Background: an optimization exercise with open tools, aiming at small area, a short achievable clock period and few clock cycles per item. Do not read the settings as production practice. RTL that was checked went through simulation tests only; none was proved equivalent to the original. Some runs may be left out. An edit can pass the tests and still lose a function that they never use. No functional check of the RTL was part of runs 2 to 4.

### flow/config.mk
export PLATFORM = sky130hd
export DESIGN_NAME = rsa_key
export DESIGN_NICKNAME = rsa_key
export VERILOG_FILES = /design/flow/design.v
export SDC_FILE = /design/flow/constraint.sdc
export NUM_CORES = 4
export LEC_CHECK = 0
export CAP_MARGIN = 20
export CORE_MARGIN = 2
export CORE_UTILIZATION = 40
export SLEW_MARGIN = 20
### flow/constraint.sdc
create_clock -name core_clock -period 210.0 [get_ports {clk}]
set_input_delay 42.0000 -clock core_clock [delete_from_list [all_inputs] [get_ports {clk}]]
set_output_delay 42.0000 -clock core_clock [all_outputs]
set_load 0.01 [all_outputs]
### flow/design.v
module RSA_IP #(parameter WIDTH = 3) (
    IN_P, IN_Q, IN_E,
    OUT_N, OUT_D
);
input  [WIDTH-1:0]   IN_P, IN_Q;
input  [WIDTH*2-1:0] IN_E;
output [WIDTH*2-1:0] OUT_N, OUT_D;
reg [WIDTH*2-1:0] N;
reg [WIDTH*2-1:0] Euler;
reg signed [WIDTH*2-1:0] r[0:8];
reg signed [WIDTH*2-1:0] t[0:8];
reg signed [WIDTH*2-1:0] q[0:7];
reg signed [WIDTH*2-1:0] ans;
always@(*)begin
N = IN_P*IN_Q;
Euler = (N-IN_P)-(IN_Q-1);
r[0] = Euler;
r[1] = IN_E;
t[0] = 0;
t[1] = 1;
end
genvar i;
generate
	for(i=2;i<9;i=i+1)begin
		always@(*) begin
				q[i-2] = r[i-2]/r[i-1];
				r[i]   = r[i-2]%r[i-1];
				t[i]   = t[i-2]-q[i-2]*t[i-1];
		end
	end
endgenerate
always@(*)begin
	if(r[2]==0) ans = t[1];
	else if(r[3]==0) ans = t[2];
	else if(r[4]==0) ans = t[3];
	else if(r[5]==0) ans = t[4];
	else if(r[6]==0) ans = t[5];
	else if(r[7]==0) ans = t[6];
	else  ans = t[7];
end
assign OUT_D = (ans<0)? ans+Euler:(ans>Euler)? ans-Euler:ans;
assign OUT_N = N;
endmodule
module rsa_key #(parameter WIDTH = 6) (
    input                    clk,
    input                    rst_n,
    input                    in_valid,
    output                   in_ready,
    input  [WIDTH-1:0]       IN_P,
    input  [WIDTH-1:0]       IN_Q,
    input  [WIDTH*2-1:0]     IN_E,
    output reg               out_valid,
    output reg [WIDTH*2-1:0] OUT_N,
    output reg [WIDTH*2-1:0] OUT_D
);
reg               v_q;
reg [WIDTH-1:0]   p_q, q_q;
reg [WIDTH*2-1:0] e_q;
wire [WIDTH*2-1:0] n_w, d_w;
assign in_ready = 1'b1;
always @(posedge clk or negedge rst_n) begin
    if (~rst_n) begin
        v_q       <= 1'b0;
        out_valid <= 1'b0;
    end else begin
        v_q       <= in_valid;
        out_valid <= v_q;
    end
end
always @(posedge clk) begin
    if (in_valid) begin
        p_q <= IN_P;
        q_q <= IN_Q;
        e_q <= IN_E;
    end
    if (v_q) begin
        OUT_N <= n_w;
        OUT_D <= d_w;
    end
end
RSA_IP #(.WIDTH(WIDTH)) RSA_IP1 (
    .IN_P(p_q), .IN_Q(q_q), .IN_E(e_q),
    .OUT_N(n_w), .OUT_D(d_w)
);
endmodule
### flow/run.sh
#!/bin/bash
# synth_recipe.tcl (not shown) runs the flow's synth.tcl, then flattens the netlist and writes it again
# the make line also repeats each setting of config.mk as NAME=value (left out here)
make -C /OpenROAD-flow-scripts/flow DESIGN_CONFIG=/design/flow/config.mk WORK_HOME=/design/flow/orfs CLKGATE_MAP_FILE= SYNTH_SCRIPT=/design/flow/synth_recipe.tcl finish
==> qor.yml, run 1 <==
clock_tree:
  numClockSinks: 50
  insertion_delay_ns: 0.32
  tritoncts: "built"
  ctsHoldBuffers: 0
  htreeDepth: 2
  cts_root_buf: "clkbuf_16"
  numCtsBuffers: 5
  cts.path.max_buffers: 2
timing:
  drv_slew: 0
  fmax_mhz: 5.15
  hold_slack_ns: 0.554
  fin_crit_ns: 194.05
  hold_viol_final: 0
  worstMarginPinSlew_ns: 1.17
  setup_viol: 0
  post-route-period-util_pct: 92.4
  skew_ns: 0.00976
  tns_ns: 0
yosys:
  async_flop_share_pct: 4.00
  synth_cell_types: 149
  synth_top_area_share_pct: 17.3
  synth_area_per_cell_um2: 7.27
  yosys-mux-area-fraction_pct: 2.91
  synth_cells: 7407
  ys.flop_type: "edfxtp_1"
  synth_edf_count: 48
  ys_top_cells_by_area: "ha_1 (17%), fa_1 (9.4%), xnor2_1 (7.0%), nor2_1 (5.5%), nand2_1 (4.6%)"
  synth_xor_area_share_pct: 10.5
  ys_ff_latch: 50
  seq_area_frac_synth_pct: 2.77
routing:
  drt_iter0_markers: 5659
  drc: 0
  firstDrtPassIters: 6
  wl_um: 204000
  drt.antenna.violating_nets: 0
  viasPerCell: 6.15
worst_setup_path:
  path_buf_inv: 103
  path_max_fanout: 32
  rr_worst_depth: 923
  worstSetupEndpointType: "register"
  critPathTopFamily: "compound AO/OA/AOI/OAI gates"
  slowest_delay_ns: 0.77
  rrSetupSlack_ns: 15.95
  cp.depth: 883
  cp-endpoint: "OUT_D[1]"
  rr_startpoint: "q_q[2]"
  worstSetupPathType: "reg -> reg"
  crit_path_top_delay_cell: "or4_1"
  reg2reg_to: "OUT_D[1]"
  required_ns: 210.12
die:
  die_area_um2: 138000
  io_pins: 53
  dieWidth_um: 371
  design.core.area_um2: 133000
  start_util_pct: 40.3
  rows: 134
status:
  status: "timing/DRC/antenna clean"
placement:
  place_area_um2: 56700
  placedCellCount: 9125
global_route:
  grt_max_degree: 44
  antenna_found_initial: 2
  grt_pass1_vias: 53800
  grt_first_pass_wirelength_um: 315000
  grt_overflow: 0
worst_hold_path:
  min_from: "v_q"
  hold_class: "reg -> reg"
  hold_depth: 0
  min_to: "out_valid"
job:
  maxCapViolCount: 0
final_layout:
  design_area_um2: 57600
  layout-drive-gt1-share_pct: 7.81
Testbench counts for the RTL of run 1, summed over its fixed seeds: cycles 2,416, items 2,400.
run 1: Yosys cell counts, types with 77 or more instances:
library cell / n
nor2_1: 787
ha_1: 746
nand2_1: 660
inv_1: 642
a21oi_1: 473
xnor2_1: 433
o21ai_0: 274
fa_1: 254
nor3_1: 253
xor2_1: 192
a21o_1: 176
clkbuf_1: 161
nand3_1: 152
o21a_1: 144
and2_1: 133
nand2b_1: 101
a31oi_1: 88
nor2b_1: 86
or3_1: 85
o21bai_1: 83
nand4_1: 77
run 1: timing repair:
| item | CTS | global route |
|---|---|---|
| setup endpoints to repair | 0 | 12 |
| buffers inserted | 0 | 26 |
| gates resized for setup | 0 | 94 |
run 1: layout make-up:
cell class                      count  area, um^2
Timing Repair Buffer              224        1810
Clock buffer                        8         166
Tap cell                         1768        2210
Fill cell                       13800       75900
Antenna cell                        1        2.50
Inverter                          655        2480
Multi-Input combinational cell   6455       49400
Sequential cell                    50        1490
run 1: sequential cells by signal, summed over array words and instances, names as in the netlist:
signal and count:
OUT_D 12, OUT_N 12, e_q 12, p_q 6
q_q 6, out_valid 1, v_q 1
run 1: layer usage:
metal  global-route usage, %  share of wire [%]
met1                    39.2                 44
met2                    47.4                 45
met3                    2.80                6.9
met4                    9.29                3.8
met5                       0                  0
run 1: through the flow:
step                setup slack (ns)  utilization, %
floorplan                      39.55               -
detailed placement              7.62            42.5
global route                  -0.165            43.1
global placement               11.05            42.5
finish                         15.95            43.1
CTS                             6.84            42.6
run 1: layout by cell type, fill, tap and decap left out, types with 83 or more instances in the layout:
cell,synthesis,final
a21oi_1,473,460
ha_1,746,746
inv_1,642,635
nor2_1,787,780
nand2b_1,101,101
or3_1,85,85
nor3_1,253,244
and2_1,133,132
fa_1,254,254
nor2b_1,86,84
a31oi_1,88,87
a21o_1,176,175
buf_4,12,171
nand2_1,660,657
o21bai_1,83,83
nand3_1,152,147
o21a_1,144,144
o21ai_0,274,267
xnor2_1,433,424
xor2_1,192,190
run 1: kinds of logic (layout without fill, tap and decap cells):
group / after synthesis / count (layout)
other: 1 / 2
buffers and inverters: 902 / 887
adder cells (fa/ha/maj): 1000 / 1000
flip-flops: 50 / 50
AND/OR/NAND/NOR: 2649 / 2649
XOR/XNOR: 635 / 635
AO/OA/AOI/OAI: 2024 / 2024
multiplexers: 146 / 146
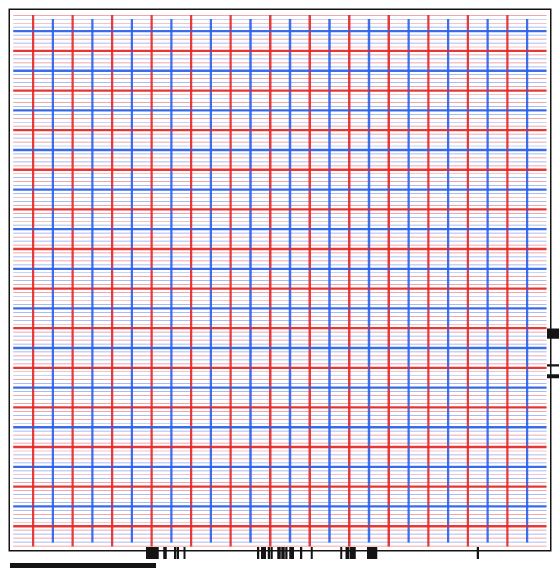
Run 1: power grid
The bar under the picture is 100 um long. Pins as bars on the die edge.
- VDD: blue
- VSS: red
- met4 straps: 26
- met1 rails: 135

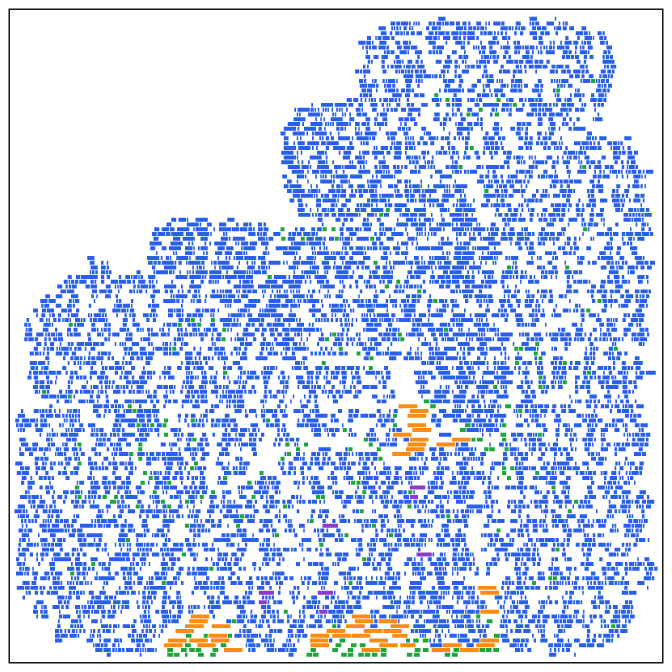
Run 1: placement by cell class
- clock drivers and dummy loads: purple (cells 8)
- remaining buffers and delay cells: green (cells 224)
- sequential cells: orange (cells 50)
- combinational and other logic: blue (cells 7110)

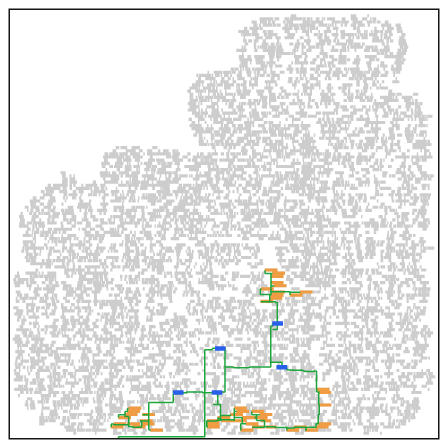
Run 1: routed clock nets over the placement
- flip-flops: orange (count 50)
- clock wires: green (length 906 um)
- clock drivers: blue (count 5)
- routed clock nets: 6

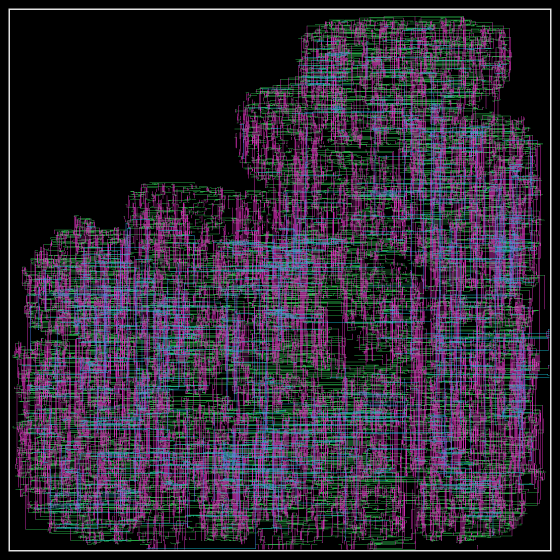
Run 1: signal wires by layer
- metal 2: magenta (wire length 92.2 mm)
- metal 1: green (wire length 89.9 mm)
- metal 3: cyan (wire length 14000 um)
- metal 4: blue (wire length 7720 um)

Run 1, track usage over the die:
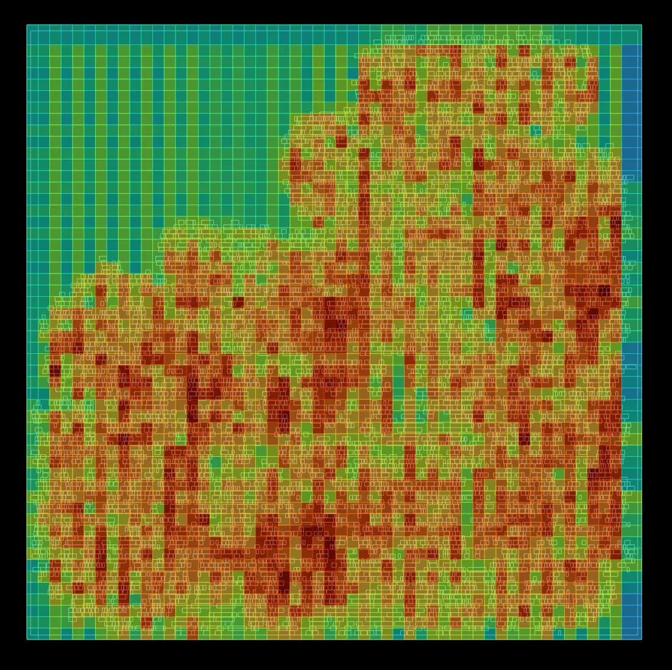

==> run 2: a larger rewrite; changed files in full <==
==> flow/design.v <==
module rsa_row #(parameter K = 0, parameter W = 12) (
    input  [W-1:0]  R, B,
    input  [11:0]   X, TB,
    input           en,
    output [W-1:0]  RO,
    output [11:0]   XO,
    output          qo
);
    localparam WR = W - K;
    localparam WX = 12 - K;
    wire [WR:0]   c;
    wire [WR-1:0] d;
    wire [WX:0]   cx;
    wire [WX-1:0] sx;
    assign c[0]  = 1'b1;
    assign cx[0] = 1'b0;
    genvar j;
    generate for (j = 0; j < WR; j = j + 1) begin : bt
        wire x = R[K+j];
        wire y = ~B[j];
        assign d[j]   = x ^ y ^ c[j];
        assign c[j+1] = (x & y) | (x & c[j]) | (y & c[j]);
    end endgenerate
    wire q = en & c[WR];
    wire [WX-1:0] tb = TB[WX-1:0] & {WX{q}};
    generate for (j = 0; j < WX; j = j + 1) begin : bx
        wire x = X[K+j];
        wire y = tb[j];
        assign sx[j]   = x ^ y ^ cx[j];
        assign cx[j+1] = (x & y) | (x & cx[j]) | (y & cx[j]);
    end endgenerate
    assign qo = q;
    generate if (K == 0) begin : k0
        assign RO = q ? d : R;
        assign XO = sx;
    end else begin : kn
        assign RO = {q ? d : R[W-1:K], R[K-1:0]};
        assign XO = {sx, X[K-1:0]};
    end endgenerate
endmodule
module rsa_add #(parameter W = 12) (
    input  [W-1:0] a, b,
    input          ci,
    output [W-1:0] s,
    output         co
);
    wire [W:0] c;
    assign c[0] = ci;
    genvar j;
    generate for (j = 0; j < W; j = j + 1) begin : bt
        assign s[j]   = a[j] ^ b[j] ^ c[j];
        assign c[j+1] = (a[j] & b[j]) | (a[j] & c[j]) | (b[j] & c[j]);
    end endgenerate
    assign co = c[W];
endmodule
module rsa_cneg #(parameter W = 12) (
    input  [W-1:0] x,
    input          n,
    output [W-1:0] y
);
    wire [W-1:0] xi = x ^ {W{n}};
    wire [W:0]   c;
    assign c[0] = n;
    genvar j;
    generate for (j = 0; j < W; j = j + 1) begin : bt
        assign y[j]   = xi[j] ^ c[j];
        assign c[j+1] = xi[j] & c[j];
    end endgenerate
endmodule
module rsa_prep (
    input  [5:0]  p, q,
    output [11:0] N, Eu
);
    wire [11:0] acc [0:5];
    assign acc[0] = {6'd0, p & {6{q[0]}}};
    genvar i;
    generate for (i = 1; i < 6; i = i + 1) begin : mr
        wire [6:0] s;
        wire       co;
        rsa_add #(.W(6)) u_a (.a(acc[i-1][i+5:i]), .b(p & {6{q[i]}}), .ci(1'b0), .s(s[5:0]), .co(co));
        assign s[6] = co;
        if (i < 5) begin : lo
            assign acc[i] = {{(5-i){1'b0}}, s, acc[i-1][i-1:0]};
        end else begin : hi
            assign acc[i] = {s[6:0], acc[i-1][4:0]};
        end
    end endgenerate
    assign N = acc[5];
    wire [11:0] np = {6'h3f, ~p};
    wire [11:0] nq;
    rsa_cneg #(.W(12)) u_nq (.x({6'd0, q}), .n(1'b1), .y(nq));
    wire [11:0] cs = N ^ np ^ nq;
    wire [11:0] cc = (N & np) | (N & nq) | (np & nq);
    wire        co2;
    rsa_add #(.W(12)) u_e (.a(cs), .b({cc[10:0], 1'b1}), .ci(1'b1), .s(Eu), .co(co2));
endmodule
module rsa_rrow #(parameter K = 0, parameter W = 12) (
    input  [W-1:0]  R, B,
    input           en,
    output [W-1:0]  RO,
    output          qo
);
    localparam WR = W - K;
    wire [WR:0]   c;
    wire [WR-1:0] d;
    assign c[0] = 1'b1;
    genvar j;
    generate for (j = 0; j < WR; j = j + 1) begin : bt
        wire x = R[K+j];
        wire y = ~B[j];
        assign d[j]   = x ^ y ^ c[j];
        assign c[j+1] = (x & y) | (x & c[j]) | (y & c[j]);
    end endgenerate
    wire q = en & c[WR];
    assign qo = q;
    generate if (K == 0) begin : k0
        assign RO = q ? d : R;
    end else begin : kn
        assign RO = {q ? d : R[W-1:K], R[K-1:0]};
    end endgenerate
endmodule
module rsa_tb4 #(parameter I = 0) (
    input  [11:0] X, TB,
    input         q2, q1, q0,
    output [11:0] XO
);
    localparam WX = 12 - 2 * I;
    wire one = q1 ^ q0;
    wire two = (q2 & ~q1 & ~q0) | (~q2 & q1 & q0);
    wire neg = q2;
    wire [WX-1:0] tb  = TB[WX-1:0];
    wire [WX-1:0] tb2 = {TB[WX-2:0], 1'b0};
    wire [WX-1:0] pp  = ((tb & {WX{one}}) | (tb2 & {WX{two}})) ^ {WX{neg}};
    wire [WX:0]   c;
    wire [WX-1:0] s;
    assign c[0] = neg;
    genvar j;
    generate for (j = 0; j < WX; j = j + 1) begin : bt
        wire x = X[2*I+j];
        wire y = pp[j];
        assign s[j]   = x ^ y ^ c[j];
        assign c[j+1] = (x & y) | (x & c[j]) | (y & c[j]);
    end endgenerate
    generate if (I == 0) begin : i0
        assign XO = s;
    end else begin : in
        assign XO = {s, X[2*I-1:0]};
    end endgenerate
endmodule
module rsa_key #(parameter WIDTH = 6) (
    input                    clk,
    input                    rst_n,
    input                    in_valid,
    output                   in_ready,
    input  [WIDTH-1:0]       IN_P,
    input  [WIDTH-1:0]       IN_Q,
    input  [WIDTH*2-1:0]     IN_E,
    output reg               out_valid,
    output reg [WIDTH*2-1:0] OUT_N,
    output reg [WIDTH*2-1:0] OUT_D
);
assign in_ready = 1'b1;
reg v0;
reg [5:0] p0, q0;
reg [11:0] e0;
always @(posedge clk or negedge rst_n)
    if (~rst_n) v0 <= 1'b0; else v0 <= in_valid;
always @(posedge clk) begin p0 <= IN_P; q0 <= IN_Q; e0 <= IN_E; end
wire [11:0] c_N, c_Eu, c_A0, c_B0;
rsa_prep u_prep (.p(p0), .q(q0), .N(c_N), .Eu(c_Eu));
rsa_cneg #(.W(12)) u_na (.x(c_Eu), .n(c_Eu[11]), .y(c_A0));
rsa_cneg #(.W(12)) u_nb (.x(e0), .n(e0[11]), .y(c_B0));
wire        c_sp0 = ~(c_Eu[11] ^ e0[11]);
wire [10:0] c1_Bw = c_B0;
wire [10:0] c2_A;
wire c3_q;
rsa_rrow #(.K(10), .W(11)) u_d0_k10 (.R(c_A0), .B(c1_Bw), .en((|c_B0 & ~|c_B0[11:1])), .RO(c2_A), .qo(c3_q));
wire [10:0] c4_Bw = c_B0;
wire [10:0] c5_A;
wire c6_q;
rsa_rrow #(.K(9), .W(11)) u_d0_k9 (.R(c2_A), .B(c4_Bw), .en((|c_B0 & ~|c_B0[11:2])), .RO(c5_A), .qo(c6_q));
wire [10:0] c7_Bw = c_B0;
wire [10:0] c8_A;
wire c9_q;
rsa_rrow #(.K(8), .W(11)) u_d0_k8 (.R(c5_A), .B(c7_Bw), .en((|c_B0 & ~|c_B0[11:3])), .RO(c8_A), .qo(c9_q));
wire [10:0] c10_Bw = c_B0;
wire [10:0] c11_A;
wire c12_q;
rsa_rrow #(.K(7), .W(11)) u_d0_k7 (.R(c8_A), .B(c10_Bw), .en((|c_B0 & ~|c_B0[11:4])), .RO(c11_A), .qo(c12_q));
wire [10:0] c13_Bw = c_B0;
wire [10:0] c14_A;
wire c15_q;
rsa_rrow #(.K(6), .W(11)) u_d0_k6 (.R(c11_A), .B(c13_Bw), .en((|c_B0 & ~|c_B0[11:5])), .RO(c14_A), .qo(c15_q));
wire [10:0] c16_Bw = c_B0;
wire [10:0] c17_A;
wire c18_q;
rsa_rrow #(.K(5), .W(11)) u_d0_k5 (.R(c14_A), .B(c16_Bw), .en((|c_B0 & ~|c_B0[11:6])), .RO(c17_A), .qo(c18_q));
wire [10:0] c19_Bw = c_B0;
wire [10:0] c20_A;
wire c21_q;
rsa_rrow #(.K(4), .W(11)) u_d0_k4 (.R(c17_A), .B(c19_Bw), .en((|c_B0 & ~|c_B0[11:7])), .RO(c20_A), .qo(c21_q));
wire [10:0] c22_Bw = c_B0;
wire [10:0] c23_A;
wire c24_q;
rsa_rrow #(.K(3), .W(11)) u_d0_k3 (.R(c20_A), .B(c22_Bw), .en((|c_B0 & ~|c_B0[11:8])), .RO(c23_A), .qo(c24_q));
wire [10:0] c25_Bw = c_B0;
wire [10:0] c26_A;
wire c27_q;
rsa_rrow #(.K(2), .W(11)) u_d0_k2 (.R(c23_A), .B(c25_Bw), .en((|c_B0 & ~|c_B0[11:9])), .RO(c26_A), .qo(c27_q));
wire [10:0] c28_Bw = c_B0;
wire [10:0] c29_A;
wire c30_q;
rsa_rrow #(.K(1), .W(11)) u_d0_k1 (.R(c26_A), .B(c28_Bw), .en((|c_B0 & ~|c_B0[11:10])), .RO(c29_A), .qo(c30_q));
wire [10:0] c31_Bw = c_B0;
wire [10:0] c32_A;
wire c33_q;
rsa_rrow #(.K(0), .W(11)) u_d0_k0 (.R(c29_A), .B(c31_Bw), .en((|c_B0 & ~|c_B0[11:11])), .RO(c32_A), .qo(c33_q));
reg v1;
always @(posedge clk or negedge rst_n)
    if (~rst_n) v1 <= 1'b0; else v1 <= v0;
reg [10:0] s1_A;
always @(posedge clk) s1_A <= c32_A;
reg [11:0] s1_B;
always @(posedge clk) s1_B <= c_B0;
reg s1_sp;
always @(posedge clk) s1_sp <= c_sp0;
reg [11:0] s1_Eu;
always @(posedge clk) s1_Eu <= c_Eu;
reg [11:0] s1_N;
always @(posedge clk) s1_N <= c_N;
reg s1_q10;
always @(posedge clk) s1_q10 <= c3_q;
reg s1_q9;
always @(posedge clk) s1_q9 <= c6_q;
reg s1_q8;
always @(posedge clk) s1_q8 <= c9_q;
reg s1_q7;
always @(posedge clk) s1_q7 <= c12_q;
reg s1_q6;
always @(posedge clk) s1_q6 <= c15_q;
reg s1_q5;
always @(posedge clk) s1_q5 <= c18_q;
reg s1_q4;
always @(posedge clk) s1_q4 <= c21_q;
reg s1_q3;
always @(posedge clk) s1_q3 <= c24_q;
reg s1_q2;
always @(posedge clk) s1_q2 <= c27_q;
reg s1_q1;
always @(posedge clk) s1_q1 <= c30_q;
reg s1_q0;
always @(posedge clk) s1_q0 <= c33_q;
wire [11:0] c34_Q = {1'b0, s1_q10, s1_q9, s1_q8, s1_q7, s1_q6, s1_q5, s1_q4, s1_q3, s1_q2, s1_q1, s1_q0};
wire c35_bnz = |s1_B;
wire [11:0] c36_A = s1_B;
wire [10:0] c37_B = c35_bnz ? s1_A[10:0] : 11'd0;
wire [11:0] c38_X = 12'd1;
wire [11:0] c39_TB = c34_Q;
wire c40_par = c35_bnz ? ~1'b0 : 1'b0;
wire c41_sw = c35_bnz ? 1'b0 : ~1'b0;
wire [11:0] c42_Bw = c37_B;
wire [11:0] c43_A;
wire c44_q;
rsa_rrow #(.K(11), .W(12)) u_d1_k11 (.R(c36_A), .B(c42_Bw), .en((|c37_B & ~|c37_B[10:1])), .RO(c43_A), .qo(c44_q));
wire [11:0] c45_Bw = c37_B;
wire [11:0] c46_A;
wire c47_q;
rsa_rrow #(.K(10), .W(12)) u_d1_k10 (.R(c43_A), .B(c45_Bw), .en((|c37_B & ~|c37_B[10:2])), .RO(c46_A), .qo(c47_q));
wire [11:0] c48_Bw = c37_B;
wire [11:0] c49_A;
wire c50_q;
rsa_rrow #(.K(9), .W(12)) u_d1_k9 (.R(c46_A), .B(c48_Bw), .en((|c37_B & ~|c37_B[10:3])), .RO(c49_A), .qo(c50_q));
wire [11:0] c51_X;
rsa_tb4 #(.I(5)) u_t1_i5 (.X(c38_X), .TB(c39_TB), .q2(c44_q), .q1(c47_q), .q0(c50_q), .XO(c51_X));
wire [11:0] c52_Bw = c37_B;
wire [11:0] c53_A;
wire c54_q;
rsa_rrow #(.K(8), .W(12)) u_d1_k8 (.R(c49_A), .B(c52_Bw), .en((|c37_B & ~|c37_B[10:4])), .RO(c53_A), .qo(c54_q));
wire [11:0] c55_Bw = c37_B;
wire [11:0] c56_A;
wire c57_q;
rsa_rrow #(.K(7), .W(12)) u_d1_k7 (.R(c53_A), .B(c55_Bw), .en((|c37_B & ~|c37_B[10:5])), .RO(c56_A), .qo(c57_q));
wire [11:0] c58_X;
rsa_tb4 #(.I(4)) u_t1_i4 (.X(c51_X), .TB(c39_TB), .q2(c50_q), .q1(c54_q), .q0(c57_q), .XO(c58_X));
wire [11:0] c59_Bw = c37_B;
wire [11:0] c60_A;
wire c61_q;
rsa_rrow #(.K(6), .W(12)) u_d1_k6 (.R(c56_A), .B(c59_Bw), .en((|c37_B & ~|c37_B[10:6])), .RO(c60_A), .qo(c61_q));
wire [11:0] c62_Bw = c37_B;
wire [11:0] c63_A;
wire c64_q;
rsa_rrow #(.K(5), .W(12)) u_d1_k5 (.R(c60_A), .B(c62_Bw), .en((|c37_B & ~|c37_B[10:7])), .RO(c63_A), .qo(c64_q));
wire [11:0] c65_X;
rsa_tb4 #(.I(3)) u_t1_i3 (.X(c58_X), .TB(c39_TB), .q2(c57_q), .q1(c61_q), .q0(c64_q), .XO(c65_X));
wire [11:0] c66_Bw = c37_B;
wire [11:0] c67_A;
wire c68_q;
rsa_rrow #(.K(4), .W(12)) u_d1_k4 (.R(c63_A), .B(c66_Bw), .en((|c37_B & ~|c37_B[10:8])), .RO(c67_A), .qo(c68_q));
wire [11:0] c69_Bw = c37_B;
wire [11:0] c70_A;
wire c71_q;
rsa_rrow #(.K(3), .W(12)) u_d1_k3 (.R(c67_A), .B(c69_Bw), .en((|c37_B & ~|c37_B[10:9])), .RO(c70_A), .qo(c71_q));
wire [11:0] c72_X;
rsa_tb4 #(.I(2)) u_t1_i2 (.X(c65_X), .TB(c39_TB), .q2(c64_q), .q1(c68_q), .q0(c71_q), .XO(c72_X));
wire [11:0] c73_Bw = c37_B;
wire [11:0] c74_A;
wire c75_q;
rsa_rrow #(.K(2), .W(12)) u_d1_k2 (.R(c70_A), .B(c73_Bw), .en((|c37_B & ~|c37_B[10:10])), .RO(c74_A), .qo(c75_q));
wire [11:0] c76_Bw = c37_B;
wire [11:0] c77_A;
wire c78_q;
rsa_rrow #(.K(1), .W(12)) u_d1_k1 (.R(c74_A), .B(c76_Bw), .en((|c37_B)), .RO(c77_A), .qo(c78_q));
wire [11:0] c79_X;
rsa_tb4 #(.I(1)) u_t1_i1 (.X(c72_X), .TB(c39_TB), .q2(c71_q), .q1(c75_q), .q0(c78_q), .XO(c79_X));
wire [11:0] c80_Bw = c37_B;
wire [11:0] c81_A;
wire c82_q;
rsa_rrow #(.K(0), .W(12)) u_d1_k0 (.R(c77_A), .B(c80_Bw), .en((|c37_B)), .RO(c81_A), .qo(c82_q));
reg v2;
always @(posedge clk or negedge rst_n)
    if (~rst_n) v2 <= 1'b0; else v2 <= v1;
reg [11:0] s2_A;
always @(posedge clk) s2_A <= c81_A;
reg [10:0] s2_B;
always @(posedge clk) s2_B <= c37_B;
reg [11:0] s2_X;
always @(posedge clk) s2_X <= c79_X;
reg [11:0] s2_TB;
always @(posedge clk) s2_TB <= c39_TB;
reg s2_par;
always @(posedge clk) s2_par <= c40_par;
reg s2_sw;
always @(posedge clk) s2_sw <= c41_sw;
reg s2_sp;
always @(posedge clk) s2_sp <= s1_sp;
reg [11:0] s2_Eu;
always @(posedge clk) s2_Eu <= s1_Eu;
reg [11:0] s2_N;
always @(posedge clk) s2_N <= s1_N;
reg s2_q1;
always @(posedge clk) s2_q1 <= c78_q;
reg s2_q0;
always @(posedge clk) s2_q0 <= c82_q;
wire [11:0] c83_X;
rsa_tb4 #(.I(0)) u_t1_i0 (.X(s2_X), .TB(s2_TB), .q2(s2_q1), .q1(s2_q0), .q0(1'b0), .XO(c83_X));
wire c84_bnz = |s2_B;
wire [10:0] c85_A = s2_B;
wire [9:0] c86_B = c84_bnz ? s2_A[9:0] : 10'd0;
wire [11:0] c87_X = s2_TB;
wire [11:0] c88_TB = c83_X;
wire c89_par = c84_bnz ? ~s2_par : s2_par;
wire c90_sw = c84_bnz ? s2_sw : ~s2_sw;
wire [10:0] c91_Bw = c86_B;
wire [10:0] c92_A;
wire c93_q;
rsa_rrow #(.K(10), .W(11)) u_d2_k10 (.R(c85_A), .B(c91_Bw), .en((|c86_B & ~|c86_B[9:1])), .RO(c92_A), .qo(c93_q));
wire [10:0] c94_Bw = c86_B;
wire [10:0] c95_A;
wire c96_q;
rsa_rrow #(.K(9), .W(11)) u_d2_k9 (.R(c92_A), .B(c94_Bw), .en((|c86_B & ~|c86_B[9:2])), .RO(c95_A), .qo(c96_q));
wire [11:0] c97_X;
rsa_tb4 #(.I(5)) u_t2_i5 (.X(c87_X), .TB(c88_TB), .q2(1'b0), .q1(c93_q), .q0(c96_q), .XO(c97_X));
wire [10:0] c98_Bw = c86_B;
wire [10:0] c99_A;
wire c100_q;
rsa_rrow #(.K(8), .W(11)) u_d2_k8 (.R(c95_A), .B(c98_Bw), .en((|c86_B & ~|c86_B[9:3])), .RO(c99_A), .qo(c100_q));
wire [10:0] c101_Bw = c86_B;
wire [10:0] c102_A;
wire c103_q;
rsa_rrow #(.K(7), .W(11)) u_d2_k7 (.R(c99_A), .B(c101_Bw), .en((|c86_B & ~|c86_B[9:4])), .RO(c102_A), .qo(c103_q));
wire [11:0] c104_X;
rsa_tb4 #(.I(4)) u_t2_i4 (.X(c97_X), .TB(c88_TB), .q2(c96_q), .q1(c100_q), .q0(c103_q), .XO(c104_X));
wire [10:0] c105_Bw = c86_B;
wire [10:0] c106_A;
wire c107_q;
rsa_rrow #(.K(6), .W(11)) u_d2_k6 (.R(c102_A), .B(c105_Bw), .en((|c86_B & ~|c86_B[9:5])), .RO(c106_A), .qo(c107_q));
wire [10:0] c108_Bw = c86_B;
wire [10:0] c109_A;
wire c110_q;
rsa_rrow #(.K(5), .W(11)) u_d2_k5 (.R(c106_A), .B(c108_Bw), .en((|c86_B & ~|c86_B[9:6])), .RO(c109_A), .qo(c110_q));
wire [11:0] c111_X;
rsa_tb4 #(.I(3)) u_t2_i3 (.X(c104_X), .TB(c88_TB), .q2(c103_q), .q1(c107_q), .q0(c110_q), .XO(c111_X));
wire [10:0] c112_Bw = c86_B;
wire [10:0] c113_A;
wire c114_q;
rsa_rrow #(.K(4), .W(11)) u_d2_k4 (.R(c109_A), .B(c112_Bw), .en((|c86_B & ~|c86_B[9:7])), .RO(c113_A), .qo(c114_q));
wire [10:0] c115_Bw = c86_B;
wire [10:0] c116_A;
wire c117_q;
rsa_rrow #(.K(3), .W(11)) u_d2_k3 (.R(c113_A), .B(c115_Bw), .en((|c86_B & ~|c86_B[9:8])), .RO(c116_A), .qo(c117_q));
wire [11:0] c118_X;
rsa_tb4 #(.I(2)) u_t2_i2 (.X(c111_X), .TB(c88_TB), .q2(c110_q), .q1(c114_q), .q0(c117_q), .XO(c118_X));
wire [10:0] c119_Bw = c86_B;
wire [10:0] c120_A;
wire c121_q;
rsa_rrow #(.K(2), .W(11)) u_d2_k2 (.R(c116_A), .B(c119_Bw), .en((|c86_B & ~|c86_B[9:9])), .RO(c120_A), .qo(c121_q));
wire [10:0] c122_Bw = c86_B;
wire [10:0] c123_A;
wire c124_q;
rsa_rrow #(.K(1), .W(11)) u_d2_k1 (.R(c120_A), .B(c122_Bw), .en((|c86_B)), .RO(c123_A), .qo(c124_q));
wire [11:0] c125_X;
rsa_tb4 #(.I(1)) u_t2_i1 (.X(c118_X), .TB(c88_TB), .q2(c117_q), .q1(c121_q), .q0(c124_q), .XO(c125_X));
wire [10:0] c126_Bw = c86_B;
wire [10:0] c127_A;
wire c128_q;
rsa_rrow #(.K(0), .W(11)) u_d2_k0 (.R(c123_A), .B(c126_Bw), .en((|c86_B)), .RO(c127_A), .qo(c128_q));
wire [11:0] c129_X;
rsa_tb4 #(.I(0)) u_t2_i0 (.X(c125_X), .TB(c88_TB), .q2(c124_q), .q1(c128_q), .q0(1'b0), .XO(c129_X));
wire c130_bnz = |c86_B;
wire [9:0] c131_A = c86_B;
wire [9:0] c132_B = c130_bnz ? c127_A[9:0] : 10'd0;
wire [11:0] c133_X = c88_TB;
wire [11:0] c134_TB = c129_X;
wire c135_par = c130_bnz ? ~c89_par : c89_par;
wire c136_sw = c130_bnz ? c90_sw : ~c90_sw;
wire [9:0] c137_Bw = c132_B;
wire [9:0] c138_A;
wire c139_q;
rsa_rrow #(.K(9), .W(10)) u_d3_k9 (.R(c131_A), .B(c137_Bw), .en((|c132_B & ~|c132_B[9:1])), .RO(c138_A), .qo(c139_q));
wire [11:0] c140_X;
rsa_tb4 #(.I(5)) u_t3_i5 (.X(c133_X), .TB(c134_TB), .q2(1'b0), .q1(1'b0), .q0(c139_q), .XO(c140_X));
reg v3;
always @(posedge clk or negedge rst_n)
    if (~rst_n) v3 <= 1'b0; else v3 <= v2;
reg [9:0] s3_A;
always @(posedge clk) s3_A <= c138_A;
reg [9:0] s3_B;
always @(posedge clk) s3_B <= c132_B;
reg [11:0] s3_X;
always @(posedge clk) s3_X <= c140_X;
reg [11:0] s3_TB;
always @(posedge clk) s3_TB <= c134_TB;
reg s3_par;
always @(posedge clk) s3_par <= c135_par;
reg s3_sw;
always @(posedge clk) s3_sw <= c136_sw;
reg s3_sp;
always @(posedge clk) s3_sp <= s2_sp;
reg [11:0] s3_Eu;
always @(posedge clk) s3_Eu <= s2_Eu;
reg [11:0] s3_N;
always @(posedge clk) s3_N <= s2_N;
reg s3_q9;
always @(posedge clk) s3_q9 <= c139_q;
wire [9:0] c141_Bw = s3_B;
wire [9:0] c142_A;
wire c143_q;
rsa_rrow #(.K(8), .W(10)) u_d3_k8 (.R(s3_A), .B(c141_Bw), .en((|s3_B & ~|s3_B[9:2])), .RO(c142_A), .qo(c143_q));
wire [9:0] c144_Bw = s3_B;
wire [9:0] c145_A;
wire c146_q;
rsa_rrow #(.K(7), .W(10)) u_d3_k7 (.R(c142_A), .B(c144_Bw), .en((|s3_B & ~|s3_B[9:3])), .RO(c145_A), .qo(c146_q));
wire [11:0] c147_X;
rsa_tb4 #(.I(4)) u_t3_i4 (.X(s3_X), .TB(s3_TB), .q2(s3_q9), .q1(c143_q), .q0(c146_q), .XO(c147_X));
wire [9:0] c148_Bw = s3_B;
wire [9:0] c149_A;
wire c150_q;
rsa_rrow #(.K(6), .W(10)) u_d3_k6 (.R(c145_A), .B(c148_Bw), .en((|s3_B & ~|s3_B[9:4])), .RO(c149_A), .qo(c150_q));
wire [9:0] c151_Bw = s3_B;
wire [9:0] c152_A;
wire c153_q;
rsa_rrow #(.K(5), .W(10)) u_d3_k5 (.R(c149_A), .B(c151_Bw), .en((|s3_B & ~|s3_B[9:5])), .RO(c152_A), .qo(c153_q));
wire [11:0] c154_X;
rsa_tb4 #(.I(3)) u_t3_i3 (.X(c147_X), .TB(s3_TB), .q2(c146_q), .q1(c150_q), .q0(c153_q), .XO(c154_X));
wire [9:0] c155_Bw = s3_B;
wire [9:0] c156_A;
wire c157_q;
rsa_rrow #(.K(4), .W(10)) u_d3_k4 (.R(c152_A), .B(c155_Bw), .en((|s3_B & ~|s3_B[9:6])), .RO(c156_A), .qo(c157_q));
wire [9:0] c158_Bw = s3_B;
wire [9:0] c159_A;
wire c160_q;
rsa_rrow #(.K(3), .W(10)) u_d3_k3 (.R(c156_A), .B(c158_Bw), .en((|s3_B & ~|s3_B[9:7])), .RO(c159_A), .qo(c160_q));
wire [11:0] c161_X;
rsa_tb4 #(.I(2)) u_t3_i2 (.X(c154_X), .TB(s3_TB), .q2(c153_q), .q1(c157_q), .q0(c160_q), .XO(c161_X));
wire [9:0] c162_Bw = s3_B;
wire [9:0] c163_A;
wire c164_q;
rsa_rrow #(.K(2), .W(10)) u_d3_k2 (.R(c159_A), .B(c162_Bw), .en((|s3_B & ~|s3_B[9:8])), .RO(c163_A), .qo(c164_q));
wire [9:0] c165_Bw = s3_B;
wire [9:0] c166_A;
wire c167_q;
rsa_rrow #(.K(1), .W(10)) u_d3_k1 (.R(c163_A), .B(c165_Bw), .en((|s3_B & ~|s3_B[9:9])), .RO(c166_A), .qo(c167_q));
wire [11:0] c168_X;
rsa_tb4 #(.I(1)) u_t3_i1 (.X(c161_X), .TB(s3_TB), .q2(c160_q), .q1(c164_q), .q0(c167_q), .XO(c168_X));
wire [9:0] c169_Bw = s3_B;
wire [9:0] c170_A;
wire c171_q;
rsa_rrow #(.K(0), .W(10)) u_d3_k0 (.R(c166_A), .B(c169_Bw), .en((|s3_B)), .RO(c170_A), .qo(c171_q));
wire [11:0] c172_X;
rsa_tb4 #(.I(0)) u_t3_i0 (.X(c168_X), .TB(s3_TB), .q2(c167_q), .q1(c171_q), .q0(1'b0), .XO(c172_X));
wire c173_bnz = |s3_B;
wire [9:0] c174_A = s3_B;
wire [8:0] c175_B = c173_bnz ? c170_A[8:0] : 9'd0;
wire [11:0] c176_X = s3_TB;
wire [11:0] c177_TB = c172_X;
wire c178_par = c173_bnz ? ~s3_par : s3_par;
wire c179_sw = c173_bnz ? s3_sw : ~s3_sw;
wire [9:0] c180_Bw = c175_B;
wire [9:0] c181_A;
wire c182_q;
rsa_rrow #(.K(9), .W(10)) u_d4_k9 (.R(c174_A), .B(c180_Bw), .en((|c175_B & ~|c175_B[8:1])), .RO(c181_A), .qo(c182_q));
wire [11:0] c183_X;
rsa_tb4 #(.I(5)) u_t4_i5 (.X(c176_X), .TB(c177_TB), .q2(1'b0), .q1(1'b0), .q0(c182_q), .XO(c183_X));
wire [9:0] c184_Bw = c175_B;
wire [9:0] c185_A;
wire c186_q;
rsa_rrow #(.K(8), .W(10)) u_d4_k8 (.R(c181_A), .B(c184_Bw), .en((|c175_B & ~|c175_B[8:2])), .RO(c185_A), .qo(c186_q));
wire [9:0] c187_Bw = c175_B;
wire [9:0] c188_A;
wire c189_q;
rsa_rrow #(.K(7), .W(10)) u_d4_k7 (.R(c185_A), .B(c187_Bw), .en((|c175_B & ~|c175_B[8:3])), .RO(c188_A), .qo(c189_q));
wire [11:0] c190_X;
rsa_tb4 #(.I(4)) u_t4_i4 (.X(c183_X), .TB(c177_TB), .q2(c182_q), .q1(c186_q), .q0(c189_q), .XO(c190_X));
wire [9:0] c191_Bw = c175_B;
wire [9:0] c192_A;
wire c193_q;
rsa_rrow #(.K(6), .W(10)) u_d4_k6 (.R(c188_A), .B(c191_Bw), .en((|c175_B & ~|c175_B[8:4])), .RO(c192_A), .qo(c193_q));
wire [9:0] c194_Bw = c175_B;
wire [9:0] c195_A;
wire c196_q;
rsa_rrow #(.K(5), .W(10)) u_d4_k5 (.R(c192_A), .B(c194_Bw), .en((|c175_B & ~|c175_B[8:5])), .RO(c195_A), .qo(c196_q));
wire [11:0] c197_X;
rsa_tb4 #(.I(3)) u_t4_i3 (.X(c190_X), .TB(c177_TB), .q2(c189_q), .q1(c193_q), .q0(c196_q), .XO(c197_X));
wire [9:0] c198_Bw = c175_B;
wire [9:0] c199_A;
wire c200_q;
rsa_rrow #(.K(4), .W(10)) u_d4_k4 (.R(c195_A), .B(c198_Bw), .en((|c175_B & ~|c175_B[8:6])), .RO(c199_A), .qo(c200_q));
reg v4;
always @(posedge clk or negedge rst_n)
    if (~rst_n) v4 <= 1'b0; else v4 <= v3;
reg [9:0] s4_A;
always @(posedge clk) s4_A <= c199_A;
reg [8:0] s4_B;
always @(posedge clk) s4_B <= c175_B;
reg [11:0] s4_X;
always @(posedge clk) s4_X <= c197_X;
reg [11:0] s4_TB;
always @(posedge clk) s4_TB <= c177_TB;
reg s4_par;
always @(posedge clk) s4_par <= c178_par;
reg s4_sw;
always @(posedge clk) s4_sw <= c179_sw;
reg s4_sp;
always @(posedge clk) s4_sp <= s3_sp;
reg [11:0] s4_Eu;
always @(posedge clk) s4_Eu <= s3_Eu;
reg [11:0] s4_N;
always @(posedge clk) s4_N <= s3_N;
reg s4_q5;
always @(posedge clk) s4_q5 <= c196_q;
reg s4_q4;
always @(posedge clk) s4_q4 <= c200_q;
wire [9:0] c201_Bw = s4_B;
wire [9:0] c202_A;
wire c203_q;
rsa_rrow #(.K(3), .W(10)) u_d4_k3 (.R(s4_A), .B(c201_Bw), .en((|s4_B & ~|s4_B[8:7])), .RO(c202_A), .qo(c203_q));
wire [11:0] c204_X;
rsa_tb4 #(.I(2)) u_t4_i2 (.X(s4_X), .TB(s4_TB), .q2(s4_q5), .q1(s4_q4), .q0(c203_q), .XO(c204_X));
wire [9:0] c205_Bw = s4_B;
wire [9:0] c206_A;
wire c207_q;
rsa_rrow #(.K(2), .W(10)) u_d4_k2 (.R(c202_A), .B(c205_Bw), .en((|s4_B & ~|s4_B[8:8])), .RO(c206_A), .qo(c207_q));
wire [9:0] c208_Bw = s4_B;
wire [9:0] c209_A;
wire c210_q;
rsa_rrow #(.K(1), .W(10)) u_d4_k1 (.R(c206_A), .B(c208_Bw), .en((|s4_B)), .RO(c209_A), .qo(c210_q));
wire [11:0] c211_X;
rsa_tb4 #(.I(1)) u_t4_i1 (.X(c204_X), .TB(s4_TB), .q2(c203_q), .q1(c207_q), .q0(c210_q), .XO(c211_X));
wire [9:0] c212_Bw = s4_B;
wire [9:0] c213_A;
wire c214_q;
rsa_rrow #(.K(0), .W(10)) u_d4_k0 (.R(c209_A), .B(c212_Bw), .en((|s4_B)), .RO(c213_A), .qo(c214_q));
wire [11:0] c215_X;
rsa_tb4 #(.I(0)) u_t4_i0 (.X(c211_X), .TB(s4_TB), .q2(c210_q), .q1(c214_q), .q0(1'b0), .XO(c215_X));
wire c216_bnz = |s4_B;
wire [8:0] c217_A = s4_B;
wire [8:0] c218_B = c216_bnz ? c213_A[8:0] : 9'd0;
wire [11:0] c219_X = s4_TB;
wire [11:0] c220_TB = c215_X;
wire c221_par = c216_bnz ? ~s4_par : s4_par;
wire c222_sw = c216_bnz ? s4_sw : ~s4_sw;
wire [8:0] c223_Bw = c218_B;
wire [8:0] c224_A;
wire c225_q;
rsa_rrow #(.K(8), .W(9)) u_d5_k8 (.R(c217_A), .B(c223_Bw), .en((|c218_B & ~|c218_B[8:1])), .RO(c224_A), .qo(c225_q));
wire [8:0] c226_Bw = c218_B;
wire [8:0] c227_A;
wire c228_q;
rsa_rrow #(.K(7), .W(9)) u_d5_k7 (.R(c224_A), .B(c226_Bw), .en((|c218_B & ~|c218_B[8:2])), .RO(c227_A), .qo(c228_q));
wire [11:0] c229_X;
rsa_tb4 #(.I(4)) u_t5_i4 (.X(c219_X), .TB(c220_TB), .q2(1'b0), .q1(c225_q), .q0(c228_q), .XO(c229_X));
wire [8:0] c230_Bw = c218_B;
wire [8:0] c231_A;
wire c232_q;
rsa_rrow #(.K(6), .W(9)) u_d5_k6 (.R(c227_A), .B(c230_Bw), .en((|c218_B & ~|c218_B[8:3])), .RO(c231_A), .qo(c232_q));
wire [8:0] c233_Bw = c218_B;
wire [8:0] c234_A;
wire c235_q;
rsa_rrow #(.K(5), .W(9)) u_d5_k5 (.R(c231_A), .B(c233_Bw), .en((|c218_B & ~|c218_B[8:4])), .RO(c234_A), .qo(c235_q));
wire [11:0] c236_X;
rsa_tb4 #(.I(3)) u_t5_i3 (.X(c229_X), .TB(c220_TB), .q2(c228_q), .q1(c232_q), .q0(c235_q), .XO(c236_X));
wire [8:0] c237_Bw = c218_B;
wire [8:0] c238_A;
wire c239_q;
rsa_rrow #(.K(4), .W(9)) u_d5_k4 (.R(c234_A), .B(c237_Bw), .en((|c218_B & ~|c218_B[8:5])), .RO(c238_A), .qo(c239_q));
wire [8:0] c240_Bw = c218_B;
wire [8:0] c241_A;
wire c242_q;
rsa_rrow #(.K(3), .W(9)) u_d5_k3 (.R(c238_A), .B(c240_Bw), .en((|c218_B & ~|c218_B[8:6])), .RO(c241_A), .qo(c242_q));
wire [11:0] c243_X;
rsa_tb4 #(.I(2)) u_t5_i2 (.X(c236_X), .TB(c220_TB), .q2(c235_q), .q1(c239_q), .q0(c242_q), .XO(c243_X));
wire [8:0] c244_Bw = c218_B;
wire [8:0] c245_A;
wire c246_q;
rsa_rrow #(.K(2), .W(9)) u_d5_k2 (.R(c241_A), .B(c244_Bw), .en((|c218_B & ~|c218_B[8:7])), .RO(c245_A), .qo(c246_q));
wire [8:0] c247_Bw = c218_B;
wire [8:0] c248_A;
wire c249_q;
rsa_rrow #(.K(1), .W(9)) u_d5_k1 (.R(c245_A), .B(c247_Bw), .en((|c218_B & ~|c218_B[8:8])), .RO(c248_A), .qo(c249_q));
wire [11:0] c250_X;
rsa_tb4 #(.I(1)) u_t5_i1 (.X(c243_X), .TB(c220_TB), .q2(c242_q), .q1(c246_q), .q0(c249_q), .XO(c250_X));
wire [8:0] c251_Bw = c218_B;
wire [8:0] c252_A;
wire c253_q;
rsa_rrow #(.K(0), .W(9)) u_d5_k0 (.R(c248_A), .B(c251_Bw), .en((|c218_B)), .RO(c252_A), .qo(c253_q));
wire [11:0] c254_X;
rsa_tb4 #(.I(0)) u_t5_i0 (.X(c250_X), .TB(c220_TB), .q2(c249_q), .q1(c253_q), .q0(1'b0), .XO(c254_X));
wire c255_bnz = |c218_B;
wire [8:0] c256_A = c218_B;
wire [7:0] c257_B = c255_bnz ? c252_A[7:0] : 8'd0;
wire [11:0] c258_X = c220_TB;
wire [11:0] c259_TB = c254_X;
wire c260_par = c255_bnz ? ~c221_par : c221_par;
wire c261_sw = c255_bnz ? c222_sw : ~c222_sw;
wire f_z = ~|c257_B;
wire [11:0] f_u = (f_z & ~c261_sw) ? c258_X : c259_TB;
wire f_neg = s4_sp & ~(f_z ? c260_par : ~c260_par);
wire [11:0] f_Eu = s4_Eu;
wire f_m = (f_neg & |f_u) | f_u[11];   
wire [11:0] f_df, f_ndf;
wire f_ge;
rsa_add #(.W(12)) u_df (.a(f_u), .b(~f_Eu), .ci(1'b1), .s(f_df), .co(f_ge));
rsa_cneg #(.W(12)) u_nd (.x(f_df), .n(1'b1), .y(f_ndf));
wire f_gt = f_ge & |f_df;
wire [11:0] f_D = f_m ? f_ndf : f_gt ? f_df : f_u;
always @(posedge clk or negedge rst_n)
    if (~rst_n) out_valid <= 1'b0; else out_valid <= v4;
always @(posedge clk) begin OUT_N <= s4_N; OUT_D <= f_D; end
endmodule
==> flow/config.mk <==
export PLATFORM = sky130hd
export DESIGN_NAME = rsa_key
export DESIGN_NICKNAME = rsa_key
export VERILOG_FILES = /design/flow/design.v
export SDC_FILE = /design/flow/constraint.sdc
export NUM_CORES = 4
export LEC_CHECK = 0
export ABC_AREA = 1
export CAP_MARGIN = 20
export CORE_MARGIN = 2
export CORE_UTILIZATION = 40
export SLEW_MARGIN = 20
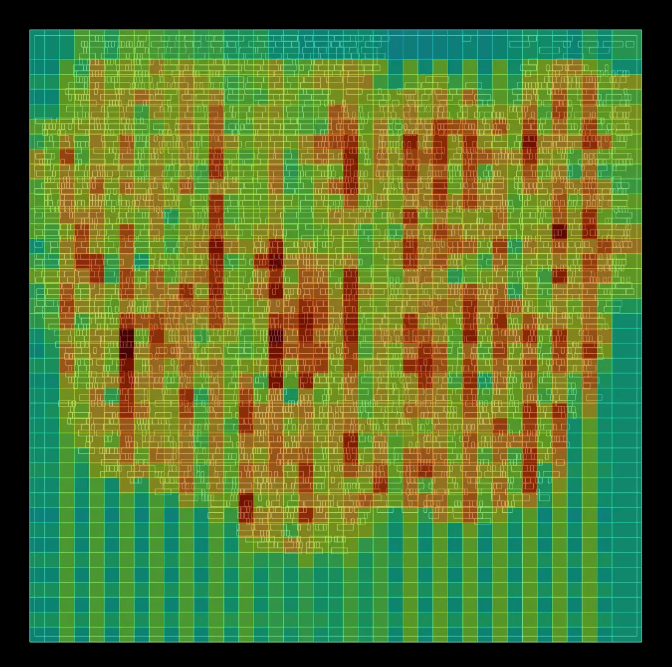
Run 2: track usage over the die
most used routing layer: met2
Util after Layout: 44.0%

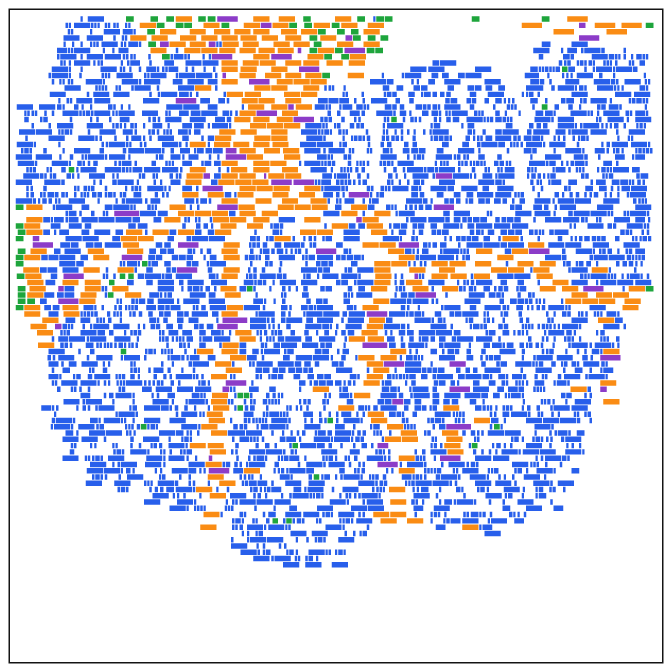
Run 2: placement by cell class
std cell rows: 102
Final Instance Area: 34000 um^2
core area: 77200 um^2
Seq area share: 19.4%

==> run 2 against run 1 <==
Net effect: critical path type is now reg -> out; highest routed layer unchanged; clock-buffer cell count increased by 34; global-route usage shrank 11 points; final cell count fell by 49%; still clean on timing, DRC and antenna; sequential share of layout area up 17 points.
==> qor.yml, run 2 <==
final_layout:
  syn_to_final_growth_pct: 9.42  # was 6.91%
  fin_cells: 4676  # was 9161
  final_cell_mix: "nand2_1 (739), inv_1 (613), fa_1 (487)"  # was nor2_1 (780), ha_1 (746), nand2_1 (657)
  layout_commonest_cell: "nand2_1"  # was nor2_1
  layout-drive-gt1-share_pct: 5.06  # was 7.81%
  fin_nets: 4254  # was 8418
  n_fill_cell: 7621  # was 13.8k
clock_tree:
  post_cts_resized: 0  # unchanged
  numCtsBuffers: 36  # was 5
  numClockSinks: 328  # was 50
  insertion_delay_ns: 0.56  # was 0.32 ns
  post_cts_buffers: 0  # unchanged
  cts.path.max_buffers: 3  # was 2
  ctsHoldBuffers: 0  # unchanged
  tritoncts: "built"  # unchanged
  path_clk_slew_ns: 0.06  # was 0.07 ns
  cts_root_buf: "clkbuf_16"  # unchanged
  htreeDepth: 2  # unchanged
timing:
  post-route-period-util_pct: 20.7  # was 92.4%
  worstMarginPinSlew_ns: 0.871  # was 1.17 ns
  skew_ns: 0.0226  # was 0.00976 ns
  slew_headroom_pct: 41.7  # was 21.2%
  drv_slew: 0  # unchanged
  rsz0062_at_grt: "false"
  fmax_mhz: 23.0  # was 5.15 MHz
  fin_crit_ns: 43.40  # was 194.05 ns
  hold_slack_ns: 0.314  # was 0.554 ns
  tns_ns: 0  # unchanged
  setup_viol: 0  # unchanged
  hold_viol_final: 0  # unchanged
  fin_ws_ns: 166.60  # was 15.95 ns
routing:
  wl_per_cell_um: 14.7  # was 22.2 um
  drt_iter0_markers: 1091  # was 5659
  wl_um: 68900  # was 204000 um
  num_vias: 22600  # was 56.3k
  drt.antenna.violating_nets: 0  # unchanged
  viasPerCell: 4.82  # was 6.15
  firstDrtPassIters: 6  # unchanged
  drc: 0  # unchanged
placement:
  place_area_um2: 32700  # was 56700 um^2
  io_buffers: 51  # unchanged
  place_hpwl_um: 57700  # was 167000 um
  dp_slack_ns: 167.16  # was 7.62 ns
  placedCellCount: 4611  # was 9125
  gp_congestion: 0.857  # was 1.01
worst_setup_path:
  required_ns: 168.00  # was 210.12 ns
  startpoint_type: "register"  # unchanged
  cp.arrival_ns: 1.40  # was 194.17 ns
  worstSetupEndpointType: "primary output"  # was register
  critPathTopFamily: "buffers and inverters"  # was compound AO/OA/AOI/OAI gates
  critical_path.cell_chain: "clkdlybuf4s50_1"
  worstSetupPathType: "reg -> out"  # was reg -> reg
  slowest_delay_ns: 0.54  # was 0.77 ns
  path_max_fanout: 1  # was 32
  path_buf_inv: 1  # was 103
  crit_path_top_delay_cell: "clkdlybuf4s50_1"  # was or4_1
global_route:
  grt_util_met1_pct: 23.7  # was 39.2%
  grt_pass1_vias: 23100  # was 53.8k
  use_met2_pct: 31.9  # was 47.4%
  grt_first_pass_wirelength_um: 118000  # was 315000 um
  grtUsageMet3_pct: 2.32  # was 2.80%
  antenna_found_initial: 1  # was 2
  grt_overflow: 0  # unchanged
  grt_max_degree: 22  # was 44
  track_usage_pct: 18.2  # was 28.7%
worst_hold_path:
  hold_class: "reg -> reg"  # unchanged
yosys:
  yosys_warnings: 3  # was 5
  ys_top_cells_by_area: "fa_1 (31%), dfxtp_1 (21%), nand2_1 (8.9%), inv_1 (7.4%), xor2_1 (6.3%)"  # was ha_1 (17%), fa_1 (9.4%), xnor2_1 (7.0%), nor2_1 (5.5%), nand2_1 (4.6%)
  ys.flop_type: "dfxtp_1"  # was edfxtp_1
  ys_ff_latch: 328  # was 50
  async_flop_share_pct: 1.83  # was 4.00%
  syn_area_um2: 31100  # was 53800 um^2
  synth_area_per_cell_um2: 8.71  # was 7.27 um^2
  netlist_top_cells_count: "nand2_1 (739), inv_1 (613), fa_1 (487), dfxtp_1 (322), xor2_1 (225)"  # was nor2_1 (787), ha_1 (746), nand2_1 (660), inv_1 (642), a21oi_1 (473)
  synth_cell_types: 58  # was 149
  yosysMostFrequentCell: "nand2_1"  # was nor2_1
  synth_cells: 3569  # was 7407
  synth_edf_count: 0  # was 48
  seq_area_frac_synth_pct: 21.2  # was 2.77%
  synth_top_area_cell: "fa_1"  # was ha_1
  synth_top_area_share_pct: 31.4  # was 17.3%
die:
  io_pins: 53  # unchanged
  dieHeight_um: 283  # was 371 um
  dieWidth_um: 283  # was 371 um
  start_util_pct: 40.3  # about the same
  die_area_um2: 79900  # was 138000 um^2
job:
  maxCapViolCount: 0  # unchanged
status:
  status: "timing/DRC/antenna clean"  # unchanged
run 2: cell types whose count changed after synthesis, moves of 233 or more:
| cell | change |
|---|---|
| nor3_1 | -233 |
| ha_1 | -615 |
| nor2_1 | -602 |
| a21oi_1 | -456 |
| xnor2_1 | -393 |
| fa_1 | +233 |
| dfxtp_1 | +322 |
run 2: layout make-up:
class                   instances  area, um^2  share of cell area (%)
diodes                          1        2.50                 0.00736
clock buffers                  42         985                    2.90
clock inverters                22         284                   0.835
inverters                     658        2480                    7.28
multi-input cells            2512       21700                    63.8
flip-flops and latches        328        6600                    19.4
well taps                    1040        1300                    3.83
repair buffers                 73         676                    1.99
run 2: path summary, 6_finish.rpt:
kind	start	end	slack, ns	cells after the start
max	OUT_D[2]	OUT_D[2]	166.60	1
max reg2reg	s4_B[0]	OUT_D[3]	169.04	148
min	s2_Eu[11]	s3_Eu[11]	0.31	0
min in group asynchronous	rst_n	v0	41.69	1
min reg2reg	s2_Eu[11]	s3_Eu[11]	0.31	0
max in group asynchronous	rst_n	v4	168.10	1
run 2: cells by family (layout without fill, tap and decap cells):
family                     after synthesis  count (layout)  synth area share (%)
DFF                                    328             328                  21.2
xor gates and xnor gates               265             265                  7.47
other                                    1               2                0.0121
adders and majority gates              618             618                  36.6
muxes                                   48              48                  1.55
and+or+nand+nor                       1176            1176                  16.5
AOI/OAI and AO/OA                      404             404                  7.59
buffers and inverters                  729             795                  9.05
run 2: layer usage:
metal  vias to the layer above  routed length (um)
li1                      11200                   -
met1                     10900               31100
met2                       322               33800
met3                        97                2260
met4                         0                1720
met5                         -                   0
Run 2, routed clock nets over the placement:
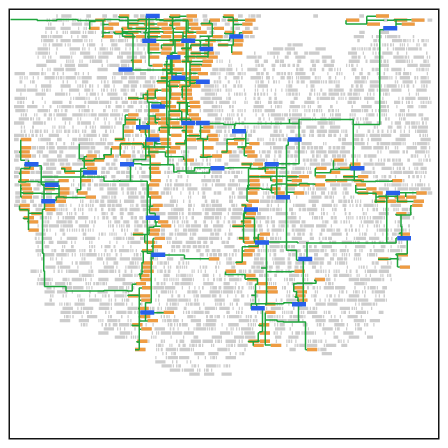

==> run 3, diff against run 2 <==
--- a/flow/config.mk
+++ b/flow/config.mk
@@ -11,2 +11,4 @@
 export CORE_UTILIZATION = 40
+export CTS_CLUSTER_DIAMETER = 60
+export CTS_CLUSTER_SIZE = 40
 export SLEW_MARGIN = 20
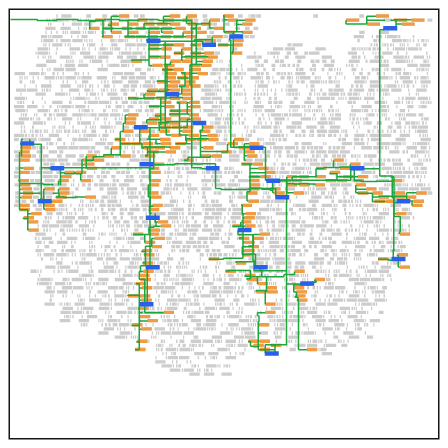
Run 3: routed clock nets over the placement
- clock wires: green (length 3730 um)
- flip-flops: orange (count 328)
- clock drivers: blue (count 25)
- routed clock nets: 26

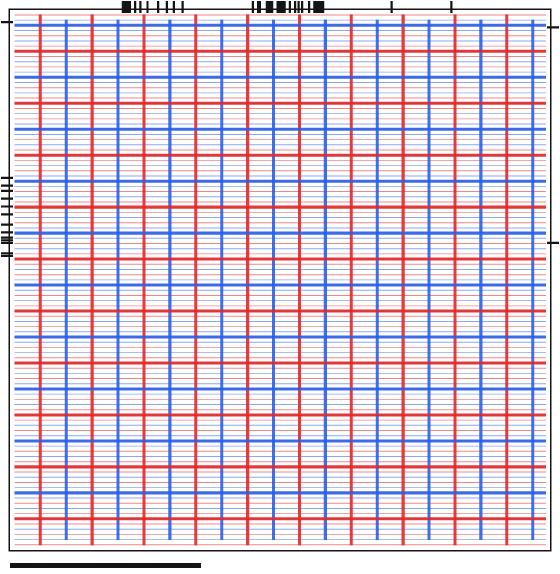
Run 3: power grid
The bar under the picture is 100 um long. Pins as bars on the die edge.
Die Wd: 283 um
Die Y-Extent: 283 um

==> run 3 against run 2 <==
Net effect: final cell count shrank 0.43%; maximum frequency is essentially flat; core utilization shrank 0.31 points; worst setup slack lost 0.041 ns; largest cell class unchanged; synthesized area is the same; routed wire length shrank 0.68%; design area shrank 0.70%; global-route usage shrank 0.25 points; first-iteration DRC count grew 3.4%.
==> qor.yml, run 3 <==
status:
  status: "timing/DRC/antenna clean"  # unchanged
yosys:
  ys.flop_type: "dfxtp_1"  # unchanged
  ys_top_cells_by_area: "fa_1 (31%), dfxtp_1 (21%), nand2_1 (8.9%), inv_1 (7.4%), xor2_1 (6.3%)"  # unchanged
  syn_area_um2: 31100  # unchanged
  ys_ff_latch: 328  # unchanged
  synth_top_area_cell: "fa_1"  # unchanged
  yosys_warnings: 3  # unchanged
  synth_top_area_share_pct: 31.4  # unchanged
  netlist_top_cells_count: "nand2_1 (739), inv_1 (613), fa_1 (487), dfxtp_1 (322), xor2_1 (225)"  # unchanged
  synth_cell_types: 58  # unchanged
  seq_area_frac_synth_pct: 21.2  # unchanged
  synth_edf_count: 0  # unchanged
  synth_area_per_cell_um2: 8.71  # unchanged
routing:
  drc: 0  # unchanged
  firstDrtPassIters: 6  # unchanged
  wl_per_cell_um: 14.7  # about the same
  num_vias: 22400  # was 22.6k
  drt_iter0_markers: 1128  # was 1091
  drt.antenna.violating_nets: 0  # unchanged
worst_setup_path:
  critPathTopFamily: "buffers and inverters"  # unchanged
  worstSetupEndpointType: "primary output"  # unchanged
  path_buf_inv: 1  # unchanged
  critical_path.cell_chain: "clkdlybuf4s50_1"  # unchanged
  reg2reg_to: "OUT_D[3]"  # unchanged
  rr_worst_depth: 148  # unchanged
  rr_startpoint: "s4_B[0]"  # unchanged
  cp.arrival_ns: 1.44  # was 1.40 ns
  rrSetupSlack_ns: 169.02  # was 169.04 ns
  crit_path_top_delay_cell: "clkdlybuf4s50_1"  # unchanged
timing:
  fin_crit_ns: 43.44  # was 43.40 ns
  fmax_mhz: 23.0  # about the same
  rsz0062_at_grt: "false"  # unchanged
  hold_slack_ns: 0.330  # was 0.314 ns
  post-route-period-util_pct: 20.7  # about the same
  hold_viol_final: 0  # unchanged
  setup_viol: 0  # unchanged
  drv_slew: 0  # unchanged
  skew_ns: 0.0447  # was 0.0226 ns
  tns_ns: 0  # unchanged
clock_tree:
  ctsHoldBuffers: 0  # unchanged
  post_cts_buffers: 0  # unchanged
  post_cts_resized: 0  # unchanged
  insertion_delay_ns: 0.58  # was 0.56 ns
  cts_root_buf: "clkbuf_16"  # unchanged
  path_clk_slew_ns: 0.13  # was 0.06 ns
  cts.path.max_buffers: 3  # unchanged
  tritoncts: "built"  # unchanged
final_layout:
  syn_to_final_growth_pct: 8.65  # was 9.42%
  antenna_cells: 0  # was 1
  fin_nets: 4243  # was 4254
  layout_commonest_cell: "nand2_1"  # unchanged
  final_cell_mix: "nand2_1 (739), inv_1 (613), fa_1 (487)"  # unchanged
die:
  start_util_pct: 40.3  # unchanged
  design.core.area_um2: 77200  # unchanged
  rows: 102  # unchanged
  io_pins: 53  # unchanged
placement:
  io_buffers: 51  # unchanged
  place_hpwl_um: 57700  # unchanged
  gp_congestion: 0.857  # unchanged
global_route:
  grt_max_degree: 41  # was 22
  grt_pass1_vias: 22900  # was 23.1k
  antenna_found_initial: 1  # unchanged
  grt_first_pass_wirelength_um: 117000  # was 118000 um
worst_hold_path:
  hold_class: "reg -> reg"  # unchanged
  min_from: "s3_N[4]"  # was s2_Eu[11]
  min_to: "s4_N[4]"  # was s3_Eu[11]
==> run 3: logic make-up (layout without fill, tap and decap cells) <==
| family | after synthesis | after routing | share of synthesized area (%) |
|---|---|---|---|
| AND/OR/NAND/NOR | 1176 | 1176 | 16.5 |
| buffers and inverters | 729 | 776 | 9.05 |
| adder cells (fa/ha/maj) | 618 | 618 | 36.6 |
| AO/OA/AOI/OAI | 404 | 404 | 7.59 |
| flip-flops | 328 | 328 | 21.2 |
| XOR/XNOR | 265 | 265 | 7.47 |
| multiplexers | 48 | 48 | 1.55 |
| other | 1 | 1 | 0.0121 |
==> run 3: stage by stage <==
step / std cells / worst slack, ns / util, % / area (um^2)
4_1_cts: 4656 / 166.52 / 43.7 / 33800
2_1_floorplan: 3569 / 167.62 / - / 31100
6_report: 4656 / 166.56 / 43.7 / 33800
3_3_place_gp: 4611 / 167.17 / 42.4 / 32700
3_5_place_dp: 4611 / 167.16 / 42.4 / 32700
5_1_grt: 4656 / 166.47 / 43.7 / 33800
==> run 3: routing by layer <==
layer | GRT usage [%] | routed length (um) | part of all wire (%) | up-vias
met3 | 1.96 | 1960 | 2.9 | 104
met4 | 4.54 | 1950 | 2.9 | 0
met2 | 31.5 | 33400 | 49 | 287
met1 | 23.6 | 31100 | 45 | 10900
met5 | 0 | 0 | 0 | -
li1 | - | - | - | 11200
==> run 3: cell type report <==
| class | instances | area [um^2] | share of cell area, % |
|---|---|---|---|
| multi-input cells | 2512 | 21700 | 64.2 |
| flip-flops and latches | 328 | 6600 | 19.5 |
| inverters | 658 | 2480 | 7.33 |
| well taps | 1040 | 1300 | 3.85 |
| repair buffers | 73 | 676 | 2.00 |
| clock buffers | 26 | 629 | 1.86 |
| clock inverters | 19 | 404 | 1.20 |
==> run 3: how the worst max path moves through the flow <==
stage                            to  slack, ns  cells past startpoint  startpoint
after floorplan           out_valid     167.62                      0   out_valid
after global placement    OUT_N[10]     167.17                      1   OUT_N[10]
after detailed placement   OUT_D[7]     167.16                      1    OUT_D[7]
after CTS                  OUT_N[6]     166.52                      1    OUT_N[6]
after global routing       OUT_D[3]     166.47                    148     s4_B[0]
final                      OUT_D[2]     166.56                      1    OUT_D[2]
Run 3, track usage over the die:
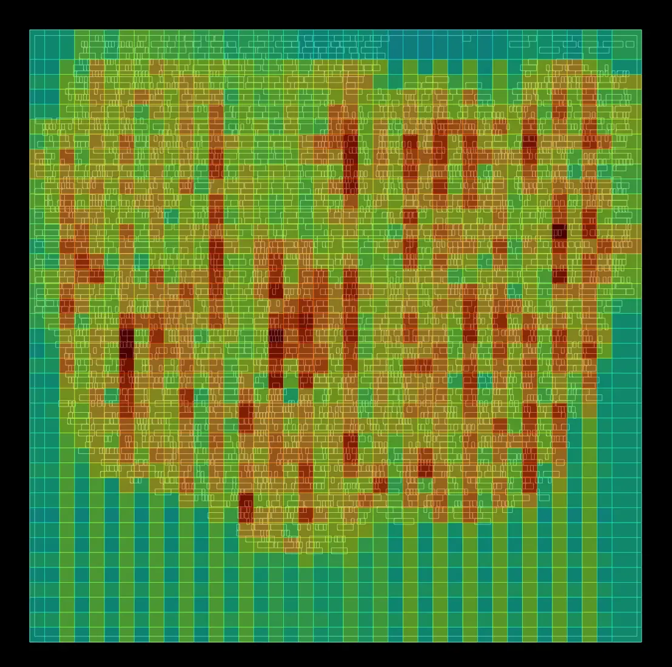

==> run 4, diff against run 3 <==
--- a/flow/config.mk
+++ b/flow/config.mk
@@ -11,4 +11,4 @@
 export CORE_UTILIZATION = 40
-export CTS_CLUSTER_DIAMETER = 60
-export CTS_CLUSTER_SIZE = 40
+export CTS_CLUSTER_DIAMETER = 80
+export CTS_CLUSTER_SIZE = 30
 export SLEW_MARGIN = 20
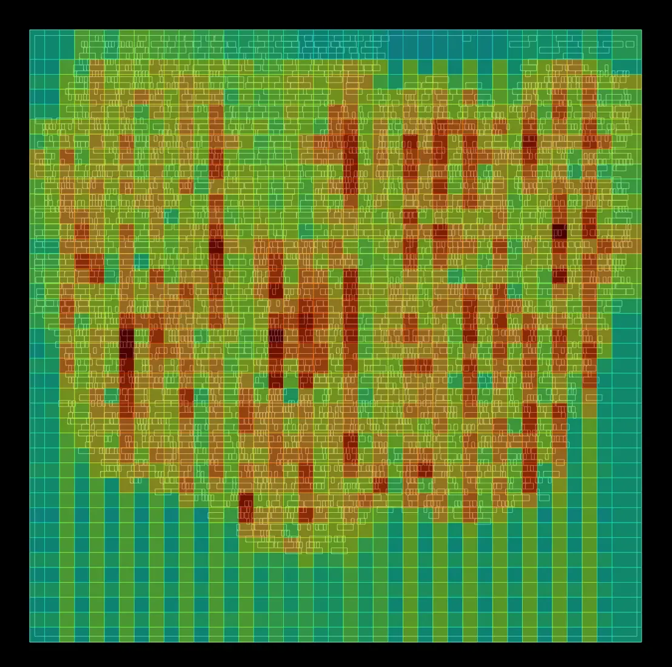
Run 4: track usage over the die
GR Layer Usage met1: 23.7%
met2 GRT Util: 31.7%

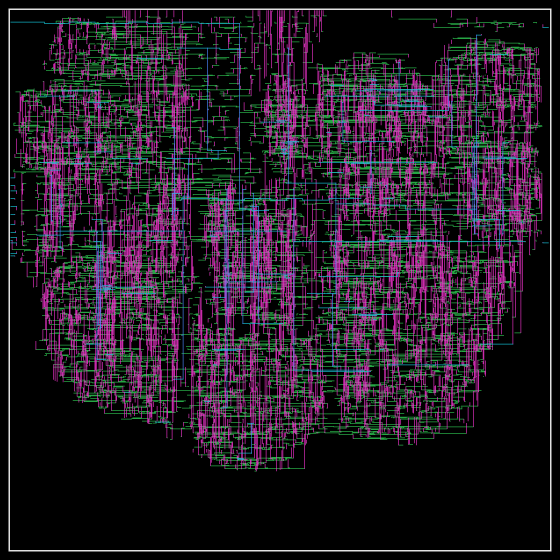
Run 4: signal wires by layer
GRT Overall Usage: 17.9%
routed length per instance: 14.7 um
Vias: 22.4k
Routed Wire Length: 68200 um

==> run 4 against run 3 <==
Net effect: sequential share of layout area increased by 0.18 points; clock skew decreased by 0.012 ns; first-iteration DRC count increased by 0.35%; global-route usage about the same; design area decreased by 0.91%; worst hold slack improved by 0.0025 ns; critical path type unchanged.
==> qor.yml, run 4 <==
status:
  status: "timing/DRC/antenna clean"  # unchanged
yosys:
  synth_cell_types: 58  # unchanged
  synth_area_per_cell_um2: 8.71  # unchanged
  synth_top_area_share_pct: 31.4  # unchanged
  synth_cells: 3569  # unchanged
  synth_top_area_cell: "fa_1"  # unchanged
  yosys_warnings: 3  # unchanged
  yosysMostFrequentCell: "nand2_1"  # unchanged
  syn_area_um2: 31100  # unchanged
  async_flop_share_pct: 1.83  # unchanged
  seq_area_frac_synth_pct: 21.2  # unchanged
  ys.flop_type: "dfxtp_1"  # unchanged
  ys_ff_latch: 328  # unchanged
  synth_edf_count: 0  # unchanged
routing:
  drc: 0  # unchanged
  dr.max_layer_used: "met4"  # unchanged
  viasPerCell: 4.82  # about the same
  firstDrtPassIters: 7  # was 6
  wl_met1_um: 31000  # was 31100 um
  drt.antenna.violating_nets: 0  # unchanged
  drt_iter0_markers: 1132  # was 1128
  wl_met3_um: 2030  # was 1960 um
  wl_met2_um: 33600  # was 33400 um
final_layout:
  multi_input_area_um2: 21700  # unchanged
  antenna_cells: 0  # unchanged
  layout-drive-gt1-share_pct: 4.30  # was 4.56%
  seqCellArea_um2: 6600  # unchanged
  syn_to_final_growth_pct: 7.66  # was 8.65%
  n_fill_cell: 7690  # was 7653
  final_cell_mix: "nand2_1 (739), inv_1 (613), fa_1 (487)"  # unchanged
  design_area_um2: 33500  # was 33800 um^2
  layout_commonest_cell: "nand2_1"  # unchanged
  fin_nets: 4239  # was 4243
clock_tree:
  numCtsBuffers: 21  # was 25
  cts_root_buf: "clkbuf_16"  # unchanged
  numClockSinks: 328  # unchanged
  post_cts_buffers: 0  # unchanged
  tritoncts: "built"  # unchanged
  path_clk_slew_ns: 0.10  # was 0.13 ns
  ctsHoldBuffers: 0  # unchanged
  insertion_delay_ns: 0.56  # was 0.58 ns
  post_cts_resized: 0  # unchanged
  cts.path.max_buffers: 3  # unchanged
placement:
  io_buffers: 51  # unchanged
  dp_slack_ns: 167.16  # unchanged
  place_area_um2: 32700  # unchanged
  gp_congestion: 0.857  # unchanged
  place_hpwl_um: 57700  # unchanged
worst_setup_path:
  cp.arrival_ns: 1.40  # was 1.44 ns
  worstSetupPathType: "reg -> out"  # unchanged
  worstSetupEndpointType: "primary output"  # unchanged
  startpoint_type: "register"  # unchanged
  crit_path_top_delay_cell: "clkdlybuf4s50_1"  # unchanged
  critical_path.cell_chain: "clkdlybuf4s50_1"  # unchanged
  path_buf_inv: 1  # unchanged
  required_ns: 168.00  # about the same
  path_max_fanout: 1  # unchanged
  critPathTopFamily: "buffers and inverters"  # unchanged
timing:
  hold_viol_final: 0  # unchanged
  fmax_mhz: 23.0  # about the same
  drv_slew: 0  # unchanged
  tns_ns: 0  # unchanged
  rsz0062_at_grt: "false"  # unchanged
  fin_crit_ns: 43.40  # was 43.44 ns
  skew_ns: 0.0323  # was 0.0447 ns
  setup_viol: 0  # unchanged
  slew_headroom_pct: 41.6  # was 41.7%
  hold_slack_ns: 0.333  # was 0.330 ns
  fin_ws_ns: 166.60  # was 166.56 ns
  worstMarginPinSlew_ns: 0.873  # was 0.871 ns
  post-route-period-util_pct: 20.7  # about the same
die:
  rows: 102  # unchanged
  die_area_um2: 79900  # unchanged
  design.core.area_um2: 77200  # unchanged
  dieHeight_um: 283  # unchanged
  dieWidth_um: 283  # unchanged
  start_util_pct: 40.3  # unchanged
  io_pins: 53  # unchanged
global_route:
  grt_overflow: 0  # unchanged
  grt_first_pass_wirelength_um: 117000  # about the same
  antenna_found_initial: 1  # unchanged
  grt_pass1_vias: 22900  # about the same
  grt_max_degree: 31  # was 41
worst_hold_path:
  hold_class: "reg -> reg"  # unchanged
job:
  maxCapViolCount: 0  # unchanged
==> run 4: metrics by stage <==
step	util (%)	cells
4_1_cts	43.3	4645
3_3_place_gp	42.4	4611
3_5_place_dp	42.4	4611
2_1_floorplan	-	3569
6_report	43.3	4645
5_1_grt	43.3	4645
==> run 4: kinds of logic after synthesis <==
group,after synthesis,share of synthesized area (%)
buffers and inverters,729,9.05
other,1,0.0121
muxes,48,1.55
xor gates and xnor gates,265,7.47
AOI/OAI and AO/OA,404,7.59
and+or+nand+nor,1176,16.5
DFF,328,21.2
adders and majority gates,618,36.6
==> run 4: final cells by class <==
type,count,area share [%]
clock inverter,13,0.598
multi-input combinational,2512,64.8
inverter,658,7.40
timing repair buffer,73,2.02
tap,1040,3.89
clock buffer,21,1.57
sequential,328,19.7
==> run 4: worst paths after layout <==
| kind | startpoint | to | slack (ns) | depth (start not counted) |
|---|---|---|---|---|
| min in group asynchronous | rst_n | v0 | 41.70 | 1 |
| hold / removal | s2_sp | s3_sp | 0.33 | 0 |
| setup / recovery | OUT_N[6] | OUT_N[6] | 166.60 | 1 |
| setup reg to reg | s4_B[0] | OUT_D[3] | 169.03 | 148 |
| max in group asynchronous | rst_n | v4 | 168.09 | 1 |
| hold reg to reg | s2_sp | s3_sp | 0.33 | 0 |
==> run 4: layer usage <==
metal,track usage (%),up-vias
li1,-,11200
met1,23.7,10900
met2,31.7,295
met3,1.88,80
met4,3.99,0
met5,0,-
Run 4, routed clock nets over the placement:
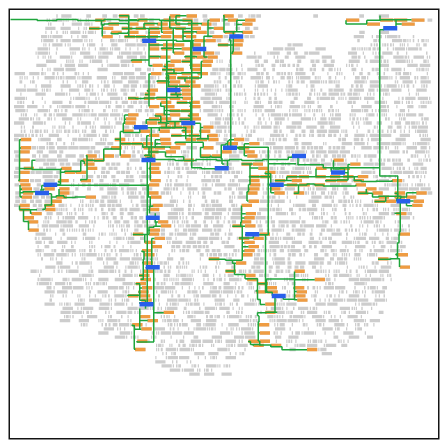

--- run 5: outline of the changes from run 4 ---
flow/design.v: 649 -> 435 lines; modules unchanged: 1
  rsa_key: edited, 500 -> 395 lines
  removed: rsa_add, rsa_cneg, rsa_prep, rsa_rrow, rsa_tb4
--- a/flow/config.mk
+++ b/flow/config.mk
@@ -6,9 +6,6 @@
 export NUM_CORES = 4
 export LEC_CHECK = 0
-export ABC_AREA = 1
 export CAP_MARGIN = 20
 export CORE_MARGIN = 2
 export CORE_UTILIZATION = 40
-export CTS_CLUSTER_DIAMETER = 80
-export CTS_CLUSTER_SIZE = 30
 export SLEW_MARGIN = 20
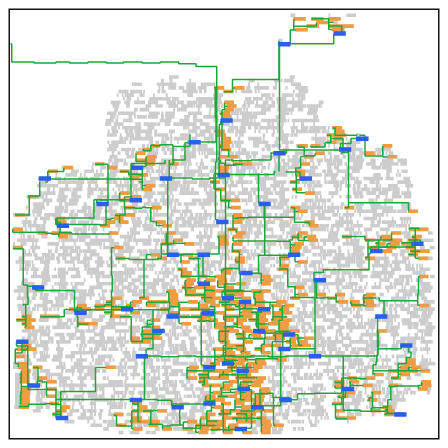
Run 5: routed clock nets over the placement
skew final: 0.0661 ns
Worst-Skew Late Latency: 0.67 ns

==> run 5 against run 4 <==
Net effect: register-to-register slack improved by 0.06 ns; clock skew rose by 0.034 ns; design area rose by 32%; first-iteration DRC count rose by 6.6%; global-route usage rose by 0.054 points; synthesized area rose by 29%; worst hold slack got worse by 0.037 ns; sequential cell count rose by 186; sequential share of layout area rose by 3.7 points.
==> qor.yml, run 5 <==
yosys:
  ys.flop_type: "dfxtp_1"  # unchanged
  async_flop_share_pct: 1.75  # was 1.83%
  synth_top_area_cell: "fa_1"  # unchanged
  synth_edf_count: 0  # unchanged
  yosysMostFrequentCell: "fa_1"  # was nand2_1
  ys_top_cells_by_area: "fa_1 (30%), dfxtp_1 (25%), ha_1 (5.6%), inv_1 (5.5%), nand2_1 (3.7%)"  # was fa_1 (31%), dfxtp_1 (21%), nand2_1 (8.9%), inv_1 (7.4%), xor2_1 (6.3%)
  syn_area_um2: 40100  # was 31100 um^2
  synth_cells: 4073  # was 3569
  synth_cell_types: 95  # was 58
  ys_ff_latch: 514  # was 328
  yosys_warnings: 1  # was 3
  synth_area_per_cell_um2: 9.86  # was 8.71 um^2
die:
  die_area_um2: 103000  # was 79900 um^2
  dieHeight_um: 321  # was 283 um
  dieWidth_um: 321  # was 283 um
  io_pins: 53  # unchanged
  start_util_pct: 40.2  # was 40.3%
clock_tree:
  post_cts_buffers: 0  # unchanged
  cts.path.max_buffers: 3  # unchanged
  numClockSinks: 514  # was 328
  cts_root_buf: "clkbuf_16"  # unchanged
  path_clk_slew_ns: 0.06  # was 0.10 ns
  post_cts_resized: 0  # unchanged
  ctsHoldBuffers: 0  # unchanged
  tritoncts: "built"  # unchanged
  htreeDepth: 2  # was 1
worst_setup_path:
  worstSetupEndpointType: "primary output"  # unchanged
  reg2reg_to: "s3_X[11]"  # was OUT_D[3]
  path_max_fanout: 1  # unchanged
  crit_path_top_delay_cell: "clkdlybuf4s50_1"  # unchanged
  cp.arrival_ns: 1.53  # was 1.40 ns
  path_buf_inv: 1  # unchanged
  slowest_delay_ns: 0.55  # was 0.54 ns
  rrSetupSlack_ns: 169.09  # was 169.03 ns
  critical_path.cell_chain: "clkdlybuf4s50_1"  # unchanged
  worstSetupPathType: "reg -> out"  # unchanged
worst_hold_path:
  hold_class: "reg -> reg"  # unchanged
  hold_depth: 0  # unchanged
  min_to: "s6_Eu[9]"  # was s3_sp
routing:
  drt_iter0_markers: 1207  # was 1132
  firstDrtPassIters: 5  # was 7
  drt.antenna.violating_nets: 0  # unchanged
  num_vias: 27200  # was 22.4k
  wl_um: 89200  # was 68200 um
  wl_per_cell_um: 16.4  # was 14.7 um
  viasPerCell: 5.00  # was 4.82
  drc: 0  # unchanged
global_route:
  grt_pass1_vias: 28200  # was 22.9k
  grt_first_pass_wirelength_um: 150000  # was 117000 um
  antenna_found_initial: 2  # was 1
timing:
  hold_viol_final: 0  # unchanged
  setup_viol: 0  # unchanged
  slew_headroom_pct: 24.7  # was 41.6%
  worstMarginPinSlew_ns: 1.12  # was 0.873 ns
  rsz0062_at_grt: "false"  # unchanged
  drv_slew: 0  # unchanged
final_layout:
  fin_nets: 4918  # was 4239
  final_cell_mix: "fa_1 (601), inv_1 (592), dfxtp_1 (503)"  # was nand2_1 (739), inv_1 (613), fa_1 (487)
  layout_commonest_cell: "fa_1"  # was nand2_1
  layout-drive-gt1-share_pct: 7.08  # was 4.30%
  antenna_cells: 0  # unchanged
placement:
  place_hpwl_um: 71800  # was 57700 um
  placedCellCount: 5349  # was 4611
  io_buffers: 51  # unchanged
  dp_slack_ns: 167.17  # was 167.16 ns
  place_area_um2: 42200  # was 32700 um^2
status:
  status: "timing/DRC/antenna clean"  # unchanged
Testbench counts for the RTL of run 5, summed over its fixed seeds: cycles 2,472, items 2,400.
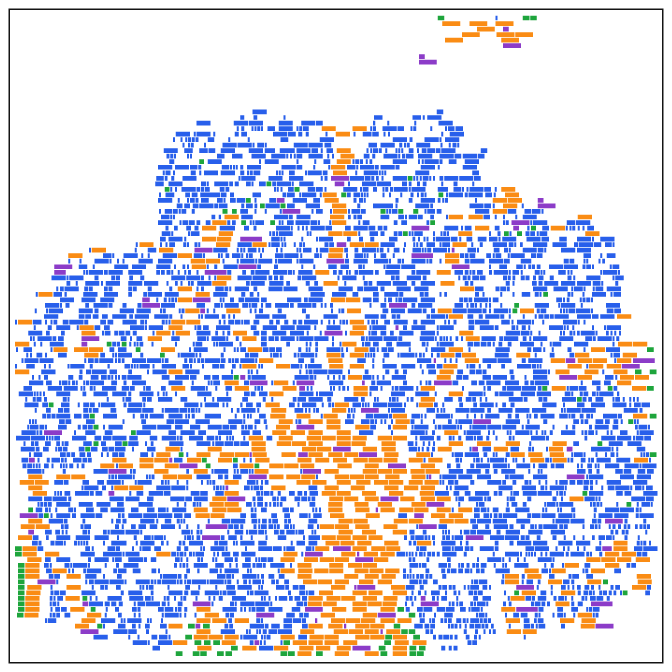
Run 5: placement by cell class
- clock drivers and dummy loads: purple (cells 103)
- sequential cells: orange (cells 514)
- combinational and other logic: blue (cells 3429)
- remaining buffers and delay cells: green (cells 108)

run 5: changes by cell type in the layout (fill, tap and decap cells not counted), sizes merged, moves of 46 or more:
cell	change
nand3	-82
dfxtp	+183
mux2	+68
xnor2	+82
xor2	-185
ha	+50
a21oi	+118
fa	+114
and2	+218
o22ai	-145
nor3	+46
nand2	-362
clkbuf	+50
run 5: cells by family (layout without fill, tap and decap cells):
kind of cell | after synthesis | count (layout) | share of synthesized area (%)
AND/OR/NAND/NOR | 1189 | 1189 | 14.8
buffers and inverters | 734 | 805 | 7.01
multiplexers | 158 | 158 | 4.23
flip-flops | 514 | 514 | 25.7
XOR/XNOR | 162 | 162 | 3.53
adder cells (fa/ha/maj) | 782 | 782 | 35.6
AO/OA/AOI/OAI | 532 | 532 | 9.05
other | 2 | 12 | 0.0187
run 5: worst max path at each step:
stage / slack (ns) / depth (start not counted) / end / startpoint
4_1_cts: 166.40 / 1 / OUT_N[7] / OUT_N[7]
3_5_place_dp: 167.17 / 1 / out_valid / out_valid
2_1_floorplan: 167.62 / 0 / out_valid / out_valid
6_report: 166.47 / 1 / OUT_N[7] / OUT_N[7]
3_3_place_gp: 167.17 / 1 / OUT_N[4] / OUT_N[4]
5_1_grt: 166.41 / 1 / OUT_N[7] / OUT_N[7]
run 5: metal layers:
layer / vias to the layer above / global-route usage, % / wire [um]
li1: 13200 / - / -
met1: 13600 / 23.6 / 40000
met5: - / 0 / 0
met3: 108 / 1.99 / 2380
met2: 363 / 31.9 / 45100
met4: 0 / 4.11 / 1720
run 5: cell type report:
class,instances,area [um^2],area share [%]
clock buffers,71,1520,3.44
clock inverters,32,417,0.944
inverters,594,2230,5.05
multi-input cells,2835,27100,61.4
flip-flops and latches,514,10300,23.4
well taps,1298,1620,3.68
repair buffers,108,938,2.13
Run 5, track usage over the die:
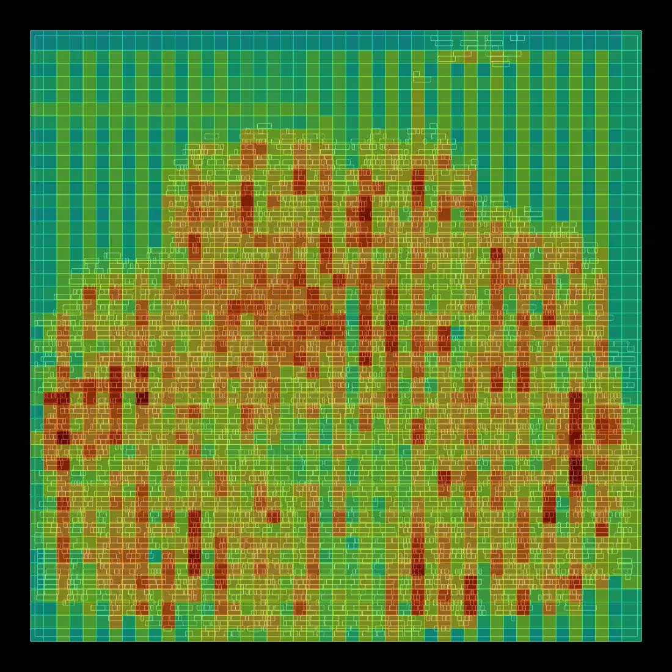

--- run 6: outline of the changes from run 5 ---
flow/design.v: 435 -> 442 lines; modules unchanged: 1
  rsa_key: edited, 395 -> 402 lines
--- a/flow/config.mk
+++ b/flow/config.mk
@@ -6,4 +6,5 @@
 export NUM_CORES = 4
 export LEC_CHECK = 0
+export ABC_AREA = 1
 export CAP_MARGIN = 20
 export CORE_MARGIN = 2
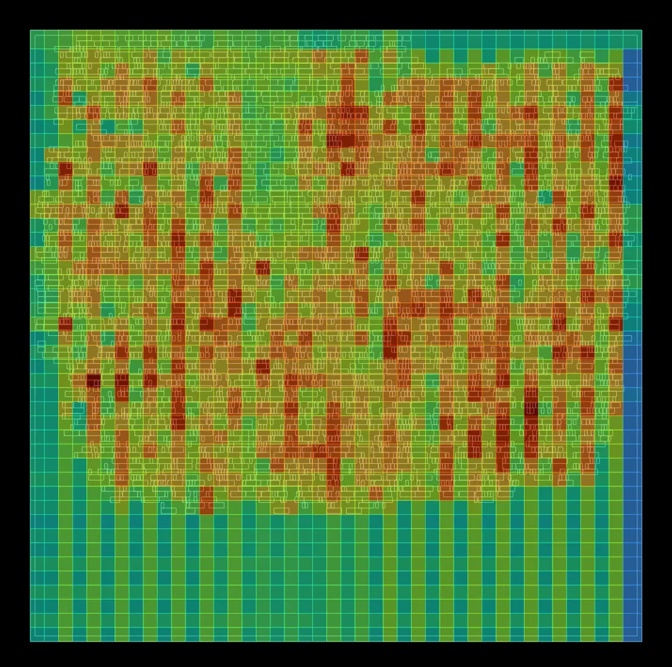
Run 6: track usage over the die
met2 GRT Util: 31.3%
GR Layer Usage met1: 24.7%

==> run 6 against run 5 <==
Net effect: synthesized area shrank 13%; clock-buffer cell count shrank 22; worst setup slack gained 0.12 ns; critical path type unchanged; critical endpoint is now OUT_D[9]; highest routed layer unchanged.
==> qor.yml, run 6 <==
worst_setup_path:
  rrSetupSlack_ns: 169.20  # was 169.09 ns
  rr_startpoint: "s1_B[4]"  # was s2_B[7]
  rr_worst_depth: 126  # was 127
  worstSetupEndpointType: "primary output"  # unchanged
  crit_path_top_delay_cell: "clkdlybuf4s50_1"  # unchanged
  slowest_delay_ns: 0.53  # was 0.55 ns
  path_buf_inv: 1  # unchanged
  critical_path.cell_chain: "clkdlybuf4s50_1"  # unchanged
  cp.depth: 1  # unchanged
  startpoint: "OUT_D[9]"  # was OUT_N[7]
  required_ns: 168.00  # about the same
  startpoint_type: "register"  # unchanged
  cp-endpoint: "OUT_D[9]"  # was OUT_N[7]
  cp.arrival_ns: 1.41  # was 1.53 ns
  critPathTopFamily: "buffers and inverters"  # unchanged
  worstSetupPathType: "reg -> out"  # unchanged
  path_max_fanout: 1  # unchanged
  reg2reg_to: "s2_TB[11]"  # was s3_X[11]
clock_tree:
  numClockSinks: 337  # was 514
  cts_root_buf: "clkbuf_16"  # unchanged
  post_cts_buffers: 0  # unchanged
  numCtsBuffers: 38  # was 56
  htreeDepth: 2  # unchanged
  ctsHoldBuffers: 0  # unchanged
  insertion_delay_ns: 0.57  # was 0.67 ns
  post_cts_resized: 0  # unchanged
  tritoncts: "built"  # unchanged
  path_clk_slew_ns: 0.06  # about the same
  cts.path.max_buffers: 3  # unchanged
die:
  design.core.area_um2: 86500  # was 99900 um^2
  start_util_pct: 40.3  # was 40.2%
  die_area_um2: 89400  # was 103000 um^2
  io_pins: 53  # unchanged
  dieWidth_um: 299  # was 321 um
  dieHeight_um: 299  # was 321 um
  rows: 108  # was 116
yosys:
  yosys-mux-area-fraction_pct: 0.891  # was 4.23%
  synth_area_per_cell_um2: 8.45  # was 9.86 um^2
  synth_cells: 4121  # was 4073
  ys_ff_latch: 337  # was 514
  ys_top_cells_by_area: "fa_1 (35%), dfxtp_1 (19%), nand2_1 (9.4%), inv_1 (8.0%), ha_1 (6.5%)"  # was fa_1 (30%), dfxtp_1 (25%), ha_1 (5.6%), inv_1 (5.5%), nand2_1 (3.7%)
  yosysMostFrequentCell: "nand2_1"  # was fa_1
  ys.flop_type: "dfxtp_1"  # unchanged
  yosys_warnings: 1  # unchanged
  synth-adder-area-share_pct: 41.1  # was 35.6%
  netlist_top_cells_count: "nand2_1 (870), inv_1 (740), fa_1 (601), nor2_1 (449), dfxtp_1 (331)"  # was fa_1 (601), inv_1 (592), dfxtp_1 (505), nand2_1 (393), nor2_1 (236)
  synth_xor_area_share_pct: 3.97  # was 3.53%
  synth_top_family_by_area: "adder cells"  # unchanged
  synth-simple-area-share_pct: 20.5  # was 14.8%
  synth_edf_count: 0  # unchanged
  synth_top_area_share_pct: 34.6  # was 30.0%
  async_flop_share_pct: 1.78  # was 1.75%
  synth_cell_types: 60  # was 95
  synth_top_area_cell: "fa_1"  # unchanged
  synth_compound_gate_area_share_pct: 4.56  # was 9.05%
  seq_area_frac_synth_pct: 19.5  # was 25.7%
  syn_area_um2: 34800  # was 40100 um^2
timing:
  hold_viol_final: 0  # unchanged
  rsz0062_at_grt: "false"  # unchanged
  tns_ns: 0  # unchanged
  fmax_mhz: 23.0  # about the same
  slew_headroom_pct: 36.0  # was 24.7%
  skew_ns: 0.0293  # was 0.0661 ns
  fin_crit_ns: 43.41  # was 43.53 ns
  worstMarginPinSlew_ns: 0.959  # was 1.12 ns
  setup_viol: 0  # unchanged
  post-route-period-util_pct: 20.7  # about the same
  drv_slew: 0  # unchanged
final_layout:
  fin_cells: 5340  # was 5452
  final_cell_mix: "nand2_1 (870), inv_1 (740), fa_1 (601)"  # was fa_1 (601), inv_1 (592), dfxtp_1 (503)
  syn_to_final_growth_pct: 8.60  # was 9.98%
  fin_nets: 4965  # was 4918
  antenna_cells: 0  # unchanged
  layout_commonest_cell: "nand2_1"  # was fa_1
  layout-drive-gt1-share_pct: 4.80  # was 7.08%
worst_hold_path:
  hold_class: "reg -> reg"  # unchanged
routing:
  drt.antenna.violating_nets: 0  # unchanged
  num_vias: 25200  # was 27.2k
  wl_per_cell_um: 14.3  # was 16.4 um
  drt_iter0_markers: 1146  # was 1207
  firstDrtPassIters: 5  # unchanged
  wl_um: 76500  # was 89200 um
  viasPerCell: 4.71  # was 5.00
  drc: 0  # unchanged
status:
  status: "timing/DRC/antenna clean"  # unchanged
global_route:
  antenna_found_initial: 1  # was 2
  track_usage_pct: 18.2  # was 18.0%
  grt_pass1_vias: 26300  # was 28.2k
  grt_first_pass_wirelength_um: 133000  # was 150000 um
  grt_max_degree: 41  # was 64
  grt_overflow: 0  # unchanged
placement:
  place_hpwl_um: 65000  # was 71800 um
  placedCellCount: 5271  # was 5349
  gp_congestion: 0.848  # was 0.854
  io_buffers: 51  # unchanged
job:
  maxCapViolCount: 0  # unchanged
Testbench counts for the RTL of run 6, summed over its fixed seeds: cycles 2,448, items 2,400.
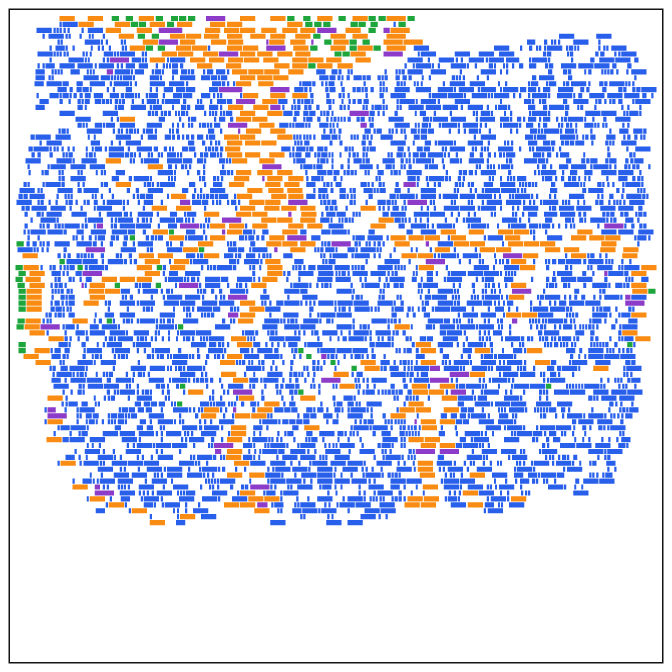
Run 6: placement by cell class
- combinational and other logic: blue (cells 3709)
- clock drivers and dummy loads: purple (cells 69)
- sequential cells: orange (cells 337)
- remaining buffers and delay cells: green (cells 70)

==> run 6: area by class of cell <==
| cell class | instances | area [um^2] |
|---|---|---|
| Fill cell | 8627 | 48700 |
| Multi-Input combinational cell | 2936 | 24800 |
| Sequential cell | 337 | 6780 |
| Inverter | 773 | 2910 |
| Tap cell | 1155 | 1450 |
| Clock buffer | 49 | 1040 |
| Timing Repair Buffer | 70 | 653 |
| Clock inverter | 20 | 211 |
==> run 6: logic make-up after synthesis <==
| logic type | after synthesis |
|---|---|
| and+or+nand+nor | 1676 |
| buffers and inverters | 858 |
| adders and majority gates | 782 |
| DFF | 337 |
| AOI/OAI and AO/OA | 278 |
| xor gates and xnor gates | 157 |
| muxes | 31 |
| other | 2 |
==> run 6: worst min-delay path by stage <==
stage / startpoint / cells past startpoint / endpoint
after floorplan: s4_N[0] / 0 / OUT_N[0]
after global placement: s1_N[0] / 0 / s2_N[0]
after detailed placement: s1_Eu[1] / 0 / s2_Eu[1]
after CTS: s3_Eu[9] / 0 / s4_Eu[9]
after global routing: s2_Eu[9] / 0 / s3_Eu[9]
final: s3_Eu[9] / 0 / s4_Eu[9]
==> run 6: metal layers <==
layer  GRT usage (%)  vias to the layer above  wire length [um]
met2            31.3                      320             37400
met3            1.87                       88              2550
li1                -                    12500                 -
met1            24.7                    12200             34900
met4            4.10                        0              1580
met5               0                        -                 0
==> run 6: worst register-to-register path: cells and delay by family (launching register included) <==
kind            cells  cell delay, ns
compound gates     12            2.76
buf+inv            13            2.88
flops               1            0.75
xor+xnor            4            0.82
fa+ha+maj          73           26.51
simple gates       24            6.96
==> run 6: stage by stage <==
step	setup slack, ns	instance area [um^2]	hold slack (ns)	utilization [%]
5_1_grt	166.47	37800	0.328	43.7
4_1_cts	166.55	37800	0.321	43.7
2_1_floorplan	167.62	34800	0.310	-
3_5_place_dp	167.17	36500	0.312	42.3
6_report	166.59	37800	0.320	43.7
3_3_place_gp	167.17	36500	0.310	42.3
Run 6, power grid:
The bar under the picture is 100 um long. Pins as bars on the die edge.
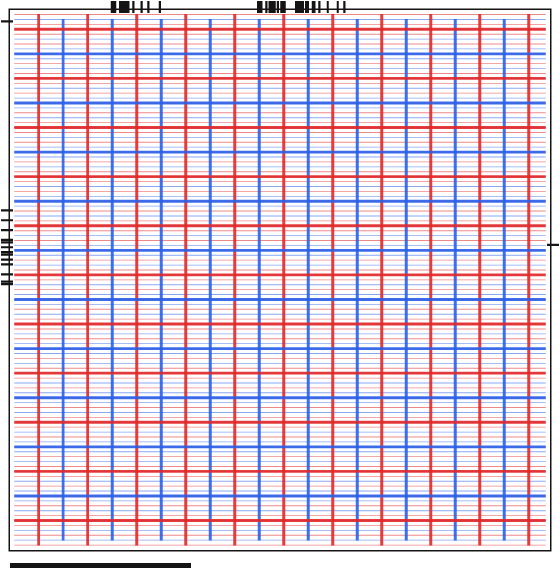

==> run 7, diff against run 6 <==
--- a/flow/config.mk
+++ b/flow/config.mk
@@ -7,3 +7,2 @@
 export LEC_CHECK = 0
-export ABC_AREA = 1
 export CAP_MARGIN = 20
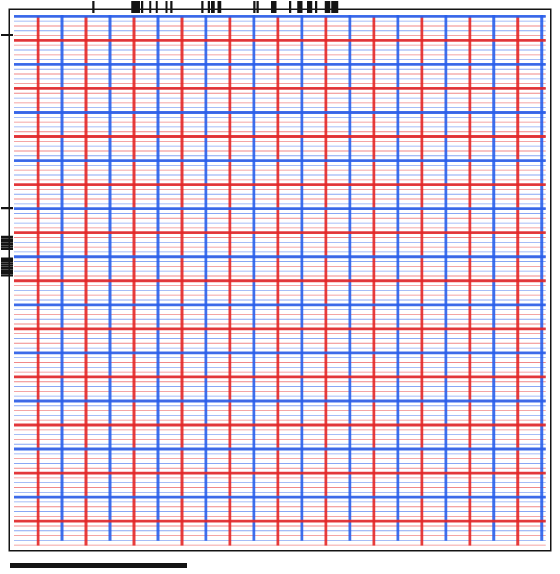
Run 7: power grid
The bar under the picture is 100 um long. Pins as bars on the die edge.
- VSS: red
- VDD: blue
- met1 rails: 111
- signal pins: 53
- rows: 110
- met5 straps: 22

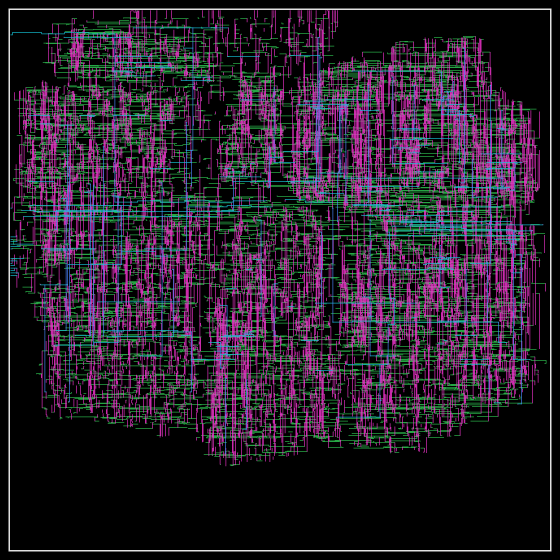
Run 7: signal wires by layer
routed length per instance: 17.1 um
GRT Overall Usage: 19.1%
Routed Wire Length: 86500 um
Vias: 25.9k

==> run 7 against run 6 <==
Net effect: worst hold slack lost 0.012 ns; sequential share of layout area shrank 0.86 points; global-route usage grew 0.97 points; critical path depth is the same; routed wire length grew 13%; sequential cell count is the same; synthesized area grew 4.5%; largest cell class unchanged.
==> qor.yml, run 7 <==
worst_setup_path:
  critPathTopFamily: "buffers and inverters"  # unchanged
  startpoint_type: "register"  # unchanged
  rrSetupSlack_ns: 167.49  # was 169.20 ns
  crit_path_top_delay_cell: "clkdlybuf4s50_1"  # unchanged
  path_buf_inv: 1  # unchanged
  slowest_delay_ns: 0.54  # was 0.53 ns
  cp.arrival_ns: 1.42  # was 1.41 ns
  worstSetupEndpointType: "primary output"  # unchanged
  worstSetupPathType: "reg -> out"  # unchanged
  required_ns: 168.00  # about the same
  rr_startpoint: "s4_B[0]"  # was s1_B[4]
  reg2reg_to: "OUT_D[9]"  # was s2_TB[11]
yosys:
  netlist_top_cells_count: "fa_1 (601), inv_1 (540), nand2_1 (376), dfxtp_1 (331), nor2_1 (266)"  # was nand2_1 (870), inv_1 (740), fa_1 (601), nor2_1 (449), dfxtp_1 (331)
  synth-simple-area-share_pct: 16.5  # was 20.5%
  synth_xor_area_share_pct: 4.03  # was 3.97%
  synth_top_family_by_area: "adder cells"  # unchanged
  synth_edf_count: 0  # unchanged
  synth_top_area_cell: "fa_1"  # unchanged
  synth-adder-area-share_pct: 39.3  # was 41.1%
  synth_cells: 3841  # was 4121
  ys_ff_latch: 337  # unchanged
  yosys_warnings: 1  # unchanged
  ys.flop_type: "dfxtp_1"  # unchanged
  synth_cell_types: 103  # was 60
  yosys-mux-area-fraction_pct: 5.04  # was 0.891%
  synth_top_area_share_pct: 33.1  # was 34.6%
timing:
  setup_viol: 0  # unchanged
  fmax_mhz: 23.0  # about the same
  skew_ns: 0.0431  # was 0.0293 ns
  tns_ns: 0  # unchanged
  fin_crit_ns: 43.42  # was 43.41 ns
  worstMarginPinSlew_ns: 1.09  # was 0.959 ns
  rsz0062_at_grt: "false"  # unchanged
routing:
  drc: 0  # unchanged
  viasPerCell: 5.10  # was 4.71
  drt_iter0_markers: 1576  # was 1146
clock_tree:
  numClockSinks: 337  # unchanged
  numCtsBuffers: 39  # was 38
  cts.path.max_buffers: 3  # unchanged
  tritoncts: "built"  # unchanged
  insertion_delay_ns: 0.58  # was 0.57 ns
  path_clk_slew_ns: 0.06  # about the same
  post_cts_buffers: 0  # unchanged
  post_cts_resized: 0  # unchanged
  cts_root_buf: "clkbuf_16"  # unchanged
placement:
  io_buffers: 51  # unchanged
  gp_congestion: 0.905  # was 0.848
  place_hpwl_um: 71200  # was 65000 um
worst_hold_path:
  hold_depth: 0  # unchanged
  min_from: "s3_Eu[3]"  # was s3_Eu[9]
final_layout:
  antenna_cells: 0  # unchanged
  seqCellArea_um2: 6780  # unchanged
  layout-drive-gt1-share_pct: 7.27  # was 4.80%
  fin_nets: 4676  # was 4965
  syn_to_final_growth_pct: 9.20  # was 8.60%
  multi_input_area_um2: 27200  # was 24800 um^2
  final_cell_mix: "fa_1 (601), inv_1 (540), nand2_1 (376)"  # was nand2_1 (870), inv_1 (740), fa_1 (601)
global_route:
  grt_pass1_vias: 26600  # was 26.3k
  grt_first_pass_wirelength_um: 144000  # was 133000 um
die:
  start_util_pct: 40.4  # was 40.3%
  die_area_um2: 93300  # was 89400 um^2
  io_pins: 53  # unchanged
status:
  status: "timing/DRC/antenna clean"  # unchanged
==> run 7: metal layers <==
layer	GRT usage, %	share of wire (%)
met5	0	0
met4	6.08	3.3
met1	25.8	45
met2	31.9	48
met3	2.63	3.9
==> run 7: worst max path at each step <==
stage	from	endpoint	cells past startpoint
after global routing	s4_B[0]	OUT_D[9]	134
after detailed placement	OUT_N[7]	OUT_N[7]	1
after global placement	OUT_D[10]	OUT_D[10]	1
after floorplan	out_valid	out_valid	0
final	OUT_D[10]	OUT_D[10]	1
after CTS	OUT_D[10]	OUT_D[10]	1
==> run 7: final cells by class <==
type	instances	share of cell area [%]
multi-input combinational	2838	68.4
sequential	337	17.1
inverter	547	5.17
tap	1176	3.71
clock buffer	45	2.62
timing repair buffer	104	2.29
clock inverter	22	0.785
==> run 7: stage by stage <==
stage,worst slack [ns],utilization (%),cell area [um^2],instances
3_5_place_dp,167.16,42.6,38300,5002
2_1_floorplan,167.62,-,36400,3851
4_1_cts,166.52,44.1,39700,5069
5_1_grt,165.24,44.1,39700,5069
6_report,166.58,44.1,39700,5069
3_3_place_gp,167.16,42.6,38300,5002
==> run 7: cell families after synthesis <==
| kind of cell | after synthesis |
|---|---|
| compound gates | 499 |
| xor+xnor | 164 |
| fa+ha+maj | 782 |
| other cells | 2 |
| simple gates | 1210 |
| buf+inv | 676 |
| flops | 337 |
| mux | 171 |
Run 7, routed clock nets over the placement:
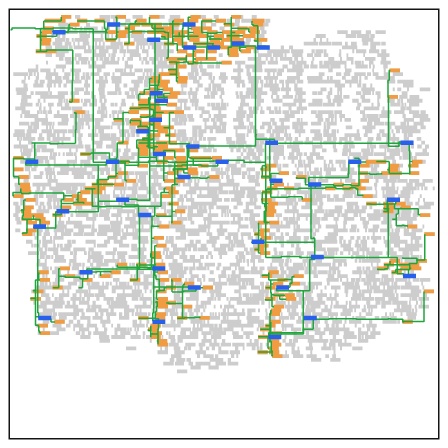

==> run 8, diff against run 7 <==
--- a/flow/config.mk
+++ b/flow/config.mk
@@ -7,2 +7,3 @@
 export LEC_CHECK = 0
+export ABC_AREA = 1
 export CAP_MARGIN = 20
@@ -10,2 +11,4 @@
 export CORE_UTILIZATION = 40
+export CTS_BUF_LIST = sky130_fd_sc_hd__clkbuf_4
+export CTS_CLUSTER_SIZE = 50
 export SLEW_MARGIN = 20
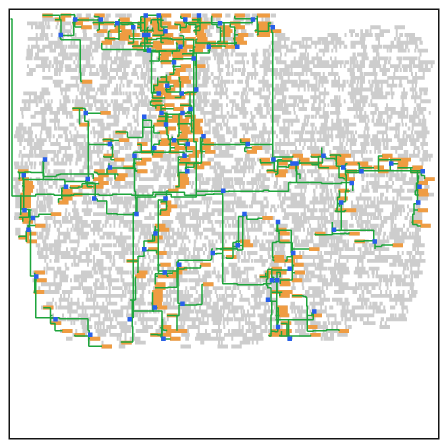
Run 8: routed clock nets over the placement
- clock drivers: blue (count 89)
- flip-flops: orange (count 337)
- clock wires: green (length 5280 um)
- flops lie: spread over the die
- routed clock nets: 90

==> run 8 against run 7 <==
Net effect: design area down 4.9%; worst setup slack got worse by 0.29 ns; final cell count increased by 7.2%; clock-buffer cell count grew 77; synthesized cell count is 7.3% higher; sequential cell count stayed put; clock skew rose by 0.031 ns; synthesized area decreased by 4.3%; die area down 4.2%; global-route usage decreased by 0.77 points; critical path type unchanged; critical endpoint is now OUT_D[1]; highest routed layer unchanged.
==> qor.yml, run 8 <==
global_route:
  use_met2_pct: 31.3  # was 31.9%
  grt_overflow: 0  # unchanged
  grtUsageMet3_pct: 2.46  # was 2.63%
  antenna_found_initial: 2  # was 3
  track_usage_pct: 18.4  # was 19.1%
  grt_first_pass_wirelength_um: 134000  # was 144000 um
  grt_busiest_layer: "met2"  # unchanged
  grt_util_met1_pct: 24.4  # was 25.8%
  grt_max_degree: 41  # was 42
  grt_pass1_vias: 26800  # was 26.6k
die:
  io_pins: 53  # unchanged
  start_util_pct: 40.3  # was 40.4%
  die_area_um2: 89400  # was 93300 um^2
  dieWidth_um: 299  # was 306 um
  design.core.area_um2: 86500  # was 90000 um^2
  rows: 108  # was 110
  dieHeight_um: 299  # was 306 um
worst_setup_path:
  worstSetupEndpointType: "primary output"  # unchanged
  crit_path_top_delay_cell: "clkdlybuf4s50_1"  # unchanged
  required_ns: 168.00  # about the same
  critPathTopFamily: "buffers and inverters"  # unchanged
  cp.depth: 1  # unchanged
  startpoint_type: "register"  # unchanged
  worstSetupPathType: "reg -> out"  # unchanged
  cp.arrival_ns: 1.71  # was 1.42 ns
  rr_worst_depth: 126  # was 134
  slowest_delay_ns: 0.53  # was 0.54 ns
  critical_path.cell_chain: "clkdlybuf4s50_1"  # unchanged
  path_buf_inv: 1  # unchanged
  path_max_fanout: 1  # unchanged
timing:
  skew_ns: 0.0745  # was 0.0431 ns
  fin_crit_ns: 43.71  # was 43.42 ns
  fmax_mhz: 22.9  # was 23.0 MHz
  worstMarginPinSlew_ns: 0.949  # was 1.09 ns
  setup_viol: 0  # unchanged
  slew_headroom_pct: 36.7  # was 26.9%
  fin_ws_ns: 166.29  # was 166.58 ns
  hold_viol_final: 0  # unchanged
  post-route-period-util_pct: 20.8  # was 20.7%
  tns_ns: 0  # unchanged
  drv_slew: 0  # unchanged
  rsz0062_at_grt: "false"  # unchanged
final_layout:
  fin_nets: 5016  # was 4676
  layout-drive-gt1-share_pct: 6.50  # was 7.27%
  syn_to_final_growth_pct: 8.47  # was 9.20%
  fin_cells: 5435  # was 5069
  layout_commonest_cell: "nand2_1"  # was fa_1
  final_cell_mix: "nand2_1 (870), inv_1 (740), fa_1 (601)"  # was fa_1 (601), inv_1 (540), nand2_1 (376)
  fin_util_pct: 43.7  # was 44.1%
  n_fill_cell: 8703  # was 8809
routing:
  wl_per_cell_um: 14.2  # was 17.1 um
  firstDrtPassIters: 5  # unchanged
  num_vias: 25500  # was 25.9k
  drt_iter0_markers: 1077  # was 1576
  viasPerCell: 4.70  # was 5.10
  wl_um: 77000  # was 86500 um
  drc: 0  # unchanged
  drt.antenna.violating_nets: 0  # unchanged
placement:
  dp_slack_ns: 167.17  # was 167.16 ns
  io_buffers: 51  # unchanged
  placedCellCount: 5271  # was 5002
  gp_congestion: 0.848  # was 0.905
  place_hpwl_um: 65000  # was 71200 um
yosys:
  seq_area_frac_synth_pct: 19.5  # was 18.6%
  netlist_top_cells_count: "nand2_1 (870), inv_1 (740), fa_1 (601), nor2_1 (449), dfxtp_1 (331)"  # was fa_1 (601), inv_1 (540), nand2_1 (376), dfxtp_1 (331), nor2_1 (266)
  ys_ff_latch: 337  # unchanged
  synth-adder-area-share_pct: 41.1  # was 39.3%
  yosys-mux-area-fraction_pct: 0.891  # was 5.04%
  synth_edf_count: 0  # unchanged
  syn_area_um2: 34800  # was 36400 um^2
  synth_top_area_share_pct: 34.6  # was 33.1%
  synth_top_area_cell: "fa_1"  # unchanged
  async_flop_share_pct: 1.78  # unchanged
  ys_top_cells_by_area: "fa_1 (35%), dfxtp_1 (19%), nand2_1 (9.4%), inv_1 (8.0%), ha_1 (6.5%)"  # was fa_1 (33%), dfxtp_1 (18%), ha_1 (6.2%), inv_1 (5.6%), nand2_1 (3.9%)
  synth_xor_area_share_pct: 3.97  # was 4.03%
  yosys_warnings: 1  # unchanged
  synth_cells: 4121  # was 3841
  ys.flop_type: "dfxtp_1"  # unchanged
  synth_area_per_cell_um2: 8.45  # was 9.47 um^2
  synth_cell_types: 60  # was 103
  synth_top_family_by_area: "adder cells"  # unchanged
  synth-simple-area-share_pct: 20.5  # was 16.5%
  yosysMostFrequentCell: "nand2_1"  # was fa_1
  synth_compound_gate_area_share_pct: 4.56  # was 9.43%
clock_tree:
  path_clk_slew_ns: 0.06  # about the same
  cts.path.max_buffers: 3  # unchanged
  ctsHoldBuffers: 0  # unchanged
  htreeDepth: 3  # was 2
  cts_root_buf: "clkbuf_4"  # was clkbuf_16
  numCtsBuffers: 89  # was 39
  post_cts_resized: 0  # unchanged
  tritoncts: "built"  # unchanged
  insertion_delay_ns: 0.89  # was 0.58 ns
  post_cts_buffers: 0  # unchanged
  numClockSinks: 337  # unchanged
job:
  maxCapViolCount: 0  # unchanged
status:
  status: "timing/DRC/antenna clean"  # unchanged
worst_hold_path:
  hold_depth: 0  # unchanged
  hold_class: "reg -> reg"  # unchanged
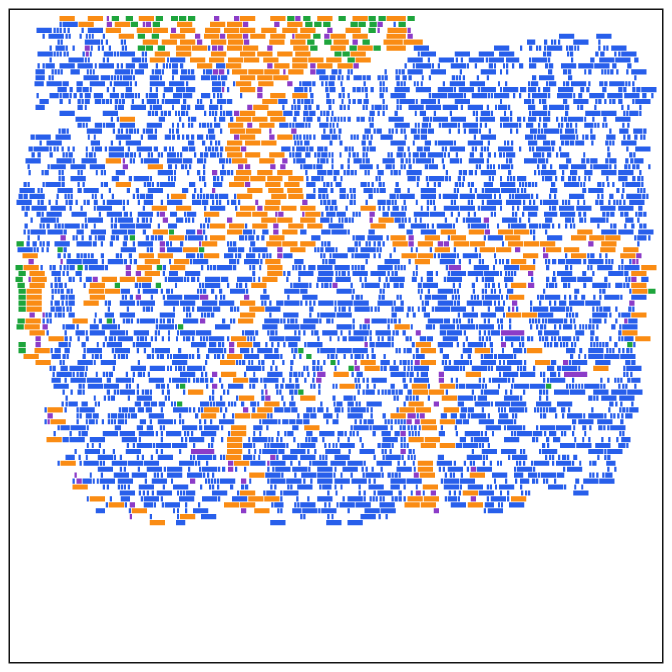
Run 8: placement by cell class
- combinational and other logic: blue (cells 3709)
- remaining buffers and delay cells: green (cells 70)
- clock drivers and dummy loads: purple (cells 163)
- sequential cells: orange (cells 337)

## run 8: cell count changes after synthesis, sizes merged, moves of 47 or more
| cell | before | now |
|---|---|---|
| clkbuf | 116 | 58 |
| inv | 542 | 758 |
| o21ai | 95 | 142 |
| nand3 | 33 | 194 |
| mux2 | 92 | 0 |
| a21oi | 114 | 44 |
| and2 | 216 | 30 |
| nand2 | 376 | 894 |
| xor2 | 31 | 119 |
| mux2i | 79 | 31 |
| xnor2 | 131 | 38 |
| nor2 | 267 | 462 |
## run 8: cell families after synthesis
| group | Yosys count |
|---|---|
| adder cells (fa/ha/maj) | 782 |
| other | 2 |
| AO/OA/AOI/OAI | 278 |
| AND/OR/NAND/NOR | 1676 |
| multiplexers | 31 |
| XOR/XNOR | 157 |
| flip-flops | 337 |
| buffers and inverters | 858 |
## run 8: path summary, 6_finish.rpt
kind                       startpoint   endpoint  slack (ns)
hold reg to reg               s4_N[8]   OUT_N[8]        0.30
hold / removal                s4_N[8]   OUT_N[8]        0.30
setup / recovery             OUT_D[1]   OUT_D[1]      166.29
min in group asynchronous       rst_n         v1       41.38
setup reg to reg              s1_B[4]   s2_X[11]      169.08
max in group asynchronous       rst_n  out_valid      168.42
## run 8: final cells by class
| cell class | instances | area, um^2 | area share [%] |
|---|---|---|---|
| Clock buffer | 122 | 916 | 2.43 |
| Clock inverter | 41 | 290 | 0.769 |
| Tap cell | 1155 | 1450 | 3.83 |
| Sequential cell | 337 | 6780 | 17.9 |
| Multi-Input combinational cell | 2936 | 24800 | 65.6 |
| Timing Repair Buffer | 70 | 653 | 1.73 |
| Inverter | 773 | 2910 | 7.69 |
| Antenna cell | 1 | 2.50 | 0.00663 |
## run 8: per-layer routing
metal / vias up / share of wire [%]
li1: 12700 / -
met1: 12400 / 45
met2: 376 / 49
met3: 105 / 3.6
met4: 0 / 2.3
met5: - / 0
## run 8: stage by stage
stage | hold slack (ns) | area, um^2
after floorplan | 0.310 | 34800
after global placement | 0.310 | 36500
after detailed placement | 0.312 | 36500
after CTS | 0.283 | 37800
after global routing | 0.290 | 37800
final | 0.301 | 37800
## run 8: worst register-to-register path: cells and delay by family, from the launching register on
family	cells	cell delay [ns]
xor gates and xnor gates	3	0.71
DFF	1	0.76
buffers and inverters	13	2.89
and+or+nand+nor	24	6.96
adders and majority gates	73	26.51
AOI/OAI and AO/OA	13	2.89

[static timing again, ports no longer ideal]
The flow's constraints put no driver on any port. The routed layouts listed below were extracted and timed again, unchanged, in two steps. Step 1 sets driving cells, clkbuf_16 on the clock port and buf_2 on the other inputs (assumed; they add their load-dependent delay and slew). Step 2 times the ports against the registers' clock, not the clock port: input delays grow and output delays shrink by t, the midpoint of the rising clock arrivals with the driver on. Slacks: no drivers / after step 1 / after step 2; pairs: no drivers / after step 1.
run | t (ns) | setup slack, ns | worst setup path after step 2 | slew at the worst register clock pin (ns) | worst data-port slew with drivers (ns)
run 1 | 0.360 | 15.947 / 15.947 / 15.947 | register to register | 0.07 / 0.07 | 0.04
run 2 | 0.609 | 166.601 / 166.540 / 167.149 | register to output | 0.07 / 0.07 | 0.03
run 3 | 0.615 | 166.560 / 166.502 / 167.118 | register to output | 0.13 / 0.13 | 0.03
run 4 | 0.603 | 166.597 / 166.538 / 167.140 | register to output | 0.11 / 0.11 | 0.03
run 5 | 0.704 | 166.474 / 166.410 / 167.114 | register to output | 0.07 / 0.07 | 0.04
run 6 | 0.617 | 166.589 / 166.530 / 167.147 | register to output | 0.07 / 0.07 | 0.04
run 7 | 0.627 | 166.577 / 166.512 / 167.139 | register to output | 0.07 / 0.07 | 0.03
run 8 | 0.904 | 166.290 / 166.232 / 167.136 | register to output | 0.08 / 0.08 | 0.04
After both steps setup and hold are still met in every run listed.
